This is an optimization exercise on Yosys and OpenROAD, whose aim is small area, not a production implementation. Function was checked by simulation only, so behaviour that the tests miss may differ from the original. The series may have gaps, and a smaller design here may also do less where the tests do not look. No activity file was given, so power comes from the tool's default toggle rates.

[standard.sh]
#!/bin/bash
# synth_recipe.tcl (not shown) runs the flow's synth.tcl, then flattens the netlist and writes it again
# the make line also repeats each setting of config.mk as NAME=value (left out here)
make -C /OpenROAD-flow-scripts/flow DESIGN_CONFIG=/design/flow/config.mk WORK_HOME=/design/flow/orfs CLKGATE_MAP_FILE= SYNTH_SCRIPT=/design/flow/synth_recipe.tcl "${@:-finish}"
[config.mk]
export PLATFORM = sky130hd
export DESIGN_NAME = top_rx_surf
export DESIGN_NICKNAME = top_rx_surf
export VERILOG_FILES = /design/flow/design.v
export SDC_FILE = /design/flow/constraint.sdc
export NUM_CORES = 4
export LEC_CHECK = 0
export CAP_MARGIN = 20
export CORE_MARGIN = 2
export CORE_UTILIZATION = 40
export CTS_BUF_LIST = sky130_fd_sc_hd__clkbuf_4
export CTS_CLUSTER_DIAMETER = 100
export CTS_CLUSTER_SIZE = 30
export SLEW_MARGIN = 20
[design.v]
module uart_bps_1(clk, cnt_start, bps_sig, cnt_n);
  input clk;
  wire clk;
  input cnt_start;
  wire cnt_start;
  output bps_sig;
  wire bps_sig;
  output cnt_n;
  reg cnt_n;
  wire g0;
  wire g1;
  wire g10;
  wire g11;
  wire g12;
  wire g13;
  wire g14;
  wire g15;
  wire g16;
  wire g17;
  wire g18;
  wire g19;
  wire g2;
  wire g20;
  wire g21;
  wire g22;
  wire g23;
  wire g24;
  wire g25;
  wire g26;
  wire g27;
  wire g28;
  wire g29;
  wire g3;
  wire g30;
  wire g31;
  wire g32;
  wire g4;
  wire g5;
  wire g6;
  wire g7;
  wire g8;
  wire g9;
  wire [12:0] s;
  assign g4 = ~(s[8] | s[9]);
  assign g3 = s[10] | s[11];
  assign g2 = g4 & ~(g3);
  assign g1 = s[5] | s[2];
  assign g0 = cnt_n | ~(s[4]);
  assign g32 = ~(s[6] & s[3]);
  assign g18 = g32 | g0;
  assign g19 = g18 | g1;
  assign bps_sig = g2 & ~(g19);
  assign g20 = s[11] & s[9];
  assign g21 = ~(s[7] & s[10]);
  assign g22 = g20 & ~(g21);
  assign g23 = ~(s[1] & s[12]);
  assign g24 = s[6] | s[4];
  assign g25 = g24 | g1;
  assign g26 = g25 | g23;
  assign g27 = g26 | ~(g22);
  assign g28 = ~(g27 & cnt_start);
  assign g17 = s[2] & ~(g28);
  assign g16 = g28 | s[1];
  assign g15 = g28 | cnt_n;
  assign g29 = ~(s[1] ^ s[12]);
  assign g30 = ~(s[4] ^ cnt_n);
  assign g31 = g30 ^ g29;
  assign g14 = ~(g31 | g28);
  assign g13 = s[10] & ~(g28);
  assign g12 = g28 | s[9];
  assign g11 = g28 | s[8];
  assign g10 = g28 | s[7];
  assign g9 = s[6] & ~(g28);
  assign g8 = g28 | s[5];
  assign g7 = g28 | s[4];
  assign g6 = g28 | s[3];
  assign g5 = g28 | s[11];
  always @(posedge clk)
    cnt_n <= g14;
  reg g68;
  always @(posedge clk)
    g68 <= g15;
  assign s[1] = g68;
  reg g69;
  always @(posedge clk)
    g69 <= g16;
  assign s[2] = g69;
  reg g70;
  always @(posedge clk)
    g70 <= g17;
  assign s[3] = g70;
  reg g71;
  always @(posedge clk)
    g71 <= g5;
  assign s[12] = g71;
  reg g72;
  always @(posedge clk)
    g72 <= g6;
  assign s[4] = g72;
  reg g73;
  always @(posedge clk)
    g73 <= g7;
  assign s[5] = g73;
  reg g74;
  always @(posedge clk)
    g74 <= g8;
  assign s[6] = g74;
  reg g75;
  always @(posedge clk)
    g75 <= g9;
  assign s[7] = g75;
  reg g76;
  always @(posedge clk)
    g76 <= g10;
  assign s[8] = g76;
  reg g77;
  always @(posedge clk)
    g77 <= g11;
  assign s[9] = g77;
  reg g78;
  always @(posedge clk)
    g78 <= g12;
  assign s[10] = g78;
  reg g79;
  always @(posedge clk)
    g79 <= g13;
  assign s[11] = g79;
  assign s[0] = cnt_n;
endmodule
module uart_receive_1(clk, rst_n, clk_bps, data_rx, rx_int, data_tx, shift);
  input clk;
  wire clk;
  input rst_n;
  wire rst_n;
  input clk_bps;
  wire clk_bps;
  input data_rx;
  wire data_rx;
  output rx_int;
  reg rx_int;
  output [7:0] data_tx;
  reg [7:0] data_tx;
  output shift;
  wire shift;
  wire g0;
  wire g1;
  wire g10;
  wire g11;
  wire g12;
  wire g13;
  wire g14;
  wire g15;
  wire g16;
  wire g17;
  wire g18;
  wire g19;
  wire g2;
  wire g20;
  wire g21;
  wire g22;
  wire g23;
  wire g24;
  wire g25;
  wire g26;
  wire g27;
  wire g28;
  wire g29;
  wire g3;
  wire g4;
  wire g5;
  wire g6;
  wire g7;
  wire g8;
  wire g9;
  reg [3:0] num;
  reg [1:0] rx;
  assign g16 = clk_bps & ~(num[3]);
  assign g17 = num[0] & ~(g16);
  assign shift = clk_bps & ~(g17);
  assign g18 = num[1] & num[0];
  assign g19 = ~(g18 | clk_bps);
  assign g20 = num[1] & ~(g19);
  assign g21 = ~rx_int;
  assign g22 = g19 & num[2];
  assign g23 = g22 | g21;
  assign g11 = g23 | g20;
  assign g24 = num[1] & ~(clk_bps);
  assign g25 = rx_int & ~(g24);
  assign g26 = ~(clk_bps & num[0]);
  assign g10 = ~(g26 & g25);
  assign g27 = ~(g16 ^ num[0]);
  assign g9 = g25 & ~(g27);
  assign g8 = shift ? data_tx[7] : data_tx[6];
  assign g7 = shift ? data_tx[6] : data_tx[5];
  assign g6 = shift ? data_tx[5] : data_tx[4];
  assign g5 = shift ? data_rx : data_tx[7];
  assign g4 = shift ? data_tx[4] : data_tx[3];
  assign g28 = rx_int & ~(g18);
  assign g29 = rx[1] & ~(rx[0]);
  assign g3 = g29 | g28;
  assign g12 = shift ? data_tx[3] : data_tx[2];
  assign g13 = shift ? data_tx[2] : data_tx[1];
  assign g14 = shift ? data_tx[1] : data_tx[0];
  assign g0 = num[2] | ~(clk_bps);
  assign g1 = g19 & ~(num[3]);
  assign g2 = g0 & ~(g1);
  assign g15 = g2 | g21;
  always @(posedge clk)
    num[2] <= g11;
  always @(posedge clk)
    data_tx[1] <= g13;
  always @(posedge clk)
    data_tx[2] <= g12;
  always @(posedge clk, negedge rst_n)
    if (!rst_n) rx[0] <= 1'h1;
    else rx[0] <= data_rx;
  always @(posedge clk, negedge rst_n)
    if (!rst_n) rx_int <= 1'h0;
    else rx_int <= g3;
  always @(posedge clk)
    data_tx[3] <= g4;
  always @(posedge clk)
    data_tx[7] <= g5;
  always @(posedge clk)
    data_tx[4] <= g6;
  always @(posedge clk)
    data_tx[5] <= g7;
  always @(posedge clk)
    data_tx[6] <= g8;
  always @(posedge clk)
    num[0] <= g9;
  always @(posedge clk, negedge rst_n)
    if (!rst_n) rx[1] <= 1'h1;
    else rx[1] <= rx[0];
  always @(posedge clk)
    num[3] <= g15;
  always @(posedge clk)
    num[1] <= g10;
  always @(posedge clk)
    data_tx[0] <= g14;
endmodule
module surf_internet_rx(clk, rst_n, data_rx, shift, rx_int, cnt_b1, flag_en_1, addr_daohang_data, data_rx_end_internet);
  input clk;
  wire clk;
  input rst_n;
  wire rst_n;
  input [7:0] data_rx;
  wire [7:0] data_rx;
  input shift;
  wire shift;
  input rx_int;
  wire rx_int;
  input cnt_b1;
  wire cnt_b1;
  output flag_en_1;
  wire flag_en_1;
  output [7:0] addr_daohang_data;
  reg [7:0] addr_daohang_data;
  output [12:0] data_rx_end_internet;
  wire [12:0] data_rx_end_internet;
  reg [5:0] cnt_1;
  reg [6:0] count;
  reg [7:0] count_1;
  reg [3:0] d0;
  wire [3:0] d1;
  reg [3:0] direction;
  wire g0;
  wire g1;
  wire g10;
  wire g100;
  wire g101;
  wire g102;
  wire g103;
  wire g104;
  wire g105;
  wire g106;
  wire g107;
  wire g108;
  wire g109;
  wire g11;
  wire g110;
  wire g111;
  wire g112;
  wire g113;
  wire g114;
  wire g115;
  wire g116;
  wire g117;
  wire g118;
  wire g119;
  wire g12;
  wire g120;
  wire g121;
  wire g122;
  wire g123;
  wire g124;
  wire g125;
  wire g126;
  wire g127;
  wire g128;
  wire g129;
  wire g13;
  wire g130;
  wire g131;
  wire g132;
  wire g133;
  wire g134;
  wire g135;
  wire g136;
  wire g137;
  wire g138;
  wire g139;
  wire g14;
  wire g140;
  wire g141;
  wire g142;
  wire g143;
  wire g144;
  wire g145;
  wire g146;
  wire g147;
  wire g148;
  wire g149;
  wire g15;
  wire g150;
  wire g151;
  wire g152;
  wire g153;
  wire g154;
  wire g155;
  wire g156;
  wire g157;
  wire g158;
  wire g159;
  wire g16;
  wire g160;
  wire g161;
  wire g162;
  wire g163;
  wire g164;
  wire g165;
  wire g166;
  wire g167;
  wire g168;
  wire g169;
  wire g17;
  wire g170;
  wire g171;
  wire g172;
  wire g173;
  wire g174;
  wire g175;
  wire g176;
  wire g177;
  wire g178;
  wire g179;
  wire g18;
  wire g180;
  wire g181;
  wire g182;
  wire g183;
  wire g184;
  wire g185;
  wire g186;
  wire g187;
  wire g188;
  wire g189;
  wire g19;
  wire g190;
  wire g191;
  wire g192;
  wire g193;
  wire g194;
  wire g195;
  wire g196;
  wire g197;
  wire g198;
  wire g199;
  wire g2;
  wire g20;
  wire g200;
  wire g201;
  wire g202;
  wire g203;
  wire g204;
  wire g205;
  wire g206;
  wire g207;
  wire g208;
  wire g209;
  wire g21;
  wire g210;
  wire g211;
  wire g212;
  wire g213;
  wire g214;
  wire g215;
  wire g216;
  wire g217;
  wire g218;
  wire g219;
  wire g22;
  wire g220;
  wire g221;
  wire g222;
  wire g223;
  wire g224;
  wire g225;
  wire g226;
  wire g227;
  wire g228;
  wire g229;
  wire g23;
  wire g230;
  wire g231;
  wire g232;
  wire g233;
  wire g234;
  wire g235;
  wire g236;
  wire g237;
  wire g238;
  wire g239;
  wire g24;
  wire g240;
  wire g241;
  wire g242;
  wire g243;
  wire g244;
  wire g245;
  wire g246;
  wire g247;
  wire g248;
  wire g249;
  wire g25;
  wire g250;
  wire g251;
  wire g252;
  wire g253;
  wire g254;
  wire g255;
  wire g256;
  wire g257;
  wire g258;
  wire g259;
  wire g26;
  wire g260;
  wire g261;
  wire g262;
  wire g263;
  wire g264;
  wire g265;
  wire g266;
  wire g267;
  wire g268;
  wire g269;
  wire g27;
  wire g270;
  wire g271;
  wire g272;
  wire g273;
  wire g274;
  wire g275;
  wire g276;
  wire g277;
  wire g278;
  wire g279;
  wire g28;
  wire g280;
  wire g281;
  wire g282;
  wire g283;
  wire g284;
  wire g285;
  wire g286;
  wire g287;
  wire g288;
  wire g289;
  wire g29;
  wire g290;
  wire g291;
  wire g292;
  wire g293;
  wire g294;
  wire g295;
  wire g296;
  wire g297;
  wire g298;
  wire g299;
  wire g3;
  wire g30;
  wire g300;
  wire g301;
  wire g302;
  wire g303;
  wire g304;
  wire g305;
  wire g306;
  wire g307;
  wire g308;
  wire g309;
  wire g31;
  wire g310;
  wire g311;
  wire g312;
  wire g313;
  wire g314;
  wire g315;
  wire g316;
  wire g317;
  wire g318;
  wire g319;
  wire g32;
  wire g320;
  wire g321;
  wire g322;
  wire g323;
  wire g324;
  wire g325;
  wire g326;
  wire g327;
  wire g328;
  wire g329;
  wire g33;
  wire g330;
  wire g331;
  wire g332;
  wire g333;
  wire g334;
  wire g335;
  wire g336;
  wire g337;
  wire g338;
  wire g339;
  wire g34;
  wire g340;
  wire g341;
  wire g342;
  wire g343;
  wire g344;
  wire g345;
  wire g346;
  wire g347;
  wire g348;
  wire g349;
  wire g35;
  wire g350;
  wire g351;
  wire g352;
  wire g353;
  wire g354;
  wire g355;
  wire g356;
  wire g357;
  wire g358;
  wire g359;
  wire g36;
  wire g360;
  wire g361;
  wire g362;
  wire g363;
  wire g364;
  wire g365;
  wire g366;
  wire g367;
  wire g368;
  wire g369;
  wire g37;
  wire g370;
  wire g371;
  wire g372;
  wire g373;
  wire g374;
  wire g375;
  wire g376;
  wire g377;
  wire g378;
  wire g379;
  wire g38;
  wire g380;
  wire g381;
  wire g382;
  wire g383;
  wire g384;
  wire g385;
  wire g386;
  wire g387;
  wire g388;
  wire g389;
  wire g39;
  wire g390;
  wire g391;
  wire g392;
  wire g393;
  wire g394;
  wire g395;
  wire g396;
  wire g397;
  wire g398;
  wire g399;
  wire g4;
  wire g40;
  wire g400;
  wire g401;
  wire g402;
  wire g403;
  wire g404;
  wire g405;
  wire g406;
  wire g407;
  wire g408;
  wire g409;
  wire g41;
  wire g410;
  wire g411;
  wire g412;
  wire g413;
  wire g414;
  wire g415;
  wire g416;
  wire g417;
  wire g418;
  wire g419;
  wire g42;
  wire g420;
  wire g421;
  wire g422;
  wire g423;
  wire g424;
  wire g425;
  wire g426;
  wire g427;
  wire g428;
  wire g429;
  wire g43;
  wire g430;
  wire g431;
  wire g432;
  wire g433;
  wire g434;
  wire g435;
  wire g436;
  wire g437;
  wire g438;
  wire g439;
  wire g44;
  wire g440;
  wire g441;
  wire g442;
  wire g443;
  wire g444;
  wire g445;
  wire g446;
  wire g447;
  wire g448;
  wire g449;
  wire g45;
  wire g450;
  wire g451;
  wire g452;
  wire g453;
  wire g454;
  wire g455;
  wire g456;
  wire g457;
  wire g458;
  wire g459;
  wire g46;
  wire g460;
  wire g461;
  wire g462;
  wire g463;
  wire g464;
  wire g465;
  wire g466;
  wire g467;
  wire g468;
  wire g469;
  wire g47;
  wire g470;
  wire g471;
  wire g472;
  wire g473;
  wire g474;
  wire g475;
  wire g476;
  wire g477;
  wire g478;
  wire g479;
  wire g48;
  wire g480;
  wire g481;
  wire g482;
  wire g483;
  wire g484;
  wire g485;
  wire g486;
  wire g487;
  wire g488;
  wire g489;
  wire g49;
  wire g490;
  wire g491;
  wire g492;
  wire g493;
  wire g494;
  wire g495;
  wire g496;
  wire g497;
  wire g498;
  wire g499;
  wire g5;
  wire g50;
  wire g500;
  wire g501;
  wire g502;
  wire g503;
  wire g504;
  wire g505;
  wire g506;
  wire g507;
  wire g508;
  wire g509;
  wire g51;
  wire g510;
  wire g511;
  wire g512;
  wire g513;
  wire g514;
  wire g515;
  wire g516;
  wire g517;
  wire g518;
  wire g519;
  wire g52;
  wire g520;
  wire g521;
  wire g522;
  wire g523;
  wire g524;
  wire g525;
  wire g526;
  wire g527;
  wire g528;
  wire g529;
  wire g53;
  wire g530;
  wire g531;
  wire g532;
  wire g533;
  wire g54;
  wire g55;
  wire g56;
  wire g57;
  wire g58;
  wire g59;
  wire g6;
  wire g60;
  wire g61;
  wire g62;
  wire g63;
  wire g64;
  wire g65;
  wire g66;
  wire g67;
  wire g68;
  wire g69;
  wire g7;
  wire g70;
  wire g71;
  wire g72;
  wire g73;
  wire g74;
  wire g75;
  wire g76;
  wire g77;
  wire g78;
  wire g79;
  wire g8;
  wire g80;
  wire g81;
  wire g82;
  wire g83;
  wire g84;
  wire g85;
  wire g86;
  wire g87;
  wire g88;
  wire g89;
  wire g9;
  wire g90;
  wire g91;
  wire g92;
  wire g93;
  wire g94;
  wire g95;
  wire g96;
  wire g97;
  wire g98;
  wire g99;
  reg m1;
  reg m2;
  wire [3:0] n1;
  reg [3:0] n2;
  reg nege;
  reg nege1;
  reg [5:0] num;
  reg [5:0] num_1;
  reg pk1_comma;
  reg pk_comma;
  reg pk_digit;
  reg [3:0] pk_nib;
  reg [3:0] s1;
  reg [3:0] s2;
  reg timeout;
  reg timeout_1;
  reg [2:0] tmr;
  reg two;
  reg valid;
  assign g461 = g458 & ~(g460);
  assign g462 = g461 ^ data_rx[2];
  assign g463 = s2[3] & ~(g458);
  assign g464 = g463 ^ g529;
  assign g465 = g283 | ~(g287);
  assign g466 = g94 & ~(g288);
  assign g467 = g459 & ~(g466);
  assign g468 = g465 & ~(g467);
  assign g469 = g468 ^ g520;
  assign g470 = g469 | g464;
  assign g471 = g470 | g462;
  assign g472 = g457 & ~(g471);
  assign g473 = g472 & ~(g448);
  assign g349 = g473 | g441;
  assign g474 = count[6] ^ count[2];
  assign g475 = g18 & ~(g474);
  assign g476 = count[0] & ~(g16);
  assign g348 = g476 | g475;
  assign g347 = g43 ? pk_nib[3] : d0[3];
  assign g346 = g43 ? pk_nib[0] : d0[0];
  assign g477 = num_1[3] & ~(g429);
  assign g478 = num_1[2] & ~(g431);
  assign g345 = g478 | g477;
  assign g479 = cnt_1[4] & ~(g271);
  assign g480 = cnt_1[5] & ~(g268);
  assign g344 = g480 | g479;
  assign g481 = num_1[2] & ~(g429);
  assign g482 = num_1[1] & ~(g431);
  assign g343 = g482 | g481;
  assign g342 = g45 ? direction[3] : data_rx_end_internet[3];
  assign g483 = valid & ~(shift);
  assign g341 = g483 | nege;
  assign g484 = num_1[1] & ~(g429);
  assign g485 = num_1[0] & ~(g431);
  assign g340 = g485 | g484;
  assign g486 = num_1[5] & ~(g429);
  assign g487 = num_1[4] & ~(g431);
  assign g339 = g487 | g486;
  assign g488 = num_1[0] & ~(g429);
  assign g489 = num_1[2] & num_1[1];
  assign g490 = ~(num_1[4] & num_1[3]);
  assign g491 = g489 & ~(g490);
  assign g492 = num_1[0] & ~(g491);
  assign g493 = g492 ^ num_1[5];
  assign g494 = ~(g493 | g431);
  assign g338 = g494 | g488;
  assign g495 = num[3] & ~(g245);
  assign g497 = num[2] & ~(g247);
  assign g337 = g497 | g495;
  assign g498 = g443 & g289;
  assign g336 = g284 ? g498 : s2[3];
  assign g499 = num[2] & ~(g245);
  assign g500 = num[1] & ~(g247);
  assign g335 = g500 | g499;
  assign g501 = count_1[7] & ~(g40);
  assign g502 = g42 & count_1[6];
  assign g334 = g502 | g501;
  assign g503 = num[1] & ~(g245);
  assign g504 = num[0] & ~(g247);
  assign g333 = g504 | g503;
  assign g505 = num[0] & ~(g245);
  assign g506 = num[2] & num[1];
  assign g507 = ~(num[4] & num[3]);
  assign g508 = g506 & ~(g507);
  assign g509 = num[0] & ~(g508);
  assign g510 = g509 ^ num[5];
  assign g511 = ~(g510 | g247);
  assign g332 = g511 | g505;
  assign g331 = g240 ? pk_nib[3] : n1[3];
  always @(posedge clk, negedge rst_n)
    if (!rst_n) direction[2] <= 1'h0;
    else direction[2] <= g420;
  always @(posedge clk, negedge rst_n)
    if (!rst_n) n2[0] <= 1'h1;
    else n2[0] <= g421;
  always @(posedge clk, negedge rst_n)
    if (!rst_n) n2[1] <= 1'h1;
    else n2[1] <= g422;
  always @(posedge clk, negedge rst_n)
    if (!rst_n) n2[2] <= 1'h1;
    else n2[2] <= g423;
  always @(posedge clk, negedge rst_n)
    if (!rst_n) m2 <= 1'h0;
    else m2 <= g349;
  always @(posedge clk)
    count[1] <= g350;
  always @(posedge clk)
    num[3] <= g337;
  always @(posedge clk)
    count[2] <= g351;
  always @(posedge clk)
    num[0] <= g332;
  always @(posedge clk)
    count[3] <= g352;
  always @(posedge clk)
    num_1[0] <= g338;
  always @(posedge clk)
    pk_nib[3] <= g353;
  always @(posedge clk)
    count[4] <= g354;
  always @(posedge clk)
    count_1[7] <= g334;
  always @(posedge clk)
    num_1[4] <= g355;
  always @(posedge clk, negedge rst_n)
    if (!rst_n) num_1[5] <= 1'h1;
    else num_1[5] <= g339;
  always @(posedge clk, negedge rst_n)
    if (!rst_n) m1 <= 1'h0;
    else m1 <= g356;
  always @(posedge clk)
    tmr[2] <= g357;
  always @(posedge clk)
    num_1[1] <= g340;
  always @(posedge clk)
    count[6] <= g358;
  reg g1089;
  always @(posedge clk, negedge rst_n)
    if (!rst_n) g1089 <= 1'h1;
    else g1089 <= g331;
  assign n1[3] = g1089;
  always @(posedge clk)
    count[5] <= g359;
  always @(posedge clk, negedge rst_n)
    if (!rst_n) valid <= 1'h0;
    else valid <= g341;
  always @(posedge clk, negedge rst_n)
    if (!rst_n) addr_daohang_data[7] <= 1'h0;
    else addr_daohang_data[7] <= g360;
  always @(posedge clk)
    count_1[0] <= g361;
  reg g1094;
  always @(posedge clk, negedge rst_n)
    if (!rst_n) g1094 <= 1'h0;
    else g1094 <= g342;
  assign data_rx_end_internet[3] = g1094;
  always @(posedge clk)
    count_1[1] <= g362;
  always @(posedge clk)
    num_1[2] <= g343;
  always @(posedge clk)
    count_1[2] <= g363;
  always @(posedge clk)
    num[2] <= g335;
  always @(posedge clk)
    count_1[3] <= g364;
  always @(posedge clk, negedge rst_n)
    if (!rst_n) cnt_1[5] <= 1'h0;
    else cnt_1[5] <= g344;
  always @(posedge clk)
    count_1[4] <= g365;
  always @(posedge clk)
    num_1[3] <= g345;
  always @(posedge clk)
    count_1[5] <= g366;
  always @(posedge clk)
    num[1] <= g333;
  always @(posedge clk)
    count_1[6] <= g367;
  always @(posedge clk, negedge rst_n)
    if (!rst_n) d0[0] <= 1'h0;
    else d0[0] <= g346;
  always @(posedge clk, negedge rst_n)
    if (!rst_n) d0[1] <= 1'h0;
    else d0[1] <= g368;
  always @(posedge clk, negedge rst_n)
    if (!rst_n) d0[2] <= 1'h0;
    else d0[2] <= g369;
  reg g1109;
  always @(posedge clk, negedge rst_n)
    if (!rst_n) g1109 <= 1'h0;
    else g1109 <= g370;
  assign data_rx_end_internet[0] = g1109;
  always @(posedge clk, negedge rst_n)
    if (!rst_n) pk1_comma <= 1'h0;
    else pk1_comma <= g371;
  reg g1111;
  always @(posedge clk, negedge rst_n)
    if (!rst_n) g1111 <= 1'h0;
    else g1111 <= g372;
  assign data_rx_end_internet[1] = g1111;
  reg g1112;
  always @(posedge clk, negedge rst_n)
    if (!rst_n) g1112 <= 1'h0;
    else g1112 <= g373;
  assign data_rx_end_internet[2] = g1112;
  reg g1113;
  always @(posedge clk, negedge rst_n)
    if (!rst_n) g1113 <= 1'h0;
    else g1113 <= g374;
  assign d1[0] = g1113;
  always @(posedge clk, negedge rst_n)
    if (!rst_n) pk_digit <= 1'h0;
    else pk_digit <= g375;
  always @(posedge clk)
    num[4] <= g376;
  always @(posedge clk, negedge rst_n)
    if (!rst_n) d0[3] <= 1'h0;
    else d0[3] <= g347;
  reg g1117;
  always @(posedge clk, negedge rst_n)
    if (!rst_n) g1117 <= 1'h0;
    else g1117 <= g377;
  assign data_rx_end_internet[5] = g1117;
  reg g1118;
  always @(posedge clk, negedge rst_n)
    if (!rst_n) g1118 <= 1'h0;
    else g1118 <= g378;
  assign data_rx_end_internet[6] = g1118;
  reg g1119;
  always @(posedge clk, negedge rst_n)
    if (!rst_n) g1119 <= 1'h0;
    else g1119 <= g379;
  assign data_rx_end_internet[7] = g1119;
  reg g1120;
  always @(posedge clk, negedge rst_n)
    if (!rst_n) g1120 <= 1'h0;
    else g1120 <= g380;
  assign data_rx_end_internet[8] = g1120;
  reg g1121;
  always @(posedge clk, negedge rst_n)
    if (!rst_n) g1121 <= 1'h0;
    else g1121 <= g381;
  assign data_rx_end_internet[9] = g1121;
  reg g1122;
  always @(posedge clk, negedge rst_n)
    if (!rst_n) g1122 <= 1'h0;
    else g1122 <= g382;
  assign data_rx_end_internet[10] = g1122;
  reg g1123;
  always @(posedge clk, negedge rst_n)
    if (!rst_n) g1123 <= 1'h0;
    else g1123 <= g383;
  assign data_rx_end_internet[11] = g1123;
  always @(posedge clk, negedge rst_n)
    if (!rst_n) s1[0] <= 1'h0;
    else s1[0] <= g384;
  always @(posedge clk, negedge rst_n)
    if (!rst_n) n2[3] <= 1'h1;
    else n2[3] <= g385;
  always @(posedge clk, negedge rst_n)
    if (!rst_n) s1[1] <= 1'h0;
    else s1[1] <= g386;
  always @(posedge clk, negedge rst_n)
    if (!rst_n) s1[2] <= 1'h0;
    else s1[2] <= g387;
  always @(posedge clk, negedge rst_n)
    if (!rst_n) timeout <= 1'h0;
    else timeout <= g388;
  always @(posedge clk, negedge rst_n)
    if (!rst_n) timeout_1 <= 1'h0;
    else timeout_1 <= g389;
  reg g1130;
  always @(posedge clk, negedge rst_n)
    if (!rst_n) g1130 <= 1'h0;
    else g1130 <= g390;
  assign data_rx_end_internet[12] = g1130;
  always @(posedge clk, negedge rst_n)
    if (!rst_n) pk_comma <= 1'h0;
    else pk_comma <= g391;
  always @(posedge clk, negedge rst_n)
    if (!rst_n) s1[3] <= 1'h0;
    else s1[3] <= g392;
  always @(posedge clk, negedge rst_n)
    if (!rst_n) addr_daohang_data[0] <= 1'h0;
    else addr_daohang_data[0] <= g393;
  always @(posedge clk, negedge rst_n)
    if (!rst_n) addr_daohang_data[1] <= 1'h0;
    else addr_daohang_data[1] <= g394;
  always @(posedge clk, negedge rst_n)
    if (!rst_n) addr_daohang_data[2] <= 1'h0;
    else addr_daohang_data[2] <= g395;
  always @(posedge clk, negedge rst_n)
    if (!rst_n) addr_daohang_data[3] <= 1'h0;
    else addr_daohang_data[3] <= g396;
  always @(posedge clk, negedge rst_n)
    if (!rst_n) addr_daohang_data[4] <= 1'h0;
    else addr_daohang_data[4] <= g397;
  always @(posedge clk, negedge rst_n)
    if (!rst_n) addr_daohang_data[5] <= 1'h0;
    else addr_daohang_data[5] <= g398;
  always @(posedge clk, negedge rst_n)
    if (!rst_n) addr_daohang_data[6] <= 1'h0;
    else addr_daohang_data[6] <= g399;
  always @(posedge clk)
    tmr[0] <= g400;
  always @(posedge clk)
    count[0] <= g348;
  always @(posedge clk)
    tmr[1] <= g401;
  always @(posedge clk, negedge rst_n)
    if (!rst_n) nege <= 1'h0;
    else nege <= g496;
  always @(posedge clk, negedge rst_n)
    if (!rst_n) s2[3] <= 1'h0;
    else s2[3] <= g336;
  always @(posedge clk)
    two <= g413;
  always @(posedge clk)
    pk_nib[0] <= g402;
  always @(posedge clk)
    pk_nib[1] <= g403;
  always @(posedge clk)
    pk_nib[2] <= g404;
  reg g1149;
  always @(posedge clk, negedge rst_n)
    if (!rst_n) g1149 <= 1'h1;
    else g1149 <= g405;
  assign n1[1] = g1149;
  reg g1150;
  always @(posedge clk, negedge rst_n)
    if (!rst_n) g1150 <= 1'h0;
    else g1150 <= g406;
  assign d1[2] = g1150;
  always @(posedge clk, negedge rst_n)
    if (!rst_n) cnt_1[0] <= 1'h0;
    else cnt_1[0] <= g407;
  always @(posedge clk, negedge rst_n)
    if (!rst_n) num[5] <= 1'h1;
    else num[5] <= g408;
  always @(posedge clk)
    nege1 <= nege;
  always @(posedge clk, negedge rst_n)
    if (!rst_n) cnt_1[1] <= 1'h0;
    else cnt_1[1] <= g409;
  always @(posedge clk, negedge rst_n)
    if (!rst_n) direction[3] <= 1'h0;
    else direction[3] <= g410;
  always @(posedge clk, negedge rst_n)
    if (!rst_n) cnt_1[2] <= 1'h0;
    else cnt_1[2] <= g411;
  always @(posedge clk, negedge rst_n)
    if (!rst_n) cnt_1[3] <= 1'h0;
    else cnt_1[3] <= g412;
  always @(posedge clk, negedge rst_n)
    if (!rst_n) cnt_1[4] <= 1'h0;
    else cnt_1[4] <= g414;
  always @(posedge clk, negedge rst_n)
    if (!rst_n) s2[0] <= 1'h0;
    else s2[0] <= g415;
  always @(posedge clk, negedge rst_n)
    if (!rst_n) s2[1] <= 1'h0;
    else s2[1] <= g416;
  always @(posedge clk, negedge rst_n)
    if (!rst_n) s2[2] <= 1'h0;
    else s2[2] <= g417;
  always @(posedge clk, negedge rst_n)
    if (!rst_n) direction[0] <= 1'h0;
    else direction[0] <= g418;
  always @(posedge clk, negedge rst_n)
    if (!rst_n) direction[1] <= 1'h0;
    else direction[1] <= g419;
  assign g330 = cnt_1[1] & cnt_1[0];
  assign g329 = ~(g330 & cnt_1[2]);
  assign flag_en_1 = cnt_1[5] & ~(g329);
  assign g328 = ~num[3];
  assign g327 = num[4] | num[5];
  assign g326 = g328 & ~(g327);
  assign g325 = num[0] & ~(num[1]);
  assign g324 = g325 & num[2];
  assign g323 = ~(g324 & g326);
  assign g413 = pk_comma & ~(g323);
  assign g496 = cnt_b1 & ~(rx_int);
  assign g322 = ~(count[6] & count[2]);
  assign g321 = ~(count[5] & count[3]);
  assign g320 = ~(nege1 & pk_digit);
  assign g319 = g320 | g321;
  assign g318 = g319 | g322;
  assign g317 = num[0] | ~(num[1]);
  assign g316 = g317 | num[2];
  assign g315 = g316 | g318;
  assign g314 = g327 | g328;
  assign g313 = ~(g314 | g315);
  assign g423 = g313 ? pk_nib[2] : n2[2];
  assign g422 = g313 ? pk_nib[1] : n2[1];
  assign g421 = g313 ? pk_nib[0] : n2[0];
  assign g312 = nege & ~(count_1[5]);
  assign g311 = count_1[7] | ~(pk_digit);
  assign g310 = g312 & ~(g311);
  assign g309 = ~(count_1[2] & count_1[6]);
  assign g308 = ~(count_1[1] | count_1[0]);
  assign g307 = ~(count_1[4] | count_1[3]);
  assign g306 = ~(g307 & g308);
  assign g305 = g306 | g309;
  assign g304 = g310 & ~(g305);
  assign g303 = direction[2] & ~(g304);
  assign g302 = num_1[1] | ~(num_1[0]);
  assign g301 = g302 | ~(pk_nib[2]);
  assign g300 = num_1[4] | num_1[3];
  assign g299 = g300 | num_1[5];
  assign g298 = g299 | num_1[2];
  assign g297 = g304 & ~(g298);
  assign g296 = g297 & ~(g301);
  assign g420 = g296 | g303;
  assign g295 = direction[1] & ~(g304);
  assign g294 = g302 | ~(pk_nib[1]);
  assign g293 = g297 & ~(g294);
  assign g419 = g293 | g295;
  assign g292 = direction[0] & ~(g304);
  assign g291 = g302 | ~(pk_nib[0]);
  assign g290 = g297 & ~(g291);
  assign g418 = g290 | g292;
  assign g289 = m2 & nege;
  assign g288 = s2[1] & s2[0];
  assign g287 = ~(g288 | s2[2]);
  assign g286 = s2[3] & ~(g287);
  assign g285 = ~(g286 | g289);
  assign g284 = s2[2] & s2[0];
  assign g283 = ~(s2[3] | s2[1]);
  assign g282 = g283 | ~(g284);
  assign g281 = g282 & ~(g287);
  assign g417 = g285 ? s2[2] : g281;
  assign g280 = s2[0] & ~(g285);
  assign g279 = s2[1] & ~(g280);
  assign g278 = s2[1] | ~(s2[0]);
  assign g277 = s2[3] & s2[2];
  assign g276 = ~(g277 | g278);
  assign g275 = g276 & ~(g285);
  assign g416 = g275 | g279;
  assign g415 = ~(g285 ^ s2[0]);
  assign g274 = num_1[0] | ~(num_1[1]);
  assign g273 = ~(g274 | g298);
  assign g272 = cnt_1[3] & ~(g329);
  assign g271 = g272 | ~(g273);
  assign g270 = g302 | ~(num_1[2]);
  assign g269 = ~(g270 | g299);
  assign g268 = g269 | ~(g271);
  assign g267 = cnt_1[4] & ~(g268);
  assign g266 = cnt_1[3] & ~(g271);
  assign g414 = g266 | g267;
  assign g265 = g273 | cnt_1[3];
  assign g264 = g273 & ~(cnt_1[2]);
  assign g263 = g264 | g269;
  assign g412 = g265 & ~(g263);
  assign g262 = cnt_1[2] & ~(g268);
  assign g261 = cnt_1[1] & ~(g271);
  assign g411 = g261 | g262;
  assign g260 = direction[3] & ~(g304);
  assign g259 = g302 | ~(pk_nib[3]);
  assign g258 = g297 & ~(g259);
  assign g410 = g258 | g260;
  assign g257 = cnt_1[1] & ~(g268);
  assign g256 = cnt_1[0] & ~(g271);
  assign g409 = g256 | g257;
  assign g255 = s1[2] & s1[3];
  assign g254 = s1[1] | s1[0];
  assign g253 = g255 & ~(g254);
  assign g252 = ~(g253 | nege);
  assign g251 = timeout & ~(g252);
  assign g250 = s1[1] & s1[0];
  assign g249 = s1[2] | ~(s1[3]);
  assign g248 = g250 & ~(g249);
  assign g247 = g248 | ~(g251);
  assign g246 = num[4] & ~(g247);
  assign g245 = g248 | g251;
  assign g244 = num[5] & ~(g245);
  assign g408 = g244 | g246;
  assign g243 = ~cnt_1[0];
  assign g242 = ~(g271 | cnt_1[5]);
  assign g241 = cnt_1[0] & ~(g269);
  assign g407 = g242 ? g243 : g241;
  assign g240 = ~(g318 | g323);
  assign g406 = g240 ? pk_nib[2] : d1[2];
  assign g405 = g240 ? pk_nib[1] : n1[1];
  assign g239 = timeout & valid;
  assign g404 = g239 ? data_rx[2] : pk_nib[2];
  assign g403 = g239 ? data_rx[1] : pk_nib[1];
  assign g402 = g239 ? data_rx[0] : pk_nib[0];
  assign g238 = ~(n1[1] ^ pk_nib[1]);
  assign g237 = d1[2] ^ pk_nib[2];
  assign g236 = g238 & ~(g237);
  assign g235 = d1[0] ^ pk_nib[0];
  assign g234 = pk_nib[3] ^ n1[3];
  assign g233 = g234 | g235;
  assign g232 = g236 & ~(g233);
  assign g231 = g232 | ~(g240);
  assign g230 = ~(tmr[1] ^ tmr[0]);
  assign g401 = g231 & ~(g230);
  assign g229 = tmr[1] | tmr[2];
  assign g228 = g229 & ~(tmr[0]);
  assign g400 = g228 | ~(g231);
  assign g227 = flag_en_1 & addr_daohang_data[0];
  assign g226 = g227 & addr_daohang_data[1];
  assign g225 = g226 & addr_daohang_data[2];
  assign g224 = g225 & addr_daohang_data[3];
  assign g223 = g224 & addr_daohang_data[4];
  assign g222 = g223 & addr_daohang_data[5];
  assign g399 = g222 ^ addr_daohang_data[6];
  assign g398 = g223 ^ addr_daohang_data[5];
  assign g397 = g224 ^ addr_daohang_data[4];
  assign g396 = g225 ^ addr_daohang_data[3];
  assign g395 = g226 ^ addr_daohang_data[2];
  assign g394 = g227 ^ addr_daohang_data[1];
  assign g393 = flag_en_1 ^ addr_daohang_data[0];
  assign g221 = g254 & ~(g250);
  assign g220 = g221 | ~(g255);
  assign g219 = ~(m1 & nege);
  assign g218 = ~(s1[2] | s1[1]);
  assign g217 = s1[3] & ~(g218);
  assign g216 = g219 & ~(g217);
  assign g215 = g250 & ~(g216);
  assign g214 = ~(g215 & s1[2]);
  assign g213 = g214 & ~(s1[3]);
  assign g392 = g220 & ~(g213);
  assign g212 = data_rx[3] & data_rx[2];
  assign g211 = data_rx[4] | ~(data_rx[5]);
  assign g210 = g212 & ~(g211);
  assign g209 = data_rx[7] | data_rx[6];
  assign g208 = data_rx[1] | data_rx[0];
  assign g207 = g208 | g209;
  assign g206 = g210 & ~(g207);
  assign g391 = g239 ? g206 : pk_comma;
  assign g205 = n1[3] & ~(n1[1]);
  assign g204 = d0[2] ^ d0[0];
  assign g203 = d1[2] & d0[1];
  assign g202 = n1[1] & ~(n1[3]);
  assign g201 = g202 & d0[0];
  assign g200 = ~(d1[2] | d0[1]);
  assign g199 = g201 & ~(g200);
  assign g198 = ~(g199 | g203);
  assign g197 = g204 & ~(g198);
  assign g196 = g198 & ~(g204);
  assign g195 = ~(g196 | g197);
  assign g194 = g195 ^ g205;
  assign g193 = ~g194;
  assign g192 = d0[2] & d0[0];
  assign g191 = d0[3] ^ d0[1];
  assign g190 = g191 ^ g192;
  assign g189 = ~(g197 | g205);
  assign g188 = ~(g189 | g196);
  assign g187 = g188 & g190;
  assign g186 = d0[3] & d0[1];
  assign g185 = ~(g186 ^ d0[2]);
  assign g184 = g191 & g192;
  assign g183 = ~(g185 | g184);
  assign g182 = g187 ? g185 : g183;
  assign g181 = g182 & ~(g193);
  assign g180 = ~(g203 | g200);
  assign g179 = ~(g180 ^ g201);
  assign g178 = g188 ^ g190;
  assign g177 = g178 & ~(g179);
  assign g176 = ~(g178 ^ g179);
  assign g175 = g202 ^ d0[0];
  assign g174 = d1[0] & ~(g179);
  assign g173 = ~(g174 & g175);
  assign g172 = ~g175;
  assign g171 = g172 & ~(g174);
  assign g170 = g194 & ~(g171);
  assign g169 = g173 & ~(g170);
  assign g168 = g176 & ~(g169);
  assign g167 = ~(g168 | g177);
  assign g166 = g193 & ~(g182);
  assign g165 = ~(g166 | g167);
  assign g164 = ~(g165 | g181);
  assign g163 = g183 & ~(g187);
  assign g162 = d0[2] & ~(g163);
  assign g161 = ~(g162 ^ d0[3]);
  assign g160 = g178 & ~(g161);
  assign g159 = g178 | ~(g161);
  assign g158 = g159 & ~(g160);
  assign g157 = ~(g158 ^ g164);
  assign g156 = ~two;
  assign g155 = g173 & ~(g171);
  assign g154 = g155 ^ g194;
  assign g153 = n2[1] & d1[0];
  assign g152 = ~(g153 | n2[2]);
  assign g151 = ~(g153 & n2[2]);
  assign g150 = g151 & ~(g175);
  assign g149 = ~(g150 | g152);
  assign g148 = g149 & n2[3];
  assign g147 = g149 | n2[3];
  assign g146 = ~d1[0];
  assign g145 = g179 ^ g146;
  assign g144 = g145 & g147;
  assign g143 = g144 | g148;
  assign g142 = g143 & g154;
  assign g141 = ~(g169 ^ g176);
  assign g140 = g141 & g142;
  assign g139 = ~(g181 | g166);
  assign g138 = g139 ^ g167;
  assign g137 = g138 & ~(g140);
  assign g136 = g156 & ~(g137);
  assign g135 = g140 & ~(g138);
  assign g134 = g136 & ~(g135);
  assign g133 = g134 & g157;
  assign g132 = g147 & ~(g148);
  assign g131 = g132 ^ g145;
  assign g130 = two ? g194 : g131;
  assign g129 = g151 & ~(g152);
  assign g128 = g129 ^ g172;
  assign g127 = two ? g179 : g128;
  assign g126 = g127 & ~(g130);
  assign g125 = g143 ^ g154;
  assign g124 = two ? g178 : g125;
  assign g123 = g124 | ~(g126);
  assign g122 = g141 ^ g142;
  assign g121 = two ? g182 : g122;
  assign g120 = ~(g121 & g123);
  assign g119 = g120 | ~(g133);
  assign g118 = g164 & ~(g160);
  assign g117 = g118 | ~(g159);
  assign g116 = g117 ^ g182;
  assign g115 = g156 & ~(g116);
  assign g114 = ~tmr[2];
  assign g113 = tmr[1] & tmr[0];
  assign g112 = g113 & ~(g114);
  assign g111 = g112 | g323;
  assign g110 = g111 | g115;
  assign g109 = g119 & ~(g110);
  assign g108 = ~(g135 ^ g157);
  assign g107 = g108 | two;
  assign g106 = n2[1] ^ d1[0];
  assign g105 = two ? g175 : g106;
  assign g104 = g126 & ~(g105);
  assign g103 = g124 & ~(g104);
  assign g102 = g103 | g121;
  assign g101 = two & ~(g161);
  assign g100 = g101 | g134;
  assign g99 = g100 | g102;
  assign g98 = g107 & ~(g99);
  assign g97 = g109 & ~(g98);
  assign g96 = data_rx_end_internet[12] & ~(g97);
  assign g95 = g109 & ~(g107);
  assign g390 = g95 | g96;
  assign g94 = s2[1] | s2[0];
  assign g93 = g277 & ~(g94);
  assign g92 = count_1[4] & count_1[3];
  assign g91 = g92 & g308;
  assign g90 = timeout_1 & ~(g91);
  assign g389 = g90 | g93;
  assign g89 = count[1] & count[0];
  assign g88 = ~(count[4] & count[5]);
  assign g87 = g89 & ~(g88);
  assign g86 = timeout & ~(g87);
  assign g388 = g86 | g248;
  assign g85 = ~g253;
  assign g84 = ~s1[2];
  assign g83 = g215 ^ g84;
  assign g387 = g85 & ~(g83);
  assign g82 = s1[0] & ~(g216);
  assign g386 = g82 ^ s1[1];
  assign g385 = g313 ? pk_nib[3] : n2[3];
  assign g81 = g216 ^ s1[0];
  assign g384 = g85 & ~(g81);
  assign g383 = g97 ? g100 : data_rx_end_internet[11];
  assign g80 = two ? d1[0] : n2[0];
  assign g79 = g80 & g105;
  assign g78 = g127 & ~(g79);
  assign g77 = g130 & ~(g78);
  assign g76 = ~(g77 & g124);
  assign g75 = g133 & ~(g76);
  assign g74 = g75 ^ g121;
  assign g382 = g97 ? g74 : data_rx_end_internet[10];
  assign g73 = data_rx_end_internet[9] & ~(g97);
  assign g72 = g80 | g105;
  assign g71 = g127 & ~(g72);
  assign g70 = g130 & ~(g71);
  assign g69 = ~(g70 | g124);
  assign g68 = g69 & ~(g121);
  assign g67 = g68 | ~(g133);
  assign g66 = ~(g67 | g78);
  assign g65 = g66 & g130;
  assign g64 = g65 | g124;
  assign g63 = g75 | ~(g97);
  assign g62 = g64 & ~(g63);
  assign g381 = g62 | g73;
  assign g61 = g66 ^ g130;
  assign g380 = g97 ? g61 : data_rx_end_internet[8];
  assign g60 = g67 | g79;
  assign g59 = g60 ^ g127;
  assign g379 = g97 ? g59 : data_rx_end_internet[7];
  assign g58 = g80 & ~(g67);
  assign g57 = g58 ^ g105;
  assign g378 = g97 ? g57 : data_rx_end_internet[6];
  assign g56 = ~(g67 ^ g80);
  assign g377 = g97 ? g56 : data_rx_end_internet[5];
  assign g55 = num[4] & ~(g245);
  assign g54 = num[3] & ~(g247);
  assign g376 = g54 | g55;
  assign g53 = pk_digit & ~(g239);
  assign g52 = data_rx[2] | data_rx[1];
  assign g51 = ~(g52 & data_rx[3]);
  assign g50 = ~(data_rx[5] & valid);
  assign g49 = ~(data_rx[4] & timeout);
  assign g48 = g49 | g209;
  assign g47 = g48 | g50;
  assign g46 = g51 & ~(g47);
  assign g375 = g46 | g53;
  assign g374 = g240 ? pk_nib[0] : d1[0];
  assign g45 = g273 & ~(g97);
  assign g373 = g45 ? direction[2] : data_rx_end_internet[2];
  assign g372 = g45 ? direction[1] : data_rx_end_internet[1];
  assign g44 = ~(timeout_1 & valid);
  assign g371 = g44 ? pk1_comma : g206;
  assign g370 = g45 ? direction[0] : data_rx_end_internet[0];
  assign g43 = g326 & ~(g315);
  assign g369 = g43 ? pk_nib[2] : d0[2];
  assign g368 = g43 ? pk_nib[1] : d0[1];
  assign g42 = nege & pk1_comma;
  assign g41 = count_1[5] | ~(g42);
  assign g40 = g42 | g93;
  assign g39 = ~(g40 | count_1[6]);
  assign g367 = g41 & ~(g39);
  assign g38 = count_1[5] & ~(g40);
  assign g37 = g42 & count_1[4];
  assign g366 = g37 | g38;
  assign g36 = count_1[4] & ~(g40);
  assign g35 = g42 & count_1[3];
  assign g365 = g35 | g36;
  assign g34 = count_1[3] & ~(g40);
  assign g33 = g42 & count_1[2];
  assign g364 = g33 | g34;
  assign g32 = g40 | count_1[2];
  assign g31 = g42 & ~(count_1[1]);
  assign g363 = g32 & ~(g31);
  assign g30 = count_1[1] & ~(g40);
  assign g29 = g42 & count_1[0];
  assign g362 = g29 | g30;
  assign g28 = count_1[0] & ~(g40);
  assign g27 = ~(count_1[5] & count_1[1]);
  assign g26 = g27 | g309;
  assign g25 = g92 & ~(g26);
  assign g24 = count_1[0] ^ count_1[6];
  assign g23 = g24 | g25;
  assign g22 = count_1[7] ^ count_1[1];
  assign g21 = g22 ^ g23;
  assign g20 = g42 & ~(g21);
  assign g361 = g20 | g28;
  assign g19 = g222 & addr_daohang_data[6];
  assign g360 = g19 ^ addr_daohang_data[7];
  assign g18 = pk_comma & nege;
  assign g17 = count[4] | ~(g18);
  assign g16 = g18 | g248;
  assign g15 = ~(g16 | count[5]);
  assign g359 = g17 & ~(g15);
  assign g14 = g16 | count[6];
  assign g13 = g18 & ~(count[5]);
  assign g358 = g14 & ~(g13);
  assign g12 = g113 ^ g114;
  assign g357 = g231 & ~(g12);
  assign g11 = m1 & ~(valid);
  assign g10 = g221 | s1[2];
  assign g9 = s1[0] & ~(s1[1]);
  assign g8 = g9 & ~(g84);
  assign g7 = g8 | s1[3];
  assign g6 = g7 | ~(g10);
  assign g5 = g6 ^ data_rx[0];
  assign g4 = s1[3] & ~(g9);
  assign g3 = ~(s1[3] | s1[1]);
  assign g2 = g3 | s1[2];
  assign g1 = ~(g2 | g4);
  assign g0 = g1 & ~(data_rx[4]);
  assign g533 = s1[3] | s1[0];
  assign g532 = g218 ^ data_rx[2];
  assign g531 = g532 ^ g533;
  assign g530 = g531 | g0;
  assign g529 = ~data_rx[6];
  assign g528 = ~(g249 | s1[1]);
  assign g527 = g529 & ~(g528);
  assign g526 = g9 & ~(g255);
  assign g525 = g526 ^ data_rx[3];
  assign g524 = g525 | g527;
  assign g523 = g528 & ~(g529);
  assign g522 = g523 | g524;
  assign g521 = g522 | g530;
  assign g520 = ~data_rx[1];
  assign g519 = g218 | s1[3];
  assign g518 = g519 | ~(g221);
  assign g517 = g518 & ~(g528);
  assign g516 = g517 ^ g520;
  assign g515 = data_rx[4] & ~(g1);
  assign g514 = g50 | data_rx[7];
  assign g513 = g514 | g515;
  assign g512 = g513 | g516;
  assign g424 = g512 | g521;
  assign g425 = g5 & ~(g424);
  assign g356 = g425 | g11;
  assign g426 = g277 & ~(g278);
  assign g427 = g426 | nege;
  assign g428 = ~(g427 & timeout_1);
  assign g429 = g93 | ~(g428);
  assign g430 = num_1[4] & ~(g429);
  assign g431 = g428 | g93;
  assign g432 = num_1[3] & ~(g431);
  assign g355 = g432 | g430;
  assign g433 = count[4] & ~(g16);
  assign g434 = g18 & count[3];
  assign g354 = g434 | g433;
  assign g353 = g239 ? data_rx[3] : pk_nib[3];
  assign g435 = g16 | count[3];
  assign g436 = g18 & ~(count[2]);
  assign g352 = g435 & ~(g436);
  assign g437 = g16 | count[2];
  assign g438 = g18 & ~(count[1]);
  assign g351 = g437 & ~(g438);
  assign g439 = count[1] & ~(g16);
  assign g440 = g18 & count[0];
  assign g350 = g440 | g439;
  assign g441 = m2 & ~(valid);
  assign g442 = ~(s2[2] | s2[0]);
  assign g443 = s2[1] & ~(s2[3]);
  assign g444 = g443 | g442;
  assign g445 = ~(s2[3] | s2[2]);
  assign g446 = g445 ^ data_rx[3];
  assign g447 = g446 ^ g444;
  assign g448 = g447 | g514;
  assign g449 = g278 | ~(s2[2]);
  assign g450 = g442 | s2[3];
  assign g451 = g449 & ~(g450);
  assign g452 = g451 ^ data_rx[0];
  assign g453 = ~(g442 & s2[1]);
  assign g454 = ~(g449 | s2[3]);
  assign g455 = g454 | ~(g453);
  assign g456 = g455 ^ data_rx[4];
  assign g457 = ~(g456 | g452);
  assign g458 = ~(g94 & g287);
  assign g459 = s2[2] & ~(s2[3]);
  assign g460 = g459 & ~(s2[0]);
  assign { n1[2], n1[0] } = { d1[2], d1[0] };
  assign data_rx_end_internet[4] = 1'h1;
endmodule
module top_rx_surf(
	input 			clk,
	input 			rst_n,
	input 			data_rx,
	output			flag_en_1,
	output [7:0]	addr_daohang_data,
	output [12:0]	data_rx_end_internet
    );
	wire	[7:0]	data_tx;
	wire			rx_int, clk_bps, cnt_b1, shift;
surf_internet_rx u_surf_internet_rx (
    .clk(clk),
    .rst_n(rst_n),
    .data_rx(data_tx),
    .shift(shift),
    .rx_int(rx_int),
    .cnt_b1(cnt_b1),
	.flag_en_1(flag_en_1),
	.addr_daohang_data(addr_daohang_data),
    .data_rx_end_internet(data_rx_end_internet)
    );
uart_bps_1 u_uart_bps_1 (
    .clk(clk),
    .cnt_start(rx_int),
    .bps_sig(clk_bps),
    .cnt_n(cnt_b1)
    );
uart_receive_1 u_uart_receive_1 (
    .clk(clk),
    .rst_n(rst_n),
    .clk_bps(clk_bps),
    .data_rx(data_rx),
    .rx_int(rx_int),
    .data_tx(data_tx),
    .shift(shift)
    );
endmodule
[flow/run.sh]
#!/bin/bash
# Layout flow: the standard flow (standard.sh: ORFS with the standard
# synthesis), with two changes to how the layout is made:
#  - the port buffers are the smallest buffer (buf_1) instead of the cell
#    buffer_ports picks by itself;
#  - clock tree synthesis inserts no dummy loads.
# Each tool's output is in the ORFS logs; make's output goes to flow.log.
set -euo pipefail
cd "$(dirname "$0")/.."
bash standard.sh \
  BUFFER_PORTS_ARGS="-buffer_cell sky130_fd_sc_hd__buf_1" \
  CTS_ARGS="-repair_clock_nets -buf_list sky130_fd_sc_hd__clkbuf_4 -dont_use_dummy_load" \
  finish > flow.log 2>&1
[constraint.sdc]
create_clock -name core_clock -period 10.0 [get_ports {clk}]
set_input_delay 2.0000 -clock core_clock [delete_from_list [all_inputs] [get_ports {clk}]]
set_output_delay 2.0000 -clock core_clock [all_outputs]
set_load 0.01 [all_outputs]
==> impl_metrics.yaml, run 1 <==
run_status:
  status: "finished clean"
worst_setup_path:
  critical_path_class: "reg -> reg"
  critPathMaxFanout: 11
  cp.required_ns: 10.39
  worstSetupStartpoint: "u_surf_internet_rx.g1089$_DFFE_PN1N_"
  path_cells: "nor2b_1, ha_1, inv_1, fa_1, inv_1, fa_1, inv_1, fa_1, fa_1, inv_1, fa_1, fa_1, a21boi_0, nor4_1, o32ai_1, o211ai_2, nor2b_4, mux2_4"
  reg2reg_from: "u_surf_internet_rx.g1089$_DFFE_PN1N_"
  cp.depth: 18
  r2r_setup_slack_ns: 4.86
  reg2reg_depth: 18
  arrival_ns: 5.53
  cp_slowest_cell: "fa_1"
  reg2reg_to: "u_surf_internet_rx.g1112$_DFFE_PN0P_"
  endpoint: "u_surf_internet_rx.g1112$_DFFE_PN0P_"
  path_buf_inv: 4
  cpMostUsedCell: "fa_1"
  end_kind: "flip-flop"
  critPathTopFamily: "adder cells"
  worst_setup_path_start_kind: "flip-flop"
  slowest_delay_ns: 0.60
cts:
  clockBufferDepth: 2
  clkTransAtPathRegs_ns: 0.10
  cts_tree: "yes"
  cts.repair.resized: 0
  cts_max_level: 4
  numCtsBuffers: 17
  root_buffer: "clkbuf_4"
  clkSinkCount: 123
  cts_hold_buf: 0
  clk_latency_ns: 0.51
  post_cts_buffers: 0
synthesis:
  synth_area_leader_cell: "dfrtp_1"
  syn_area_sq_mm: 0.006082
  yosysSeqAreaShare: 0.4793
  synth_common_cells: "nand2_1 (59), dfrtp_1 (54), o21ai_0 (50), dfxtp_1 (47), inv_1 (37)"
  synth_top_area_share: 0.2222
  yosysMostFrequentCell: "nand2_1"
  synth_edf_count: 12
  avgSynthCellArea_sq_um: 10.36
  yosys_register_bits: 123
  ys_warn_count: 3
  synth_nets: 631
  synth_area_leaders: "dfrtp_1 (22%), dfxtp_1 (15%), ha_1 (6.8%)"
  yosys_most_used_dff: "dfrtp_1"
  netlist_instances: 587
  synth.distinct_cells: 62
  async_reset_ff_frac: 0.5203
drt:
  drc: 0
  routedWlPerCell_um: 13.99
  via_per_inst: 5.230
  vias: 4111
  finalWirelength_mm: 11.00
  drtIter0Drc: 237
  drtPass1Iterations: 4
  detail-route-antenna-nets: 0
sta:
  hold_ws_ns: 0.3715
  tightestPinTransition_ns: 0.7272
  finalHoldViolCount: 0
  period_share: 0.5143
  setup_violations: 0
  fin_skew_ns: 0.03350
  drv_slew: 0
  clock.fmax_ghz: 0.1945
  relSlewSlack: 0.5101
  rsz0062_at_grt: "false"
finish:
  drive_gt1_frac: 0.1120
  antenna_cells: 0
  fin_nets: 644
  area_growth_pct: 4.629
grt:
  grt_usage: 0.1438
  grt-ovfl-total: 0
  antenna_found_initial: 0
  grt_max_degree: 34
  grt_pass1_vias: 3916
  grt_pass1_wl_mm: 18.82
worst_hold_path:
  hold_end: "u_uart_receive_1.rx[1]$_DFF_PN1_"
  hp-start: "u_uart_receive_1.rx[0]$_DFF_PN1_"
  hold_class: "reg -> reg"
  hold_depth: 0
power:
  p_leak_nw: 2.798
  vdd_drop_max_v: 0.00009081
  finalPower_mw: 0.8354
  power_density_mw_per_mm2: 131.3
flow_run:
  cap_violations: 0
placement:
  hpwlAfterDp_mm: 8.019
  placed_cells: 769
  gp_congestion: 0.8186
floorplanning:
  core_sq_mm: 0.01503
  die_area_sq_mm: 0.01621
  initial_core_util: 0.4046
  row_count: 45
  ios: 25
[run 1: sequential cells by signal (all words and copies together) (netlist names), 6 cells and up]
signal,flops
u_surf_internet_rx.num_1,6
u_surf_internet_rx.count_1,8
u_uart_receive_1.data_tx,8
u_surf_internet_rx.count,7
u_surf_internet_rx.cnt_1,6
u_surf_internet_rx.addr_daohang_data,8
u_surf_internet_rx.num,6
[run 1: per-layer routing]
| metal | global-route usage | vias to the layer above | part of all wire |
|---|---|---|---|
| li1 | - | 2057 | - |
| met1 | 0.1847 | 1970 | 0.48 |
| met2 | 0.2337 | 73 | 0.47 |
| met3 | 0.04355 | 11 | 0.037 |
| met4 | 0.04525 | 0 | 0.0096 |
| met5 | 0 | - | 0 |
[run 1: per-stage QoR]
step	area (sq um)	setup slack (ns)
2_1_floorplan	6082	5.506
3_3_place_gp	6236	5.013
3_5_place_dp	6236	4.876
4_1_cts	6364	4.877
5_1_grt	6364	4.505
6_report	6364	4.857
[run 1: power by group]
part	leakage, nW	switching [mW]	internal, mW
clock	0.0782	0.150	0.0776
sequential	1.34	0.0185	0.534
combinational	1.38	0.0256	0.0297
total	2.80	0.194	0.641
[run 1: layout by cell type, fill, tap and decap left out, drive strengths merged, types with 4 or more instances in the layout]
cell	instances
nor2	30
nand3b	5
a21oi	16
dfstp	10
or2	7
mux2i	6
dfxtp	47
o21ai	50
buf	24
and2	6
nor3	10
clkbuf	17
or4	4
ha	33
mux2	22
nand4	4
nand2b	13
nand3	18
dfrtp	54
xor2	11
a31oi	4
fa	8
a22o	12
xnor2	13
a21o	6
o31ai	5
nand2	59
edfxtp	12
inv	37
nor2b	8
[run 1: kinds of logic (layout without fill, tap and decap cells)]
group	count (synthesis)	count (layout)	share of synthesized area
AOI/OAI and AO/OA	118	118	0.1273
adders and majority gates	41	41	0.09422
other	1	1	0.0006166
and+or+nand+nor	185	185	0.1572
xor gates and xnor gates	24	24	0.03456
buffers and inverters	67	78	0.05184
DFF	123	123	0.4793
muxes	28	28	0.05493
[run 1: layout make-up]
cell class | instances | area (sq um)
Tap cell | 188 | 235.2
Clock buffer | 17 | 127.6
Fill cell | 1450 | 8670
Sequential cell | 123 | 2915
Timing Repair Buffer | 24 | 95.09
Inverter | 37 | 138.9
Multi-Input combinational cell | 397 | 2851
### Layout detail, run 1

Bar = 10 um. Region (83, 19) to (108, 44) um. Cells in grey, sequential cells in the stronger grey; small squares are vias.
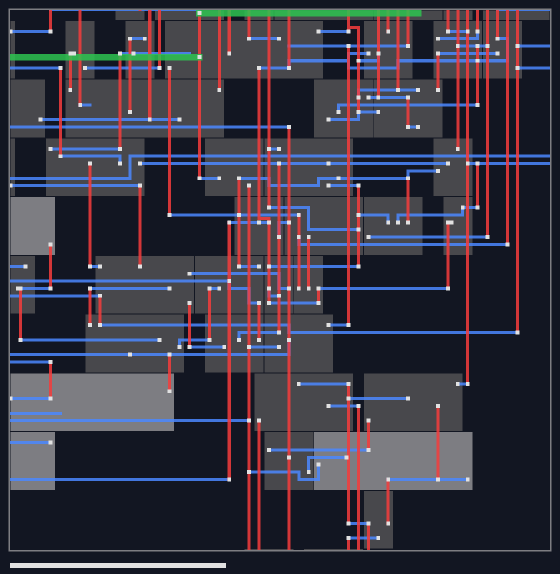
Green stands for metal 3. Blue stands for metal 1. Red stands for metal 2.
31 logic cells have their middle in the window. Sequential cells in the window: 2. Netlist names of flops here include u_surf_internet_rx.d0 (1), u_surf_internet_rx.tmr (1). Most frequent: ha_1 (5), inv_1 (4), nor2_1 (3).

### Worst path highlighted, run 1

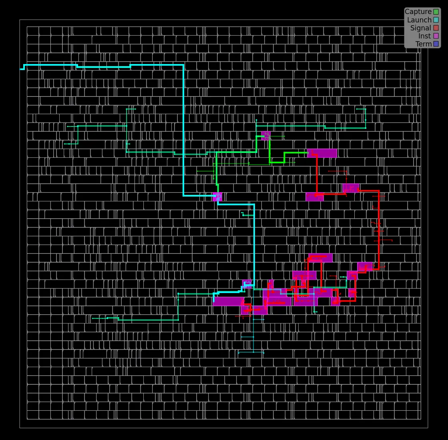
final std cells w/o fill: 786
final setup margin: 4.857 ns
Tmin final: 5.143 ns
Setup TNS: 0 ns
fin util: 0.4233

### Ports around the boundary, run 1

Bar = 50 um. Pins as bars across the die edge, other pins in grey.
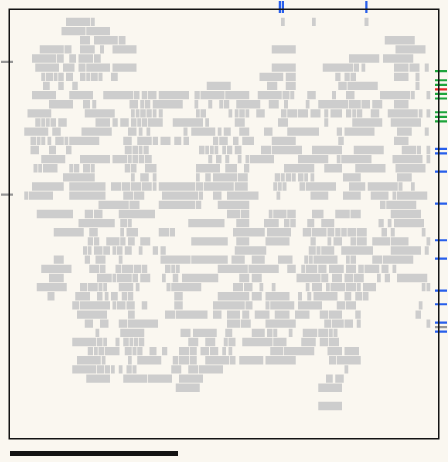
Blue stands for data_rx_end_internet, pins 13, direction output, edge 10 right, 3 top. Green stands for addr_daohang_data, pins 8, direction output, edge right. Red stands for flag_en_1, pins 1, direction output, edge right.
All pins by edge: 20 right, 3 top, 2 left.
die extent in x: 127.3 um
IO buf count: 23
die height: 127.3 um

### M3 wires, run 1

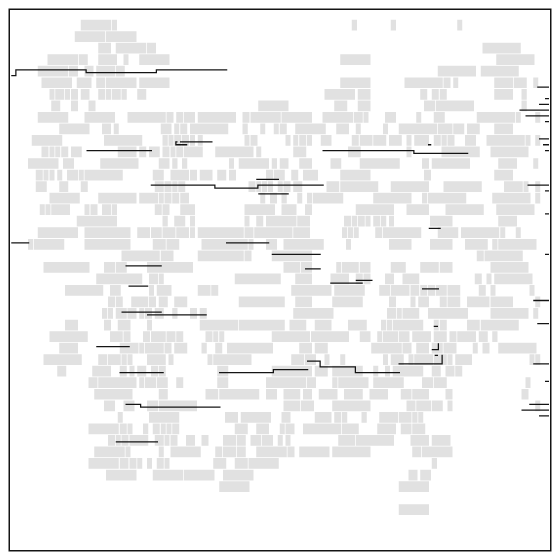
The layer holds 3.7% of the routed length. 39 nets have wire on it. The layer carries 412 um of wire.

## Run 2: what changed since run 1
--- a/flow/run.sh
+++ b/flow/run.sh
@@ -9,5 +9,5 @@
 cd "$(dirname "$0")/.."
 bash standard.sh \
   BUFFER_PORTS_ARGS="-buffer_cell sky130_fd_sc_hd__buf_1" \
-  CTS_ARGS="-repair_clock_nets -buf_list sky130_fd_sc_hd__clkbuf_4 -dont_use_dummy_load" \
+  CTS_ARGS="-sink_clustering_enable -repair_clock_nets -sink_clustering_size 40 -sink_clustering_max_diameter 200 -buf_list sky130_fd_sc_hd__clkbuf_8 -dont_use_dummy_load" \
   finish > flow.log 2>&1
### Worst path highlighted, run 2

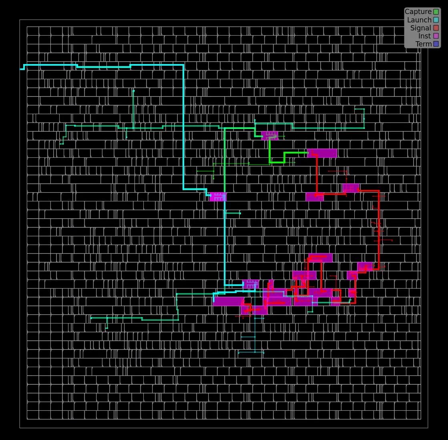
Tmin final: 5.138 ns
final setup margin: 4.862 ns
fin util: 0.4304

### M3 wires, run 2

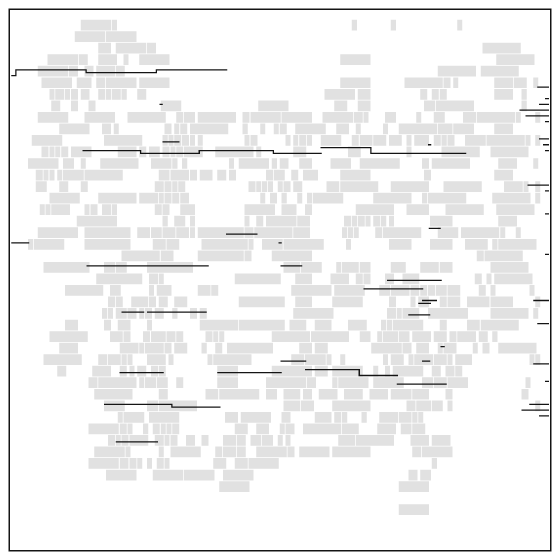
The wires run mostly horizontal. 35 nets have wire on it. The layer holds 3.7% of the routed length. The layer carries 410 um of wire.
final wirelength: 10.95 mm
Global Route met3 Usage: 0.04355
Vias: 4092

### Layout detail, run 2

Bar = 10 um. Region (83, 19) to (108, 44) um. Cells in grey, sequential cells in the stronger grey; small squares are vias.
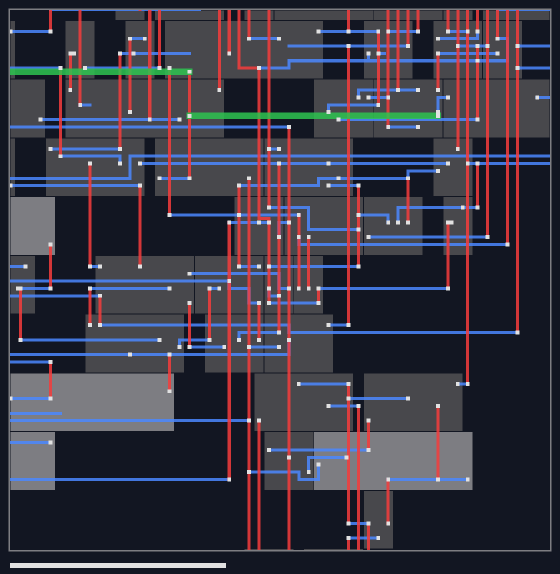
Red stands for metal 2. Blue stands for metal 1. Green stands for metal 3.
Sequential cells in the window: 2. 32 logic cells have their middle in the window. Most frequent: ha_1 (5), inv_1 (4), nor2_1 (3). Netlist names of flops here include u_surf_internet_rx.d0 (1), u_surf_internet_rx.tmr (1).

==> impl_metrics.yaml, run 2 <==
cts:
  cts_hold_buf: 0
  clk_latency_ns: 0.42
  clkSinkCount: 123
  clockBufferDepth: 2
  cts_tree: "yes"
  cts_max_level: 4
  numCtsBuffers: 17
  cts.repair.resized: 0
  post_cts_buffers: 0
placement:
  dp_slack_ns: 4.876
  hpwlAfterDp_mm: 8.019
  gp_congestion: 0.8186
finish:
  biggestRegsByFlops: "u_surf_internet_rx.addr_daohang_data (8), u_surf_internet_rx.count_1 (8), u_uart_receive_1.data_tx (8)"
  final_cell_mix: "nand2_1 (59), dfrtp_1 (54), o21ai_0 (50)"
  antenna_cells: 0
  drive_gt1_frac: 0.1120
worst_setup_path:
  cp_slowest_cell: "fa_1"
  arrival_ns: 5.44
  path_cells: "nor2b_1, ha_1, inv_1, fa_1, inv_1, fa_1, inv_1, fa_1, fa_1, inv_1, fa_1, fa_1, a21boi_0, nor4_1, o32ai_1, o211ai_2, nor2b_4, mux2_4"
  cpMostUsedCell: "fa_1"
  path_buf_inv: 4
  critPathMaxFanout: 11
  reg2reg_from: "u_surf_internet_rx.g1089$_DFFE_PN1N_"
  end_kind: "flip-flop"
  critical_path_class: "reg -> reg"
synthesis:
  yosys_most_used_dff: "dfrtp_1"
  yosys_register_bits: 123
  async_reset_ff_frac: 0.5203
  synth_area_leader_cell: "dfrtp_1"
  synth_common_cells: "nand2_1 (59), dfrtp_1 (54), o21ai_0 (50), dfxtp_1 (47), inv_1 (37)"
  synth_top_area_share: 0.2222
  yosysSeqAreaShare: 0.4793
  ys_warn_count: 3
  netlist_instances: 587
  syn_area_sq_mm: 0.006082
worst_hold_path:
  hold_class: "reg -> reg"
  hp-start: "u_uart_receive_1.rx[0]$_DFF_PN1_"
floorplanning:
  dieHeight_um: 127.3
  initial_core_util: 0.4046
  die_area_sq_mm: 0.01621
  ios: 25
sta:
  drv_slew: 0
  finalSetupTns_ns: 0
  period_share: 0.5138
  finalHoldViolCount: 0
  setup_violations: 0
  tightestPinTransition_ns: 0.7443
grt:
  grt_max_degree: 34
  grt_usage: 0.1435
drt:
  drtPass1Iterations: 4
  routedWlPerCell_um: 13.93
  detail-route-antenna-nets: 0
  via_per_inst: 5.206
run_status:
  status: "finished clean"
power:
  vdd_drop_max_v: 0.0001087
  seq_power_share: 0.604
  pwr-share-clk: 0.336
  comb_power_share: 0.060
  p_sw_mw: 0.2025
flow_run:
  cap_violations: 0
[run 2: cell counts after synthesis]
No cell type changed its count.
[run 2: worst paths after layout]
path | end | slack (ns) | cells past startpoint
max in group asynchronous | u_surf_internet_rx.g1149$_DFFE_PN1N_ | 7.44 | 2
min in group asynchronous | u_surf_internet_rx.g1118$_DFFE_PN0P_ | 1.63 | 1
worst min-delay path | u_uart_receive_1.rx[1]$_DFF_PN1_ | 0.37 | 0
worst min register to register | u_uart_receive_1.rx[1]$_DFF_PN1_ | 0.37 | 0
worst max register to register | u_surf_internet_rx.g1112$_DFFE_PN0P_ | 4.86 | 18
worst max-delay path | u_surf_internet_rx.g1112$_DFFE_PN0P_ | 4.86 | 18
[run 2: per-layer routing]
layer | GRT usage | up-vias | part of all wire | wire length, um
met1 | 0.1836 | 1957 | 0.48 | 5250
met3 | 0.04355 | 15 | 0.037 | 409
met4 | 0.04848 | 0 | 0.014 | 148
li1 | - | 2056 | - | -
met2 | 0.2325 | 64 | 0.47 | 5140
met5 | 0 | - | 0 | 0
[run 2: stage by stage]
step                      hold slack, ns  total power [mW]  utilization  area [sq um]  std cells
after detailed placement          0.3585            0.6193       0.4148          6236        769
final                             0.3667            0.9159       0.4304          6470        786
after CTS                         0.3690            0.9332       0.4304          6470        786
after floorplan                   0.3517            0.6005            -          6082        587
after global placement            0.3579            0.6170       0.4148          6236        769
after global routing              0.3728            0.9651       0.4304          6470        786
[run 2: layout make-up]
type / count / area [sq um]
multi-input cells: 397 / 2851
inverters: 37 / 138.9
fillers: 1436 / 8563
repair buffers: 24 / 95.09
flip-flops and latches: 123 / 2915
clock buffers: 17 / 234.0
well taps: 188 / 235.2
[run 2: cell families after synthesis]
kind of cell | count (synthesis) | share of synthesized area
multiplexers | 28 | 0.05493
adder cells (fa/ha/maj) | 41 | 0.09422
AO/OA/AOI/OAI | 118 | 0.1273
buffers and inverters | 67 | 0.05184
XOR/XNOR | 24 | 0.03456
AND/OR/NAND/NOR | 185 | 0.1572
other | 1 | 0.0006166
flip-flops | 123 | 0.4793
[run 2: power by group through the flow]
stage / Sequential, mW / Clock [mW] / Combinational (mW)
after floorplan: 0.556 / 0 / 0.0442
after global placement: 0.562 / 0 / 0.0548
after CTS: 0.553 / 0.323 / 0.0573
after detailed placement: 0.562 / 0 / 0.0570
final: 0.553 / 0.308 / 0.0553
after global routing: 0.556 / 0.345 / 0.0639
## Run 3: what changed since run 2
--- a/flow/run.sh
+++ b/flow/run.sh
@@ -9,5 +9,5 @@
 cd "$(dirname "$0")/.."
 bash standard.sh \
   BUFFER_PORTS_ARGS="-buffer_cell sky130_fd_sc_hd__buf_1" \
-  CTS_ARGS="-sink_clustering_enable -repair_clock_nets -sink_clustering_size 40 -sink_clustering_max_diameter 200 -buf_list sky130_fd_sc_hd__clkbuf_8 -dont_use_dummy_load" \
+  CTS_ARGS="-sink_clustering_enable -repair_clock_nets -sink_clustering_size 12 -sink_clustering_max_diameter 60 -buf_list sky130_fd_sc_hd__clkbuf_4 -dont_use_dummy_load" \
   finish > flow.log 2>&1
### Cells coloured by class, run 3

Bar = 50 um.
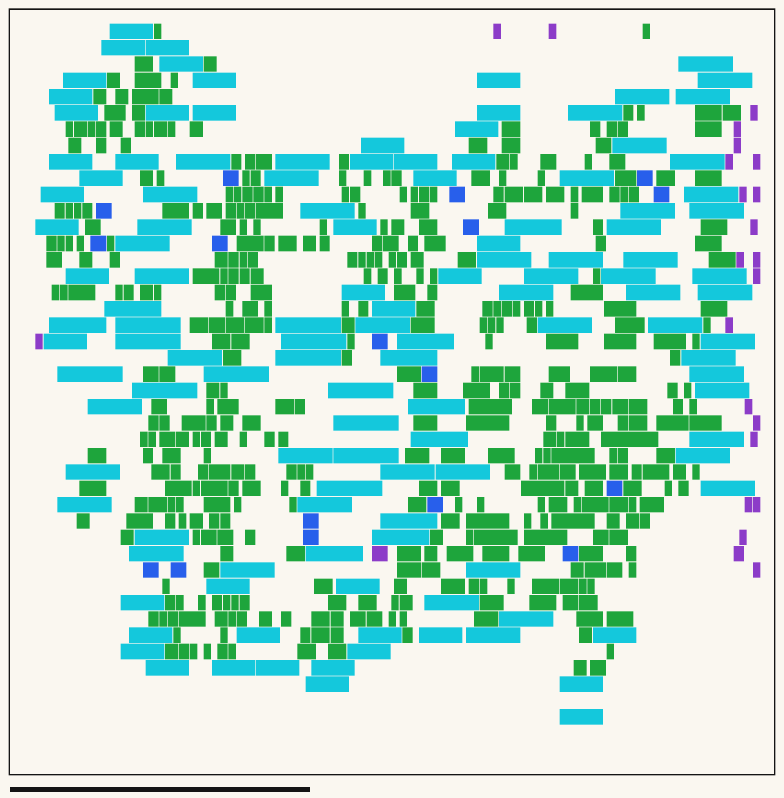
Green stands for combinational and other logic, cells 434, share of their area 49%. Blue stands for clock drivers, cells 17, share of their area 2.1%. Cyan stands for sequential cells, cells 123, share of their area 48%. Purple stands for remaining buffers and delay cells, cells 24, share of their area 1.6%.
Site Rows: 45
fraction of area in registers: 0.4581
core area: 0.01503 sq mm

### Cell placement, run 3

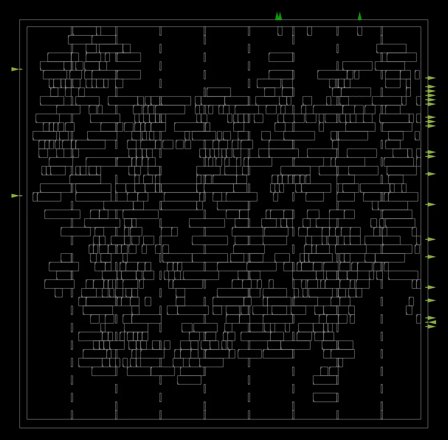
Well-Tap Cells: 188
Fill cells: 1450

==> impl_metrics.yaml, run 3 <==
flow_run:
  cap_violations: 0
finish:
  largest_class: "flip-flops and latches"
  seq_area_sq_mm: 0.002915
  nMultiInputCombCells: 397
  nClkBuffers: 17
  final_cell_mix: "nand2_1 (59), dfrtp_1 (54), o21ai_0 (50)"
  area_growth_pct: 4.629
  utilization: 0.4233
  seq_cells: 123
  n_all_inverters: 37
grt:
  grt_use_met2: 0.2337
  grt-ovfl-total: 0
  grt-busiest-layer: "met2"
  antenna_found_initial: 0
  gr-usage-met3: 0.04355
worst_setup_path:
  end_kind: "flip-flop"
  critical_path_class: "reg -> reg"
  critPathMaxFanout: 11
drt:
  drtPass1Iterations: 4
  detail-route-antenna-nets: 0
  vias: 4111
  wl_met2_mm: 5.181
  drtIter0Drc: 237
synthesis:
  syn_area_sq_mm: 0.006082
  ys_warn_count: 3
  synth.distinct_cells: 62
  synth_area_leader_cell: "dfrtp_1"
  synth_area_leaders: "dfrtp_1 (22%), dfxtp_1 (15%), ha_1 (6.8%)"
  yosys_register_bits: 123
  avgSynthCellArea_sq_um: 10.36
  yosysSeqAreaShare: 0.4793
cts:
  cts.repair.resized: 0
  clk_latency_ns: 0.51
  clkSinkCount: 123
  post_cts_buffers: 0
  numCtsBuffers: 17
  clockBufferDepth: 2
floorplanning:
  die_w_um: 127.3
  dieHeight_um: 127.3
sta:
  rsz0062_at_grt: "false"
  clock.fmax_ghz: 0.1945
  tightestPinTransition_ns: 0.7272
power:
  power_density_mw_per_mm2: 131.3
  vdd_drop_max_v: 0.00009081
run_status:
  status: "finished clean"
## run 3: through the flow
stage	power, mW	std cells	instance area (sq um)	hold slack (ns)	setup slack, ns
after floorplan	0.6005	587	6082	0.3517	5.506
after global placement	0.6170	769	6236	0.3579	5.013
after detailed placement	0.6193	769	6236	0.3585	4.876
after CTS	0.8505	786	6364	0.3745	4.877
after global routing	0.8839	786	6364	0.3792	4.505
final	0.8354	786	6364	0.3715	4.857
## run 3: path summary, 6_finish.rpt
check | slack [ns] | from | to | depth (start not counted)
min in group asynchronous | 1.53 | rst_n | u_surf_internet_rx.g1118$_DFFE_PN0P_ | 1
max reg2reg | 4.86 | u_surf_internet_rx.g1089$_DFFE_PN1N_ | u_surf_internet_rx.g1112$_DFFE_PN0P_ | 18
min | 0.37 | u_uart_receive_1.rx[0]$_DFF_PN1_ | u_uart_receive_1.rx[1]$_DFF_PN1_ | 0
max | 4.86 | u_surf_internet_rx.g1089$_DFFE_PN1N_ | u_surf_internet_rx.g1112$_DFFE_PN0P_ | 18
max in group asynchronous | 7.52 | rst_n | u_surf_internet_rx.g1149$_DFFE_PN1N_ | 2
min reg2reg | 0.37 | u_uart_receive_1.rx[0]$_DFF_PN1_ | u_uart_receive_1.rx[1]$_DFF_PN1_ | 0
## run 3: cells by family (layout without fill, tap and decap cells)
group                      Yosys count  count (layout)  share of synthesized area
other                                1               1                  0.0006166
xor gates and xnor gates            24              24                    0.03456
DFF                                123             123                     0.4793
buffers and inverters               67              78                    0.05184
muxes                               28              28                    0.05493
AOI/OAI and AO/OA                  118             118                     0.1273
and+or+nand+nor                    185             185                     0.1572
adders and majority gates           41              41                    0.09422
## run 3: critical path: stages (launching register included)
cell	delay (ns)
dfstp_2	0.56
nor2b_1	0.05
ha_1	0.17
inv_1	0.06
fa_1	0.16
inv_1	0.05
fa_1	0.60
inv_1	0.09
fa_1	0.45
fa_1	0.42
inv_1	0.09
fa_1	0.19
fa_1	0.46
a21boi_0	0.17
nor4_1	0.27
o32ai_1	0.15
o211ai_2	0.47
nor2b_4	0.33
mux2_4	0.32
## run 3: report_power, final
group / leakage, nW / switching [mW] / internal (mW) / total (mW)
Combinational: 1.38 / 0.0256 / 0.0297 / 0.0553
Clock: 0.0782 / 0.150 / 0.0776 / 0.228
Sequential: 1.34 / 0.0185 / 0.534 / 0.552
Total: 2.80 / 0.194 / 0.641 / 0.835
## Run 4: what changed since run 3
--- a/flow/run.sh
+++ b/flow/run.sh
@@ -9,5 +9,6 @@
 cd "$(dirname "$0")/.."
 bash standard.sh \
   BUFFER_PORTS_ARGS="-buffer_cell sky130_fd_sc_hd__buf_1" \
-  CTS_ARGS="-sink_clustering_enable -repair_clock_nets -sink_clustering_size 12 -sink_clustering_max_diameter 60 -buf_list sky130_fd_sc_hd__clkbuf_4 -dont_use_dummy_load" \
+  CTS_ARGS="-sink_clustering_enable -repair_clock_nets -sink_clustering_size 20 -sink_clustering_max_diameter 100 -buf_list sky130_fd_sc_hd__clkbuf_4 -dont_use_dummy_load" \
+  RECOVER_POWER=100 \
   finish > flow.log 2>&1
### Layout detail, run 4

Bar = 10 um. Region (83, 19) to (108, 44) um. Cells in grey, sequential cells in the stronger grey; small squares are vias.
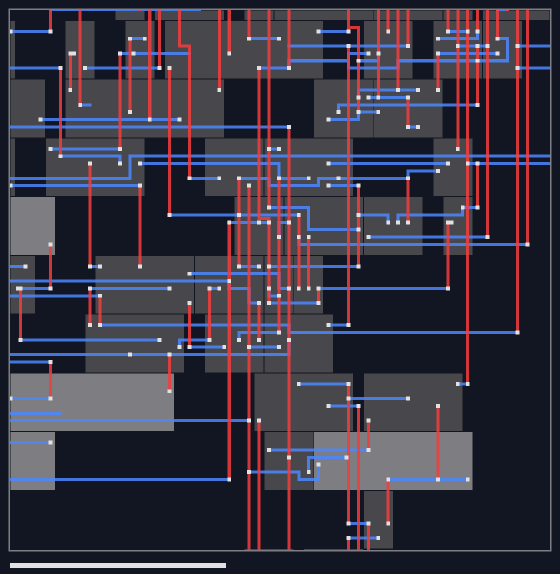
Red stands for metal 2. Blue stands for metal 1.
Netlist names of flops here include u_surf_internet_rx.d0 (1), u_surf_internet_rx.tmr (1). 31 logic cells have their middle in the window. Most frequent: ha_1 (5), inv_1 (4), nor2_1 (3). Sequential cells in the window: 2.

### Worst path highlighted, run 4

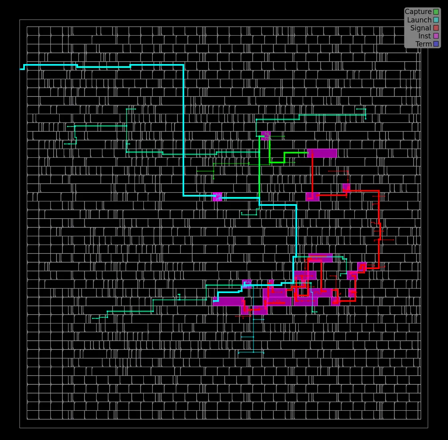
fin util: 0.4211
final setup margin: 4.446 ns
Tmin final: 5.554 ns

### M3 wires, run 4

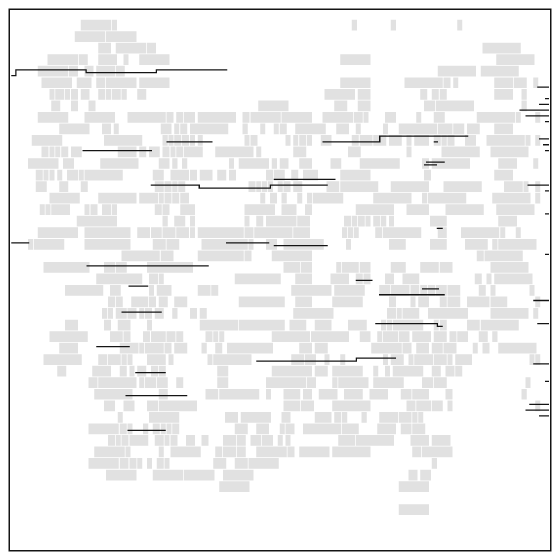
The longest straight run is 28.5 um. The layer carries 409 um of wire.

==> impl_metrics.yaml, run 4 <==
synthesis:
  ys_warn_count: 3
  synth.distinct_cells: 62
  yosysSeqAreaShare: 0.4793
  synth_area_leader_cell: "dfrtp_1"
  synth_top_area_share: 0.2222
  synth_nets: 631
  yosys_register_bits: 123
  syn_area_sq_mm: 0.006082
  synth_area_leaders: "dfrtp_1 (22%), dfxtp_1 (15%), ha_1 (6.8%)"
  netlist_instances: 587
  async_reset_ff_frac: 0.5203
  avgSynthCellArea_sq_um: 10.36
  synth_edf_count: 12
  synth_common_cells: "nand2_1 (59), dfrtp_1 (54), o21ai_0 (50), dfxtp_1 (47), inv_1 (37)"
  yosysMostFrequentCell: "nand2_1"
  yosys_most_used_dff: "dfrtp_1"
drt:
  drtIter0Drc: 195
  routedWlPerCell_um: 14.03
  vias: 4120
  detail-route-antenna-nets: 0
  via_per_inst: 5.242
  drtPass1Iterations: 4
  finalWirelength_mm: 11.03
  drc: 0
sta:
  finalSetupTns_ns: 0
  setup_violations: 0
  rsz0062_at_grt: "false"
  hold_ws_ns: 0.3715
  relSlewSlack: -0.2183
  drv_slew: 67
  tightestPinTransition_ns: 1.827
  finalHoldViolCount: 0
  period_share: 0.5554
  clock.fmax_ghz: 0.1801
  fin_skew_ns: 0.03326
worst_setup_path:
  cpMostUsedCell: "fa_1"
  arrival_ns: 5.94
  worst_setup_path_start_kind: "flip-flop"
  critPathMaxFanout: 11
  path_buf_inv: 4
  critPathTopFamily: "adder cells"
  end_kind: "flip-flop"
  critical_path_class: "reg -> reg"
  slowest_delay_ns: 0.70
  cp.required_ns: 10.39
  cp_slowest_cell: "o211ai_1"
  path_cells: "nor2b_1, ha_1, inv_1, fa_1, inv_1, fa_1, inv_1, fa_1, fa_1, inv_1, fa_1, fa_1, a21boi_0, nor4_1, o32ai_1, o211ai_1, nor2b_1, mux2_2"
finish:
  biggestRegsByFlops: "u_surf_internet_rx.addr_daohang_data (8), u_surf_internet_rx.count_1 (8), u_uart_receive_1.data_tx (8)"
  antenna_cells: 0
  instances_no_fill: 786
  fin_nets: 644
  mostFrequentLayoutCell: "nand2_1"
  stdcell_area_sq_mm: 0.006331
  area_growth_pct: 4.094
  drive_gt1_frac: 0.09866
  final_cell_mix: "nand2_1 (59), dfrtp_1 (54), o21ai_0 (50)"
grt:
  gr-usage-met3: 0.04355
  grt_util_met1: 0.1847
  grt-busiest-layer: "met2"
  antenna_found_initial: 0
  grt_max_degree: 34
  grt_use_met2: 0.2337
  grt-ovfl-total: 0
  grt_usage: 0.1438
  grt_pass1_vias: 3916
  grt_pass1_wl_mm: 18.82
floorplanning:
  dieHeight_um: 127.3
  initial_core_util: 0.4046
  row_count: 45
  die_w_um: 127.3
  die_area_sq_mm: 0.01621
  core_sq_mm: 0.01503
  ios: 25
cts:
  clkSinkCount: 123
  clockBufferDepth: 2
  cts.repair.resized: 0
  post_cts_buffers: 0
  cts_hold_buf: 0
  root_buffer: "clkbuf_4"
  cts_max_level: 4
  clk_latency_ns: 0.51
  clkTransAtPathRegs_ns: 0.10
  cts_tree: "yes"
  numCtsBuffers: 17
placement:
  dp_slack_ns: 4.876
  io_buffers: 23
  hpwlAfterDp_mm: 8.019
  place_area_sq_mm: 0.006236
  placed_cells: 769
worst_hold_path:
  hold_class: "reg -> reg"
run_status:
  so_faults: "capacitance limit, slew limit"
  status: "finished with violations"
power:
  p_leak_nw: 2.774
  finalPower_mw: 0.8350
  vdd_drop_max_v: 0.00009084
  power_density_mw_per_mm2: 131.9
flow_run:
  cap_violations: 2
[run 4: cell count changes in the layout (fill, tap and decap cells not counted), sizes merged]
cell and delta:
clkbuf +2, buf -2
[run 4: report_power, final]
| group | total [mW] | switching [mW] | leakage, nW | internal [mW] |
|---|---|---|---|---|
| clock | 0.228 | 0.150 | 0.0782 | 0.0776 |
| combinational | 0.0550 | 0.0255 | 1.36 | 0.0295 |
| sequential | 0.552 | 0.0185 | 1.34 | 0.534 |
| total | 0.835 | 0.194 | 2.77 | 0.641 |
[run 4: final timing paths]
check / from / endpoint / slack (ns) / cells after the start
setup / recovery: u_surf_internet_rx.g1089$_DFFE_PN1N_ / u_surf_internet_rx.g1112$_DFFE_PN0P_ / 4.45 / 18
hold / removal: u_uart_receive_1.rx[0]$_DFF_PN1_ / u_uart_receive_1.rx[1]$_DFF_PN1_ / 0.37 / 0
setup reg to reg: u_surf_internet_rx.g1089$_DFFE_PN1N_ / u_surf_internet_rx.g1112$_DFFE_PN0P_ / 4.45 / 18
hold reg to reg: u_uart_receive_1.rx[0]$_DFF_PN1_ / u_uart_receive_1.rx[1]$_DFF_PN1_ / 0.37 / 0
max in group asynchronous: rst_n / u_surf_internet_rx.d0[3]$_DFFE_PN0P_ / 5.64 / 2
min in group asynchronous: rst_n / u_surf_internet_rx.g1118$_DFFE_PN0P_ / 1.92 / 1
[run 4: final cells by class]
type                            instances  area, sq um
Multi-Input combinational cell        397         2824
Timing Repair Buffer                   24        90.09
Tap cell                              188        235.2
Inverter                               37        138.9
Fill cell                            1455         8702
Sequential cell                       123         2915
Clock buffer                           17        127.6
[run 4: routing by layer]
metal / part of all wire / wire (um)
met1: 0.48 / 5304
met3: 0.037 / 408
met5: 0 / 0
met2: 0.48 / 5238
met4: 0.0068 / 75
[run 4: logic make-up (layout without fill, tap and decap cells)]
| logic type | count (synthesis) | in the layout | share of synthesized area |
|---|---|---|---|
| XOR/XNOR | 24 | 24 | 0.03456 |
| buffers and inverters | 67 | 78 | 0.05184 |
| flip-flops | 123 | 123 | 0.4793 |
| AND/OR/NAND/NOR | 185 | 185 | 0.1572 |
| other | 1 | 1 | 0.0006166 |
| multiplexers | 28 | 28 | 0.05493 |
| adder cells (fa/ha/maj) | 41 | 41 | 0.09422 |
| AO/OA/AOI/OAI | 118 | 118 | 0.1273 |
## Run 5: what changed since run 4
--- a/flow/run.sh
+++ b/flow/run.sh
@@ -10,5 +10,4 @@
 bash standard.sh \
   BUFFER_PORTS_ARGS="-buffer_cell sky130_fd_sc_hd__buf_1" \
   CTS_ARGS="-sink_clustering_enable -repair_clock_nets -sink_clustering_size 20 -sink_clustering_max_diameter 100 -buf_list sky130_fd_sc_hd__clkbuf_4 -dont_use_dummy_load" \
-  RECOVER_POWER=100 \
   finish > flow.log 2>&1
==> impl_metrics.yaml, run 5 <==
floorplanning:
  dieHeight_um: 127.3
  die_area_sq_mm: 0.01621
  ios: 25
  core_sq_mm: 0.01503
  row_count: 45
power:
  pwr-share-clk: 0.273
  seq_power_share: 0.661
  switching_share: 0.2328
  p_sw_mw: 0.1945
  p_int_mw: 0.6409
  power_density_mw_per_mm2: 131.3
  vdd_drop_max_v: 0.00009081
synthesis:
  synth_mux_area_frac: 0.05493
  async_reset_ff_frac: 0.5203
  yosys.area_share.simple: 0.1572
  synthAdderAreaFrac: 0.09422
  yosysMostFrequentCell: "nand2_1"
  synth_top_family_by_area: "simple AND/OR/NAND/NOR gates"
  synth_area_leader_cell: "dfrtp_1"
  synth.distinct_cells: 62
  yosysSeqAreaShare: 0.4793
  avgSynthCellArea_sq_um: 10.36
  synth_top_area_share: 0.2222
  synth_common_cells: "nand2_1 (59), dfrtp_1 (54), o21ai_0 (50), dfxtp_1 (47), inv_1 (37)"
  yosys_most_used_dff: "dfrtp_1"
  ys_warn_count: 3
  synth_area_leaders: "dfrtp_1 (22%), dfxtp_1 (15%), ha_1 (6.8%)"
  synth_nets: 631
  netlist_instances: 587
placement:
  hpwlAfterDp_mm: 8.019
  io_buffers: 23
  gp_congestion: 0.8186
grt:
  grt_pass1_vias: 3916
  grt_usage: 0.1438
  grt_max_degree: 34
  grt_pass1_wl_mm: 18.82
  antenna_found_initial: 0
cts:
  clkSinkCount: 123
  post_cts_buffers: 0
  cts_hold_buf: 0
  numCtsBuffers: 17
  root_buffer: "clkbuf_4"
  cts_max_level: 4
  cts.repair.resized: 0
  cts_tree: "yes"
  clkTransAtPathRegs_ns: 0.10
  clk_latency_ns: 0.51
sta:
  tightestPinTransition_ns: 0.7272
  finalSetupTns_ns: 0
  fin_skew_ns: 0.03350
  rsz0062_at_grt: "false"
  drv_slew: 0
  finalHoldViolCount: 0
  clock.fmax_ghz: 0.1945
  setup_violations: 0
  min_period_ns: 5.143
worst_hold_path:
  hold_depth: 0
  hold_end: "u_uart_receive_1.rx[1]$_DFF_PN1_"
  hp-start: "u_uart_receive_1.rx[0]$_DFF_PN1_"
worst_setup_path:
  cp_slowest_cell: "fa_1"
  reg2reg_from: "u_surf_internet_rx.g1089$_DFFE_PN1N_"
  arrival_ns: 5.53
  worst_setup_path_start_kind: "flip-flop"
  path_buf_inv: 4
  reg2reg_depth: 18
  slowest_delay_ns: 0.60
  critical_path_class: "reg -> reg"
  r2r_setup_slack_ns: 4.86
  cp.required_ns: 10.39
  worstSetupStartpoint: "u_surf_internet_rx.g1089$_DFFE_PN1N_"
  critPathTopFamily: "adder cells"
  critPathMaxFanout: 11
drt:
  vias: 4111
  detail-route-antenna-nets: 0
  routedWlPerCell_um: 13.99
  drc: 0
finish:
  fillCellCount: 1450
  drive_gt1_frac: 0.1120
  mostFrequentLayoutCell: "nand2_1"
  multi_input_area_sq_mm: 0.002851
  fin_nets: 644
  area_growth_pct: 4.629
  final_cell_mix: "nand2_1 (59), dfrtp_1 (54), o21ai_0 (50)"
  utilization: 0.4233
  antenna_cells: 0
run_status:
  status: "finished clean"
[run 5: cell types whose count changed in the layout (fill, tap and decap cells not counted), sizes merged]
cell	previous run	this run
buf	22	24
clkbuf	19	17
[run 5: power by group through the flow]
stage | sequential, mW | combinational, mW | clock, mW
2_1_floorplan | 0.556 | 0.0442 | 0
3_3_place_gp | 0.562 | 0.0548 | 0
3_5_place_dp | 0.562 | 0.0570 | 0
4_1_cts | 0.552 | 0.0573 | 0.241
5_1_grt | 0.556 | 0.0639 | 0.264
6_report | 0.552 | 0.0553 | 0.228
[run 5: worst max-delay path by stage]
stage | to | slack (ns) | cells past startpoint
2_1_floorplan | u_surf_internet_rx.g1094$_DFFE_PN0P_ | 5.51 | 18
3_3_place_gp | u_surf_internet_rx.g1111$_DFFE_PN0P_ | 5.01 | 18
3_5_place_dp | u_surf_internet_rx.g1112$_DFFE_PN0P_ | 4.88 | 18
4_1_cts | u_surf_internet_rx.g1112$_DFFE_PN0P_ | 4.88 | 18
5_1_grt | u_surf_internet_rx.g1112$_DFFE_PN0P_ | 4.51 | 18
6_report | u_surf_internet_rx.g1112$_DFFE_PN0P_ | 4.86 | 18
[run 5: layout make-up]
type,instances,share of cell area
Sequential cell,123,0.4581
Tap cell,188,0.03696
Multi-Input combinational cell,397,0.4481
Timing Repair Buffer,24,0.01494
Inverter,37,0.02182
Clock buffer,17,0.02006
[run 5: metrics by stage]
| step | hold slack, ns | cell area, sq um | power [mW] | instances | setup slack [ns] |
|---|---|---|---|---|---|
| 2_1_floorplan | 0.3517 | 6082 | 0.6005 | 587 | 5.506 |
| 3_5_place_dp | 0.3585 | 6236 | 0.6193 | 769 | 4.876 |
| 5_1_grt | 0.3792 | 6364 | 0.8839 | 786 | 4.505 |
| 6_report | 0.3715 | 6364 | 0.8354 | 786 | 4.857 |
| 4_1_cts | 0.3745 | 6364 | 0.8505 | 786 | 4.877 |
| 3_3_place_gp | 0.3579 | 6236 | 0.6170 | 769 | 5.013 |
[run 5: metal layers]
layer	vias to the layer above	part of all wire	wire length, um	global-route usage
met5	-	0	0	0
li1	2057	-	-	-
met3	11	0.037	411	0.04355
met1	1970	0.48	5298	0.1847
met2	73	0.47	5181	0.2337
met4	0	0.0096	106	0.04525
## Run 6: what changed since run 5
--- a/config.mk
+++ b/config.mk
@@ -7,8 +7,8 @@
 export LEC_CHECK = 0
 export CAP_MARGIN = 20
 export CORE_MARGIN = 2
-export CORE_UTILIZATION = 40
+export CORE_UTILIZATION = 65
 export CTS_BUF_LIST = sky130_fd_sc_hd__clkbuf_4
 export CTS_CLUSTER_DIAMETER = 100
-export CTS_CLUSTER_SIZE = 30
+export CTS_CLUSTER_SIZE = 20
 export SLEW_MARGIN = 20
### Cells coloured by class, run 6

Bar = 20 um.
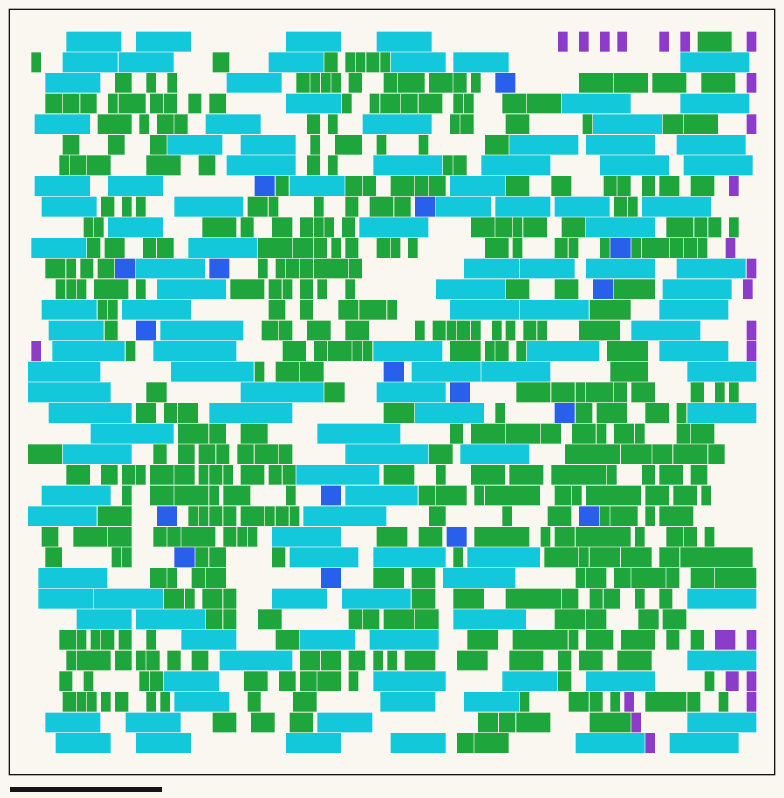
Cyan stands for sequential cells, cells 123, share of their area 48%. Green stands for combinational and other logic, cells 434, share of their area 49%. Purple stands for remaining buffers and delay cells, cells 24, share of their area 1.6%. Blue stands for clock drivers, cells 17, share of their area 2.1%.

### M3 wires, run 6

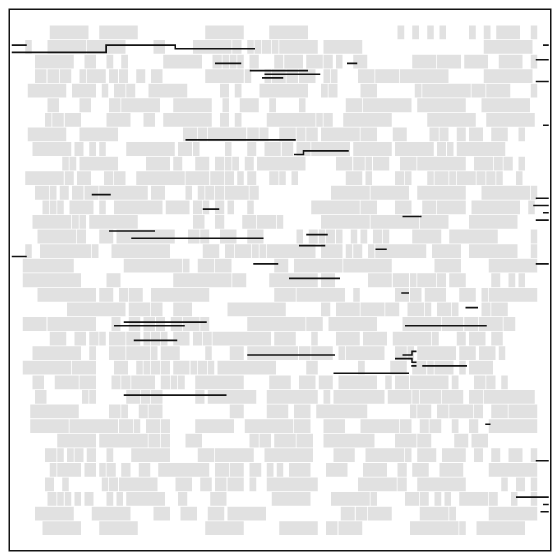
The layer carries 324 um of wire. The longest straight run is 24.4 um. The layer holds 3.1% of the routed length. The wires run mostly horizontal. 33 nets have wire on it.
Vias: 4115
Global Route met3 Usage: 0.05825
final wirelength: 10.36 mm

### Cell placement, run 6

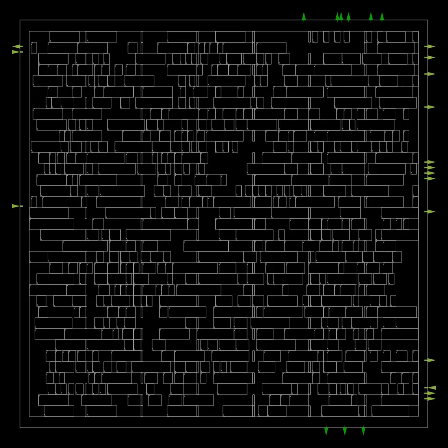
Well-Tap Cells: 111
Fill cells: 737
Seq cells: 123
fin util: 0.6848

==> impl_metrics.yaml, run 6 <==
grt:
  grt_max_degree: 65
  grt_pass1_wl_mm: 17.93
  grt_use_met2: 0.3590
  antenna_found_initial: 0
  grt-ovfl-total: 0
  grt-busiest-layer: "met2"
  grt_util_met1: 0.2987
  grt_pass1_vias: 3871
  grt_usage: 0.2241
synthesis:
  yosys_most_used_dff: "dfrtp_1"
  synth_area_leaders: "dfrtp_1 (22%), dfxtp_1 (15%), ha_1 (6.8%)"
  synth_nets: 631
  synth_common_cells: "nand2_1 (59), dfrtp_1 (54), o21ai_0 (50), dfxtp_1 (47), inv_1 (37)"
  avgSynthCellArea_sq_um: 10.36
  ys_warn_count: 3
  syn_area_sq_mm: 0.006082
  synth_area_leader_cell: "dfrtp_1"
  synth.distinct_cells: 62
  netlist_instances: 587
  yosys_register_bits: 123
  yosysMostFrequentCell: "nand2_1"
  async_reset_ff_frac: 0.5203
  synth_edf_count: 12
  synth_top_area_share: 0.2222
  yosysSeqAreaShare: 0.4793
worst_setup_path:
  end_kind: "flip-flop"
  arrival_ns: 5.58
  worstSetupStartpoint: "u_surf_internet_rx.g1089$_DFFE_PN1N_"
  critical_path_class: "reg -> reg"
  reg2reg_depth: 18
  cp.required_ns: 10.37
  worst_setup_path_start_kind: "flip-flop"
  reg2reg_from: "u_surf_internet_rx.g1089$_DFFE_PN1N_"
  critPathMaxFanout: 11
placement:
  io_buffers: 23
  place_area_sq_mm: 0.006140
  gp_congestion: 0.8268
  hpwlAfterDp_mm: 7.536
cts:
  cts_hold_buf: 0
  cts_max_level: 4
  root_buffer: "clkbuf_4"
  cts_tree: "yes"
  clkTransAtPathRegs_ns: 0.09
  cts.repair.resized: 0
  clockBufferDepth: 2
  post_cts_buffers: 0
  numCtsBuffers: 17
  clk_latency_ns: 0.51
  clkSinkCount: 123
run_status:
  status: "finished clean"
drt:
  routedWlPerCell_um: 14.62
  drc: 0
  via_per_inst: 5.804
  drtIter0Drc: 131
  drtPass1Iterations: 5
  detail-route-antenna-nets: 0
  wl_met2_mm: 4.956
  route.met3.wl_um: 323
  top_layer: "met4"
sta:
  setup_violations: 0
  finalHoldViolCount: 0
  min_period_ns: 5.208
  period_share: 0.5208
  clock.fmax_ghz: 0.1920
  tightestPinTransition_ns: 0.8131
  rsz0062_at_grt: "false"
  fin_skew_ns: 0.04362
  drv_slew: 0
  relSlewSlack: 0.4579
  finalSetupTns_ns: 0
power:
  finalPower_mw: 0.8318
  p_leak_nw: 2.798
  vdd_drop_max_v: 0.0001024
  power_density_mw_per_mm2: 132.7
finish:
  stdcell_area_sq_mm: 0.006267
  biggestRegsByFlops: "u_surf_internet_rx.addr_daohang_data (8), u_surf_internet_rx.count_1 (8), u_uart_receive_1.data_tx (8)"
  antenna_cells: 0
  drive_gt1_frac: 0.1120
  fin_nets: 644
  final_cell_mix: "nand2_1 (59), dfrtp_1 (54), o21ai_0 (50)"
  area_growth_pct: 3.045
  mostFrequentLayoutCell: "nand2_1"
floorplanning:
  die_w_um: 100.7
  die_area_sq_mm: 0.01015
  dieHeight_um: 100.7
  core_sq_mm: 0.009153
  row_count: 35
  ios: 25
  initial_core_util: 0.6645
flow_run:
  cap_violations: 0
worst_hold_path:
  hold_class: "reg -> reg"
  hold_depth: 0
  hp-start: "u_uart_receive_1.rx[0]$_DFF_PN1_"
==> run 6: logic make-up after synthesis <==
kind of cell / after synthesis / synth area share
compound gates: 118 / 0.1273
xor+xnor: 24 / 0.03456
fa+ha+maj: 41 / 0.09422
buf+inv: 67 / 0.05184
flops: 123 / 0.4793
mux: 28 / 0.05493
other cells: 1 / 0.0006166
simple gates: 185 / 0.1572
==> run 6: area by class of cell <==
type	count	area (sq um)
Tap cell	111	138.9
Multi-Input combinational cell	397	2851
Timing Repair Buffer	24	95.09
Fill cell	737	2885
Clock buffer	17	127.6
Sequential cell	123	2915
Inverter	37	138.9
==> run 6: power breakdown <==
part,leakage [nW],switching (mW),total (mW),internal [mW]
Clock,0.0782,0.146,0.223,0.0777
Combinational,1.38,0.0258,0.0553,0.0295
Sequential,1.34,0.0196,0.553,0.534
==> run 6: critical path, stage by stage (launching register included) <==
cell and delay, ns:
dfstp_2 0.55, nor2b_1 0.06, ha_1 0.18, inv_1 0.06
fa_1 0.15, inv_1 0.05, fa_1 0.59, inv_1 0.09
fa_1 0.45, fa_1 0.43, inv_1 0.07, fa_1 0.18
fa_1 0.46, a21boi_0 0.17, nor4_1 0.30, o32ai_1 0.17
o211ai_2 0.50, nor2b_4 0.33, mux2_4 0.32
==> run 6: stage by stage <==
step / hold WS (ns) / utilization / setup slack, ns / cells
after floorplan: 0.3517 / - / 5.506 / 587
after global placement: 0.3575 / 0.6708 / 4.989 / 692
after detailed placement: 0.3576 / 0.6708 / 4.775 / 692
after CTS: 0.3721 / 0.6848 / 4.769 / 709
after global routing: 0.3765 / 0.6848 / 4.474 / 709
final: 0.3706 / 0.6848 / 4.792 / 709
==> run 6: path summary, 6_finish.rpt <==
| check | endpoint | slack, ns |
|---|---|---|
| setup reg to reg | u_surf_internet_rx.g1094$_DFFE_PN0P_ | 4.79 |
| hold reg to reg | u_uart_receive_1.rx[1]$_DFF_PN1_ | 0.37 |
| min in group asynchronous | u_surf_internet_rx.g1119$_DFFE_PN0P_ | 1.64 |
| setup / recovery | u_surf_internet_rx.g1094$_DFFE_PN0P_ | 4.79 |
| hold / removal | u_uart_receive_1.rx[1]$_DFF_PN1_ | 0.37 |
| max in group asynchronous | u_surf_internet_rx.d0[1]$_DFFE_PN0P_ | 7.76 |
## Run 7: what changed since run 6
==> run.sh (new file) <==
#!/bin/bash
# synth_recipe.tcl (not shown) runs the flow's synth.tcl, then flattens the netlist and writes it again
# the make line also repeats each setting of config.mk as NAME=value (left out here)
make -C /OpenROAD-flow-scripts/flow DESIGN_CONFIG=/design/flow/config.mk WORK_HOME=/design/flow/orfs CLKGATE_MAP_FILE= SYNTH_SCRIPT=/design/flow/synth_recipe.tcl finish
--- a/config.mk
+++ b/config.mk
@@ -7,7 +7,7 @@
 export LEC_CHECK = 0
 export CAP_MARGIN = 20
 export CORE_MARGIN = 2
-export CORE_UTILIZATION = 65
+export CORE_UTILIZATION = 40
 export CTS_BUF_LIST = sky130_fd_sc_hd__clkbuf_4
 export CTS_CLUSTER_DIAMETER = 100
 export CTS_CLUSTER_SIZE = 20
removed: flow/run.sh
removed: standard.sh
### Layout detail, run 7

Bar = 10 um. Region (83, 19) to (108, 44) um. Cells in grey, sequential cells in the stronger grey; small squares are vias.
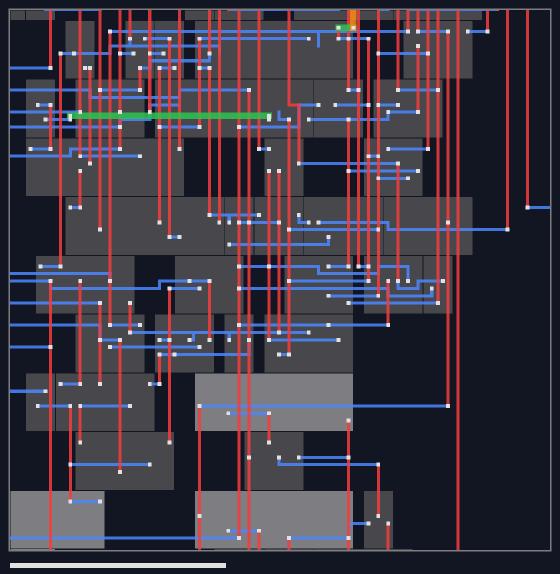
Blue stands for metal 1. Red stands for metal 2. Orange stands for metal 4. Green stands for metal 3.
Most frequent: inv_1 (6), fa_1 (4). Netlist names of flops here include u_surf_internet_rx.tmr (2). Sequential cells in the window: 2. 34 logic cells have their middle in the window.

### Ports around the boundary, run 7

Bar = 50 um. Pins as bars across the die edge, other pins in grey.
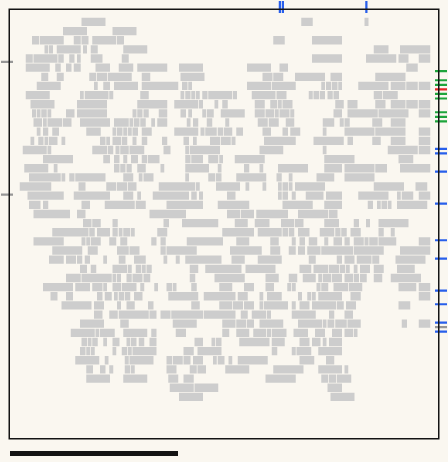
Blue stands for data_rx_end_internet, pins 13, direction output, edge 10 right, 3 top. Green stands for addr_daohang_data, pins 8, direction output, edge right. Red stands for flag_en_1, pins 1, direction output, edge right.
All pins by edge: 20 right, 3 top, 2 left.

### Cell placement, run 7

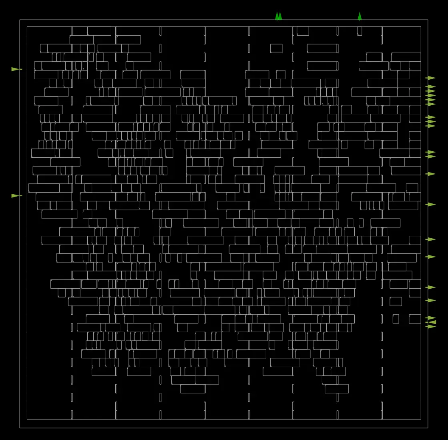
fin util: 0.4419
Fill cells: 1440

==> impl_metrics.yaml, run 7 <==
finish:
  drive_gt1_frac: 0.1321
  biggestRegsByFlops: "u_surf_internet_rx.addr_daohang_data (8), u_surf_internet_rx.count_1 (8), u_uart_receive_1.data_tx (8)"
  mostFrequentLayoutCell: "nand2_1"
  fin_nets: 644
  final_cell_mix: "nand2_1 (59), dfrtp_1 (54), o21ai_0 (50)"
  antenna_cells: 0
placement:
  hpwlAfterDp_mm: 8.215
  io_buffers: 23
worst_setup_path:
  arrival_ns: 5.64
  end_kind: "flip-flop"
  critPathMaxFanout: 11
  cp.required_ns: 10.41
  reg2reg_depth: 18
  r2r_setup_slack_ns: 4.77
  worst_setup_path_start_kind: "flip-flop"
sta:
  min_period_ns: 5.230
  clock.fmax_ghz: 0.1912
  hold_ws_ns: 0.3748
  rsz0062_at_grt: "false"
  setup_violations: 0
  fin_skew_ns: 0.01175
  tightestPinTransition_ns: 0.7298
grt:
  grt_util_met1: 0.1924
  grt_usage: 0.1509
  grt-ovfl-total: 0
  grt_max_degree: 44
  grt-busiest-layer: "met2"
  grt_pass1_wl_mm: 19.62
synthesis:
  synth.distinct_cells: 62
  synth_common_cells: "nand2_1 (59), dfrtp_1 (54), o21ai_0 (50), dfxtp_1 (47), inv_1 (37)"
  synth_nets: 631
  yosysMostFrequentCell: "nand2_1"
  synth_top_area_share: 0.2222
  yosysSeqAreaShare: 0.4793
  synth_area_leader_cell: "dfrtp_1"
  yosys_register_bits: 123
  yosys_most_used_dff: "dfrtp_1"
  ys_warn_count: 3
  netlist_instances: 587
floorplanning:
  die_w_um: 127.3
  initial_core_util: 0.4046
  die_area_sq_mm: 0.01621
  ios: 25
power:
  power_density_mw_per_mm2: 141.5
  p_leak_nw: 2.913
drt:
  wl_met2_mm: 5.418
  vias: 4153
  drc: 0
  top_layer: "met4"
  drtPass1Iterations: 5
  finalWirelength_mm: 11.22
cts:
  cts_max_level: 4
  cts_tree: "yes"
  clkSinkCount: 123
  clk_latency_ns: 0.52
  numCtsBuffers: 17
  clkTransAtPathRegs_ns: 0.12
  root_buffer: "clkbuf_4"
worst_hold_path:
  hold_depth: 0
run_status:
  status: "finished clean"
-- run 7: cell families (layout without fill, tap and decap cells) --
group	Yosys count	count (layout)	synth area share
compound gates	118	118	0.1273
xor+xnor	24	24	0.03456
mux	28	28	0.05493
other cells	1	1	0.0006166
buf+inv	67	93	0.05184
simple gates	185	185	0.1572
flops	123	123	0.4793
fa+ha+maj	41	41	0.09422
-- run 7: worst paths after layout --
check | start | end
max | u_surf_internet_rx.g1089$_DFFE_PN1N_ | u_surf_internet_rx.g1111$_DFFE_PN0P_
max in group asynchronous | rst_n | u_surf_internet_rx.s2[2]$_DFFE_PN0N_
min reg2reg | u_uart_receive_1.rx[0]$_DFF_PN1_ | u_uart_receive_1.rx[1]$_DFF_PN1_
min | u_uart_receive_1.rx[0]$_DFF_PN1_ | u_uart_receive_1.rx[1]$_DFF_PN1_
min in group asynchronous | rst_n | u_surf_internet_rx.g1113$_DFFE_PN0N_
max reg2reg | u_surf_internet_rx.g1089$_DFFE_PN1N_ | u_surf_internet_rx.g1111$_DFFE_PN0P_
-- run 7: cell type report --
class	count	area (sq um)
repair buffers	24	232.7
clock inverters	15	142.6
multi-input cells	397	2851
fillers	1440	8389
clock buffers	17	127.6
flip-flops and latches	123	2915
inverters	37	138.9
well taps	188	235.2
-- run 7: through the flow --
| stage | cells | instance area, sq um | setup WS, ns |
|---|---|---|---|
| finish | 801 | 6644 | 4.770 |
| global placement | 769 | 6374 | 5.003 |
| detailed placement | 769 | 6374 | 4.842 |
| global route | 801 | 6644 | 4.409 |
| CTS | 801 | 6644 | 4.815 |
| floorplan | 587 | 6082 | 5.506 |
-- run 7: worst max-delay path: stages (launching register included) --
cell and delay [ns]:
dfstp_2 0.57, nor2b_1 0.05, ha_1 0.17, inv_1 0.06, fa_1 0.15, inv_1 0.05
fa_1 0.60, inv_1 0.09, fa_1 0.45, fa_1 0.42, inv_1 0.08, fa_1 0.19
fa_1 0.47, a21boi_0 0.18, nor4_1 0.28, o32ai_1 0.16, o211ai_2 0.49, nor2b_4 0.33
mux2_4 0.31
-- run 7: where the power goes --
part	total, mW	leakage [nW]	internal [mW]	switching [mW]
sequential	0.554	1.34	0.534	0.0199
combinational	0.0558	1.43	0.0301	0.0257
clock	0.330	0.144	0.128	0.202
total	0.940	2.91	0.692	0.248
## Run 8: what changed since run 7
==> flow/run.sh (new file) <==
#!/bin/bash
# Layout flow: the standard flow (standard.sh: ORFS with the standard
# synthesis), with these changes to how the layout is made:
#  - the port buffers are the smallest buffer (buf_1) instead of the cell
#    buffer_ports picks by itself;
#  - clock tree synthesis inserts no dummy loads;
#  - after floorplan, combinational cells get their smallest drive strength
#    (flow/downsize.tcl); the later repair steps size up where needed.
# Each step's tool output is in orfs/logs/; make's output goes to flow.log.
set -euo pipefail
cd "$(dirname "$0")/.."
bash standard.sh \
  BUFFER_PORTS_ARGS="-buffer_cell sky130_fd_sc_hd__buf_1" \
  CTS_ARGS="-sink_clustering_enable -repair_clock_nets -sink_clustering_size 20 -sink_clustering_max_diameter 100 -buf_list sky130_fd_sc_hd__clkbuf_4 -dont_use_dummy_load" \
  POST_FLOORPLAN_TCL="$PWD/flow/downsize.tcl" \
  finish > flow.log 2>&1
==> flow/downsize.tcl (new file) <==
# After floorplan: give every combinational cell the smallest drive strength
# of its kind (same function and pins). Synthesis sized cells for a speed
# target; the design has ample slack, and the placement and CTS repair steps
# that follow size cells up again wherever slew, capacitance or timing need it.
# Registers keep their cells.
set db [ord::get_db]
set block [ord::get_db_block]
set swapped 0
set saved 0
foreach inst [$block getInsts] {
  set master [$inst getMaster]
  set name [$master getName]
  if {![regexp {^(sky130_fd_sc_hd__[a-z0-9]+)_([0-9]+)$} $name -> base drv]} { continue }
  if {[$master isSequential]} { continue }
  if {[regexp {__(df|edf|sdf|dl|conb|tap|fill|decap|clk)} $name]} { continue }
  set best $master
  foreach d {0 1 2 4 6 8 12 16} {
    set cand [$db findMaster ${base}_$d]
    if {$cand == "NULL"} { continue }
    if {[lsearch -exact $::env(DONT_USE_CELLS) [$cand getName]] >= 0} { continue }
    if {[$cand getWidth] < [$best getWidth]} { set best $cand }
  }
  if {$best != $master} {
    set saved [expr {$saved + ([$master getWidth] - [$best getWidth]) * [$master getHeight]}]
    $inst swapMaster $best
    incr swapped
  }
}
puts "downsize: swapped $swapped cells, area saved [expr {$saved / 1e6}] um2"
==> standard.sh (new file) <==
#!/bin/bash
# synth_recipe.tcl (not shown) runs the flow's synth.tcl, then flattens the netlist and writes it again
# the make line also repeats each setting of config.mk as NAME=value (left out here)
make -C /OpenROAD-flow-scripts/flow DESIGN_CONFIG=/design/flow/config.mk WORK_HOME=/design/flow/orfs CLKGATE_MAP_FILE= SYNTH_SCRIPT=/design/flow/synth_recipe.tcl "${@:-finish}"
--- a/config.mk
+++ b/config.mk
@@ -5,10 +5,10 @@
 export SDC_FILE = /design/flow/constraint.sdc
 export NUM_CORES = 4
 export LEC_CHECK = 0
-export CAP_MARGIN = 20
+export CAP_MARGIN = 5
 export CORE_MARGIN = 2
 export CORE_UTILIZATION = 40
 export CTS_BUF_LIST = sky130_fd_sc_hd__clkbuf_4
 export CTS_CLUSTER_DIAMETER = 100
 export CTS_CLUSTER_SIZE = 20
-export SLEW_MARGIN = 20
+export SLEW_MARGIN = 5
removed: run.sh
### Cell placement, run 8

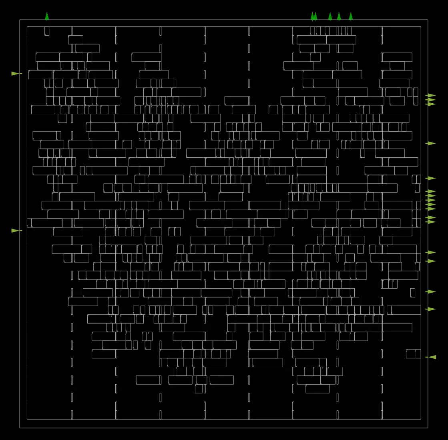
fin util: 0.4193
fraction of area in registers: 0.4625

### Worst path highlighted, run 8

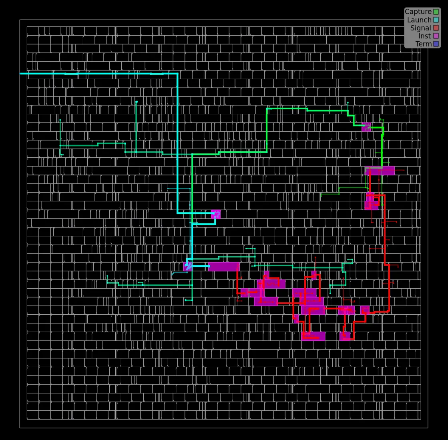
final setup margin: 4.538 ns
Tmin final: 5.462 ns

### Cells coloured by class, run 8

Bar = 50 um.
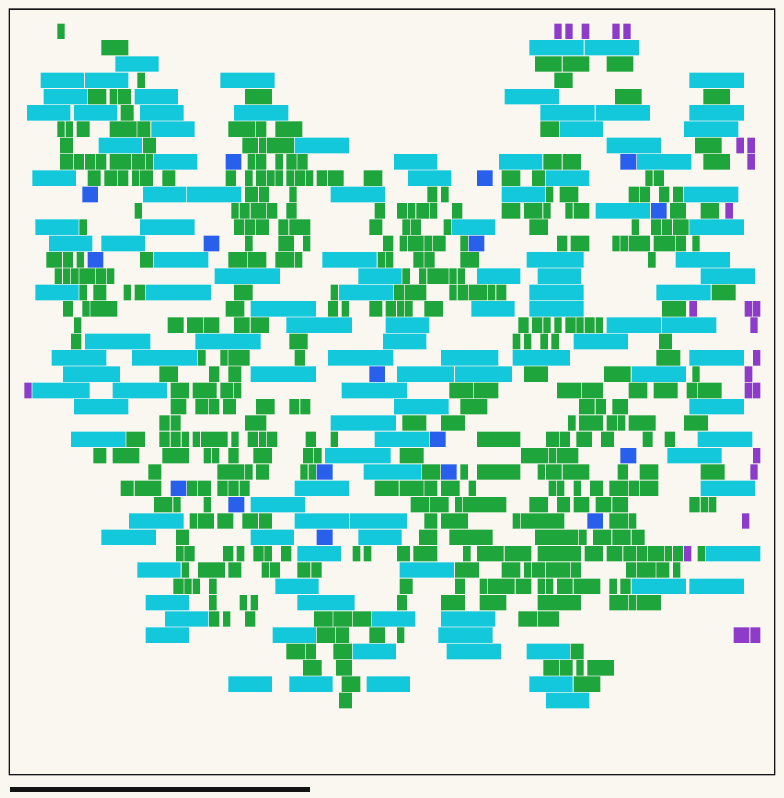
Green stands for combinational and other logic, cells 434, share of their area 48%. Blue stands for clock drivers, cells 17, share of their area 2.1%. Cyan stands for sequential cells, cells 123, share of their area 48%. Purple stands for remaining buffers and delay cells, cells 24, share of their area 1.6%.

==> impl_metrics.yaml, run 8 <==
sta:
  drv_slew: 0
  finalSetupTns_ns: 0
  tightestPinTransition_ns: 0.8171
  rsz0062_at_grt: "false"
finish:
  biggestRegsByFlops: "u_surf_internet_rx.addr_daohang_data (8), u_surf_internet_rx.count_1 (8), u_uart_receive_1.data_tx (8)"
  multi_input_area_sq_mm: 0.002791
  drive_gt1_frac: 0.09365
  fillCellCount: 1432
  area_growth_pct: 3.641
  final_cell_mix: "nand2_1 (59), dfrtp_1 (54), o21ai_0 (50)"
  fin_nets: 644
worst_setup_path:
  critPathMaxFanout: 11
  arrival_ns: 5.86
  cp.depth: 18
  reg2reg_depth: 18
  critPathTopFamily: "adder cells"
  cp_slowest_cell: "o211ai_1"
  cpMostUsedCell: "fa_1"
  end_kind: "flip-flop"
  path_cells: "nor2b_1, ha_1, inv_1, fa_1, inv_1, fa_1, inv_1, fa_1, fa_1, inv_1, fa_1, fa_1, a21boi_0, nor4_1, o32ai_1, o211ai_1, nor2b_1, mux2_1"
  cp.required_ns: 10.40
  critical_path_class: "reg -> reg"
synthesis:
  ys_warn_count: 3
  synth_area_leader_cell: "dfrtp_1"
  synth_nets: 631
  async_reset_ff_frac: 0.5203
  avgSynthCellArea_sq_um: 10.36
  synth.distinct_cells: 62
cts:
  clockBufferDepth: 2
  cts_hold_buf: 0
  cts.repair.resized: 0
  clkTransAtPathRegs_ns: 0.10
  root_buffer: "clkbuf_4"
  cts_tree: "yes"
placement:
  gp_congestion: 0.8582
  io_buffers: 23
  placed_cells: 769
floorplanning:
  row_count: 45
  ios: 25
  initial_core_util: 0.4046
  die_w_um: 127.3
drt:
  wl_met2_mm: 5.069
  finalWirelength_mm: 10.77
  detail-route-antenna-nets: 0
power:
  vdd_drop_max_v: 0.0001258
  power_density_mw_per_mm2: 133.0
run_status:
  status: "finished clean"
worst_hold_path:
  hold_depth: 0
  hold_class: "reg -> reg"
grt:
  grt_pass1_vias: 4110
  grt-ovfl-total: 0
  gr-usage-met3: 0.04523
  grt_usage: 0.1428
==> run 8: kinds of logic (layout without fill, tap and decap cells) <==
family | Yosys count | after routing | share of synthesized area
AO/OA/AOI/OAI | 118 | 118 | 0.1273
buffers and inverters | 67 | 78 | 0.05184
adder cells (fa/ha/maj) | 41 | 41 | 0.09422
multiplexers | 28 | 28 | 0.05493
XOR/XNOR | 24 | 24 | 0.03456
AND/OR/NAND/NOR | 185 | 185 | 0.1572
flip-flops | 123 | 123 | 0.4793
other | 1 | 1 | 0.0006166
==> run 8: worst reg2reg max path: stages (launching register included) <==
cell      delay [ns]
dfstp_2         0.56
nor2b_1         0.05
ha_1            0.17
inv_1           0.06
fa_1            0.15
inv_1           0.05
fa_1            0.61
inv_1           0.10
fa_1            0.45
fa_1            0.43
inv_1           0.08
fa_1            0.19
fa_1            0.46
a21boi_0        0.16
nor4_1          0.27
o32ai_1         0.15
o211ai_1        0.67
nor2b_1         0.40
mux2_1          0.37
==> run 8: through the flow <==
stage,hold slack (ns),worst slack [ns]
after global routing,0.3755,4.140
final,0.3708,4.538
after detailed placement,0.3587,4.493
after floorplan,0.3517,5.506
after CTS,0.3731,4.514
after global placement,0.3558,4.753
==> run 8: cell type report <==
class / count / area share
tap: 188 / 0.03732
multi-input combinational: 397 / 0.4428
timing repair buffer: 24 / 0.01509
inverter: 37 / 0.02203
clock buffer: 17 / 0.02025
sequential: 123 / 0.4625
==> run 8: worst paths after layout <==
check                                                      from                                    end  slack [ns]
max                        u_surf_internet_rx.g1089$_DFFE_PN1N_   u_surf_internet_rx.g1109$_DFFE_PN0P_        4.54
min                            u_uart_receive_1.rx[0]$_DFF_PN1_       u_uart_receive_1.rx[1]$_DFF_PN1_        0.37
max reg2reg                u_surf_internet_rx.g1089$_DFFE_PN1N_   u_surf_internet_rx.g1109$_DFFE_PN0P_        4.54
min reg2reg                    u_uart_receive_1.rx[0]$_DFF_PN1_       u_uart_receive_1.rx[1]$_DFF_PN1_        0.37
max in group asynchronous                                 rst_n   u_surf_internet_rx.d0[1]$_DFFE_PN0P_        7.78
min in group asynchronous                                 rst_n  u_surf_internet_rx.cnt_1[3]$_DFF_PN0_        1.66
==> run 8: power breakdown <==
group | leakage, nW | total [mW] | internal, mW | switching, mW
sequential | 1.34 | 0.553 | 0.534 | 0.0191
clock | 0.0782 | 0.230 | 0.0776 | 0.152
combinational | 1.36 | 0.0562 | 0.0300 | 0.0262

==> notes/layouts.md <==
Pictures saved along the way, in no particular order.

Ports around the boundary.
image #1
Bar = 50 um. Pins as bars across the die edge, other pins in grey.
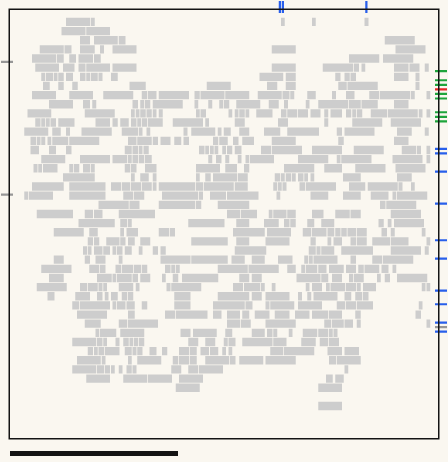
image #2
Bar = 20 um. Pins as bars across the die edge, other pins in grey.
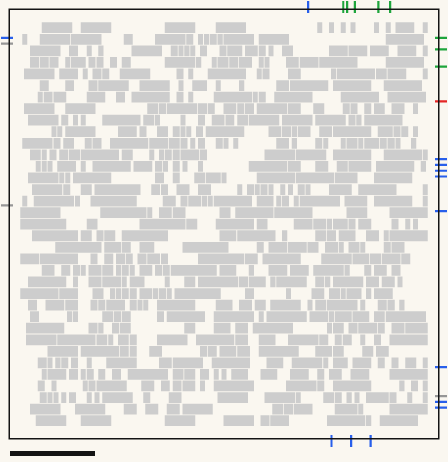
image #1 -> run 2
image #2 -> run 6
Of these, largest die: image #1

[re-timing with driven ports]
No port has a modelled driver above. Below, the same layouts with a new extraction and two added sets of constraints. Step 1, drivers: a clkbuf_16 drives clk and a buf_2 each remaining input, both assumed. Step 2 times the ports against the registers' clock, not the clock port: input delays grow and output delays shrink by t, the midpoint of the rising clock arrivals with the driver on. a / b / c = ideal ports / drivers / drivers and shift; a / b = the first two.
| run | t, ns | slack for setup (ns) | worst setup path at the end |
|---|---|---|---|
| run 1 | 0.526 | 4.857 / 4.857 / 4.857 | register to register |
| run 2 | 0.444 | 4.862 / 4.862 / 4.862 | register to register |
| run 3 | 0.526 | 4.857 / 4.857 / 4.857 | register to register |
| run 4 | 0.528 | 4.446 / 4.446 / 4.446 | register to register |
| run 5 | 0.526 | 4.857 / 4.857 / 4.857 | register to register |
| run 6 | 0.524 | 4.792 / 4.792 / 4.792 | register to register |
| run 7 | 0.551 | 4.770 / 4.770 / 4.770 | register to register |
| run 8 | 0.536 | 4.538 / 4.538 / 4.538 | register to register |
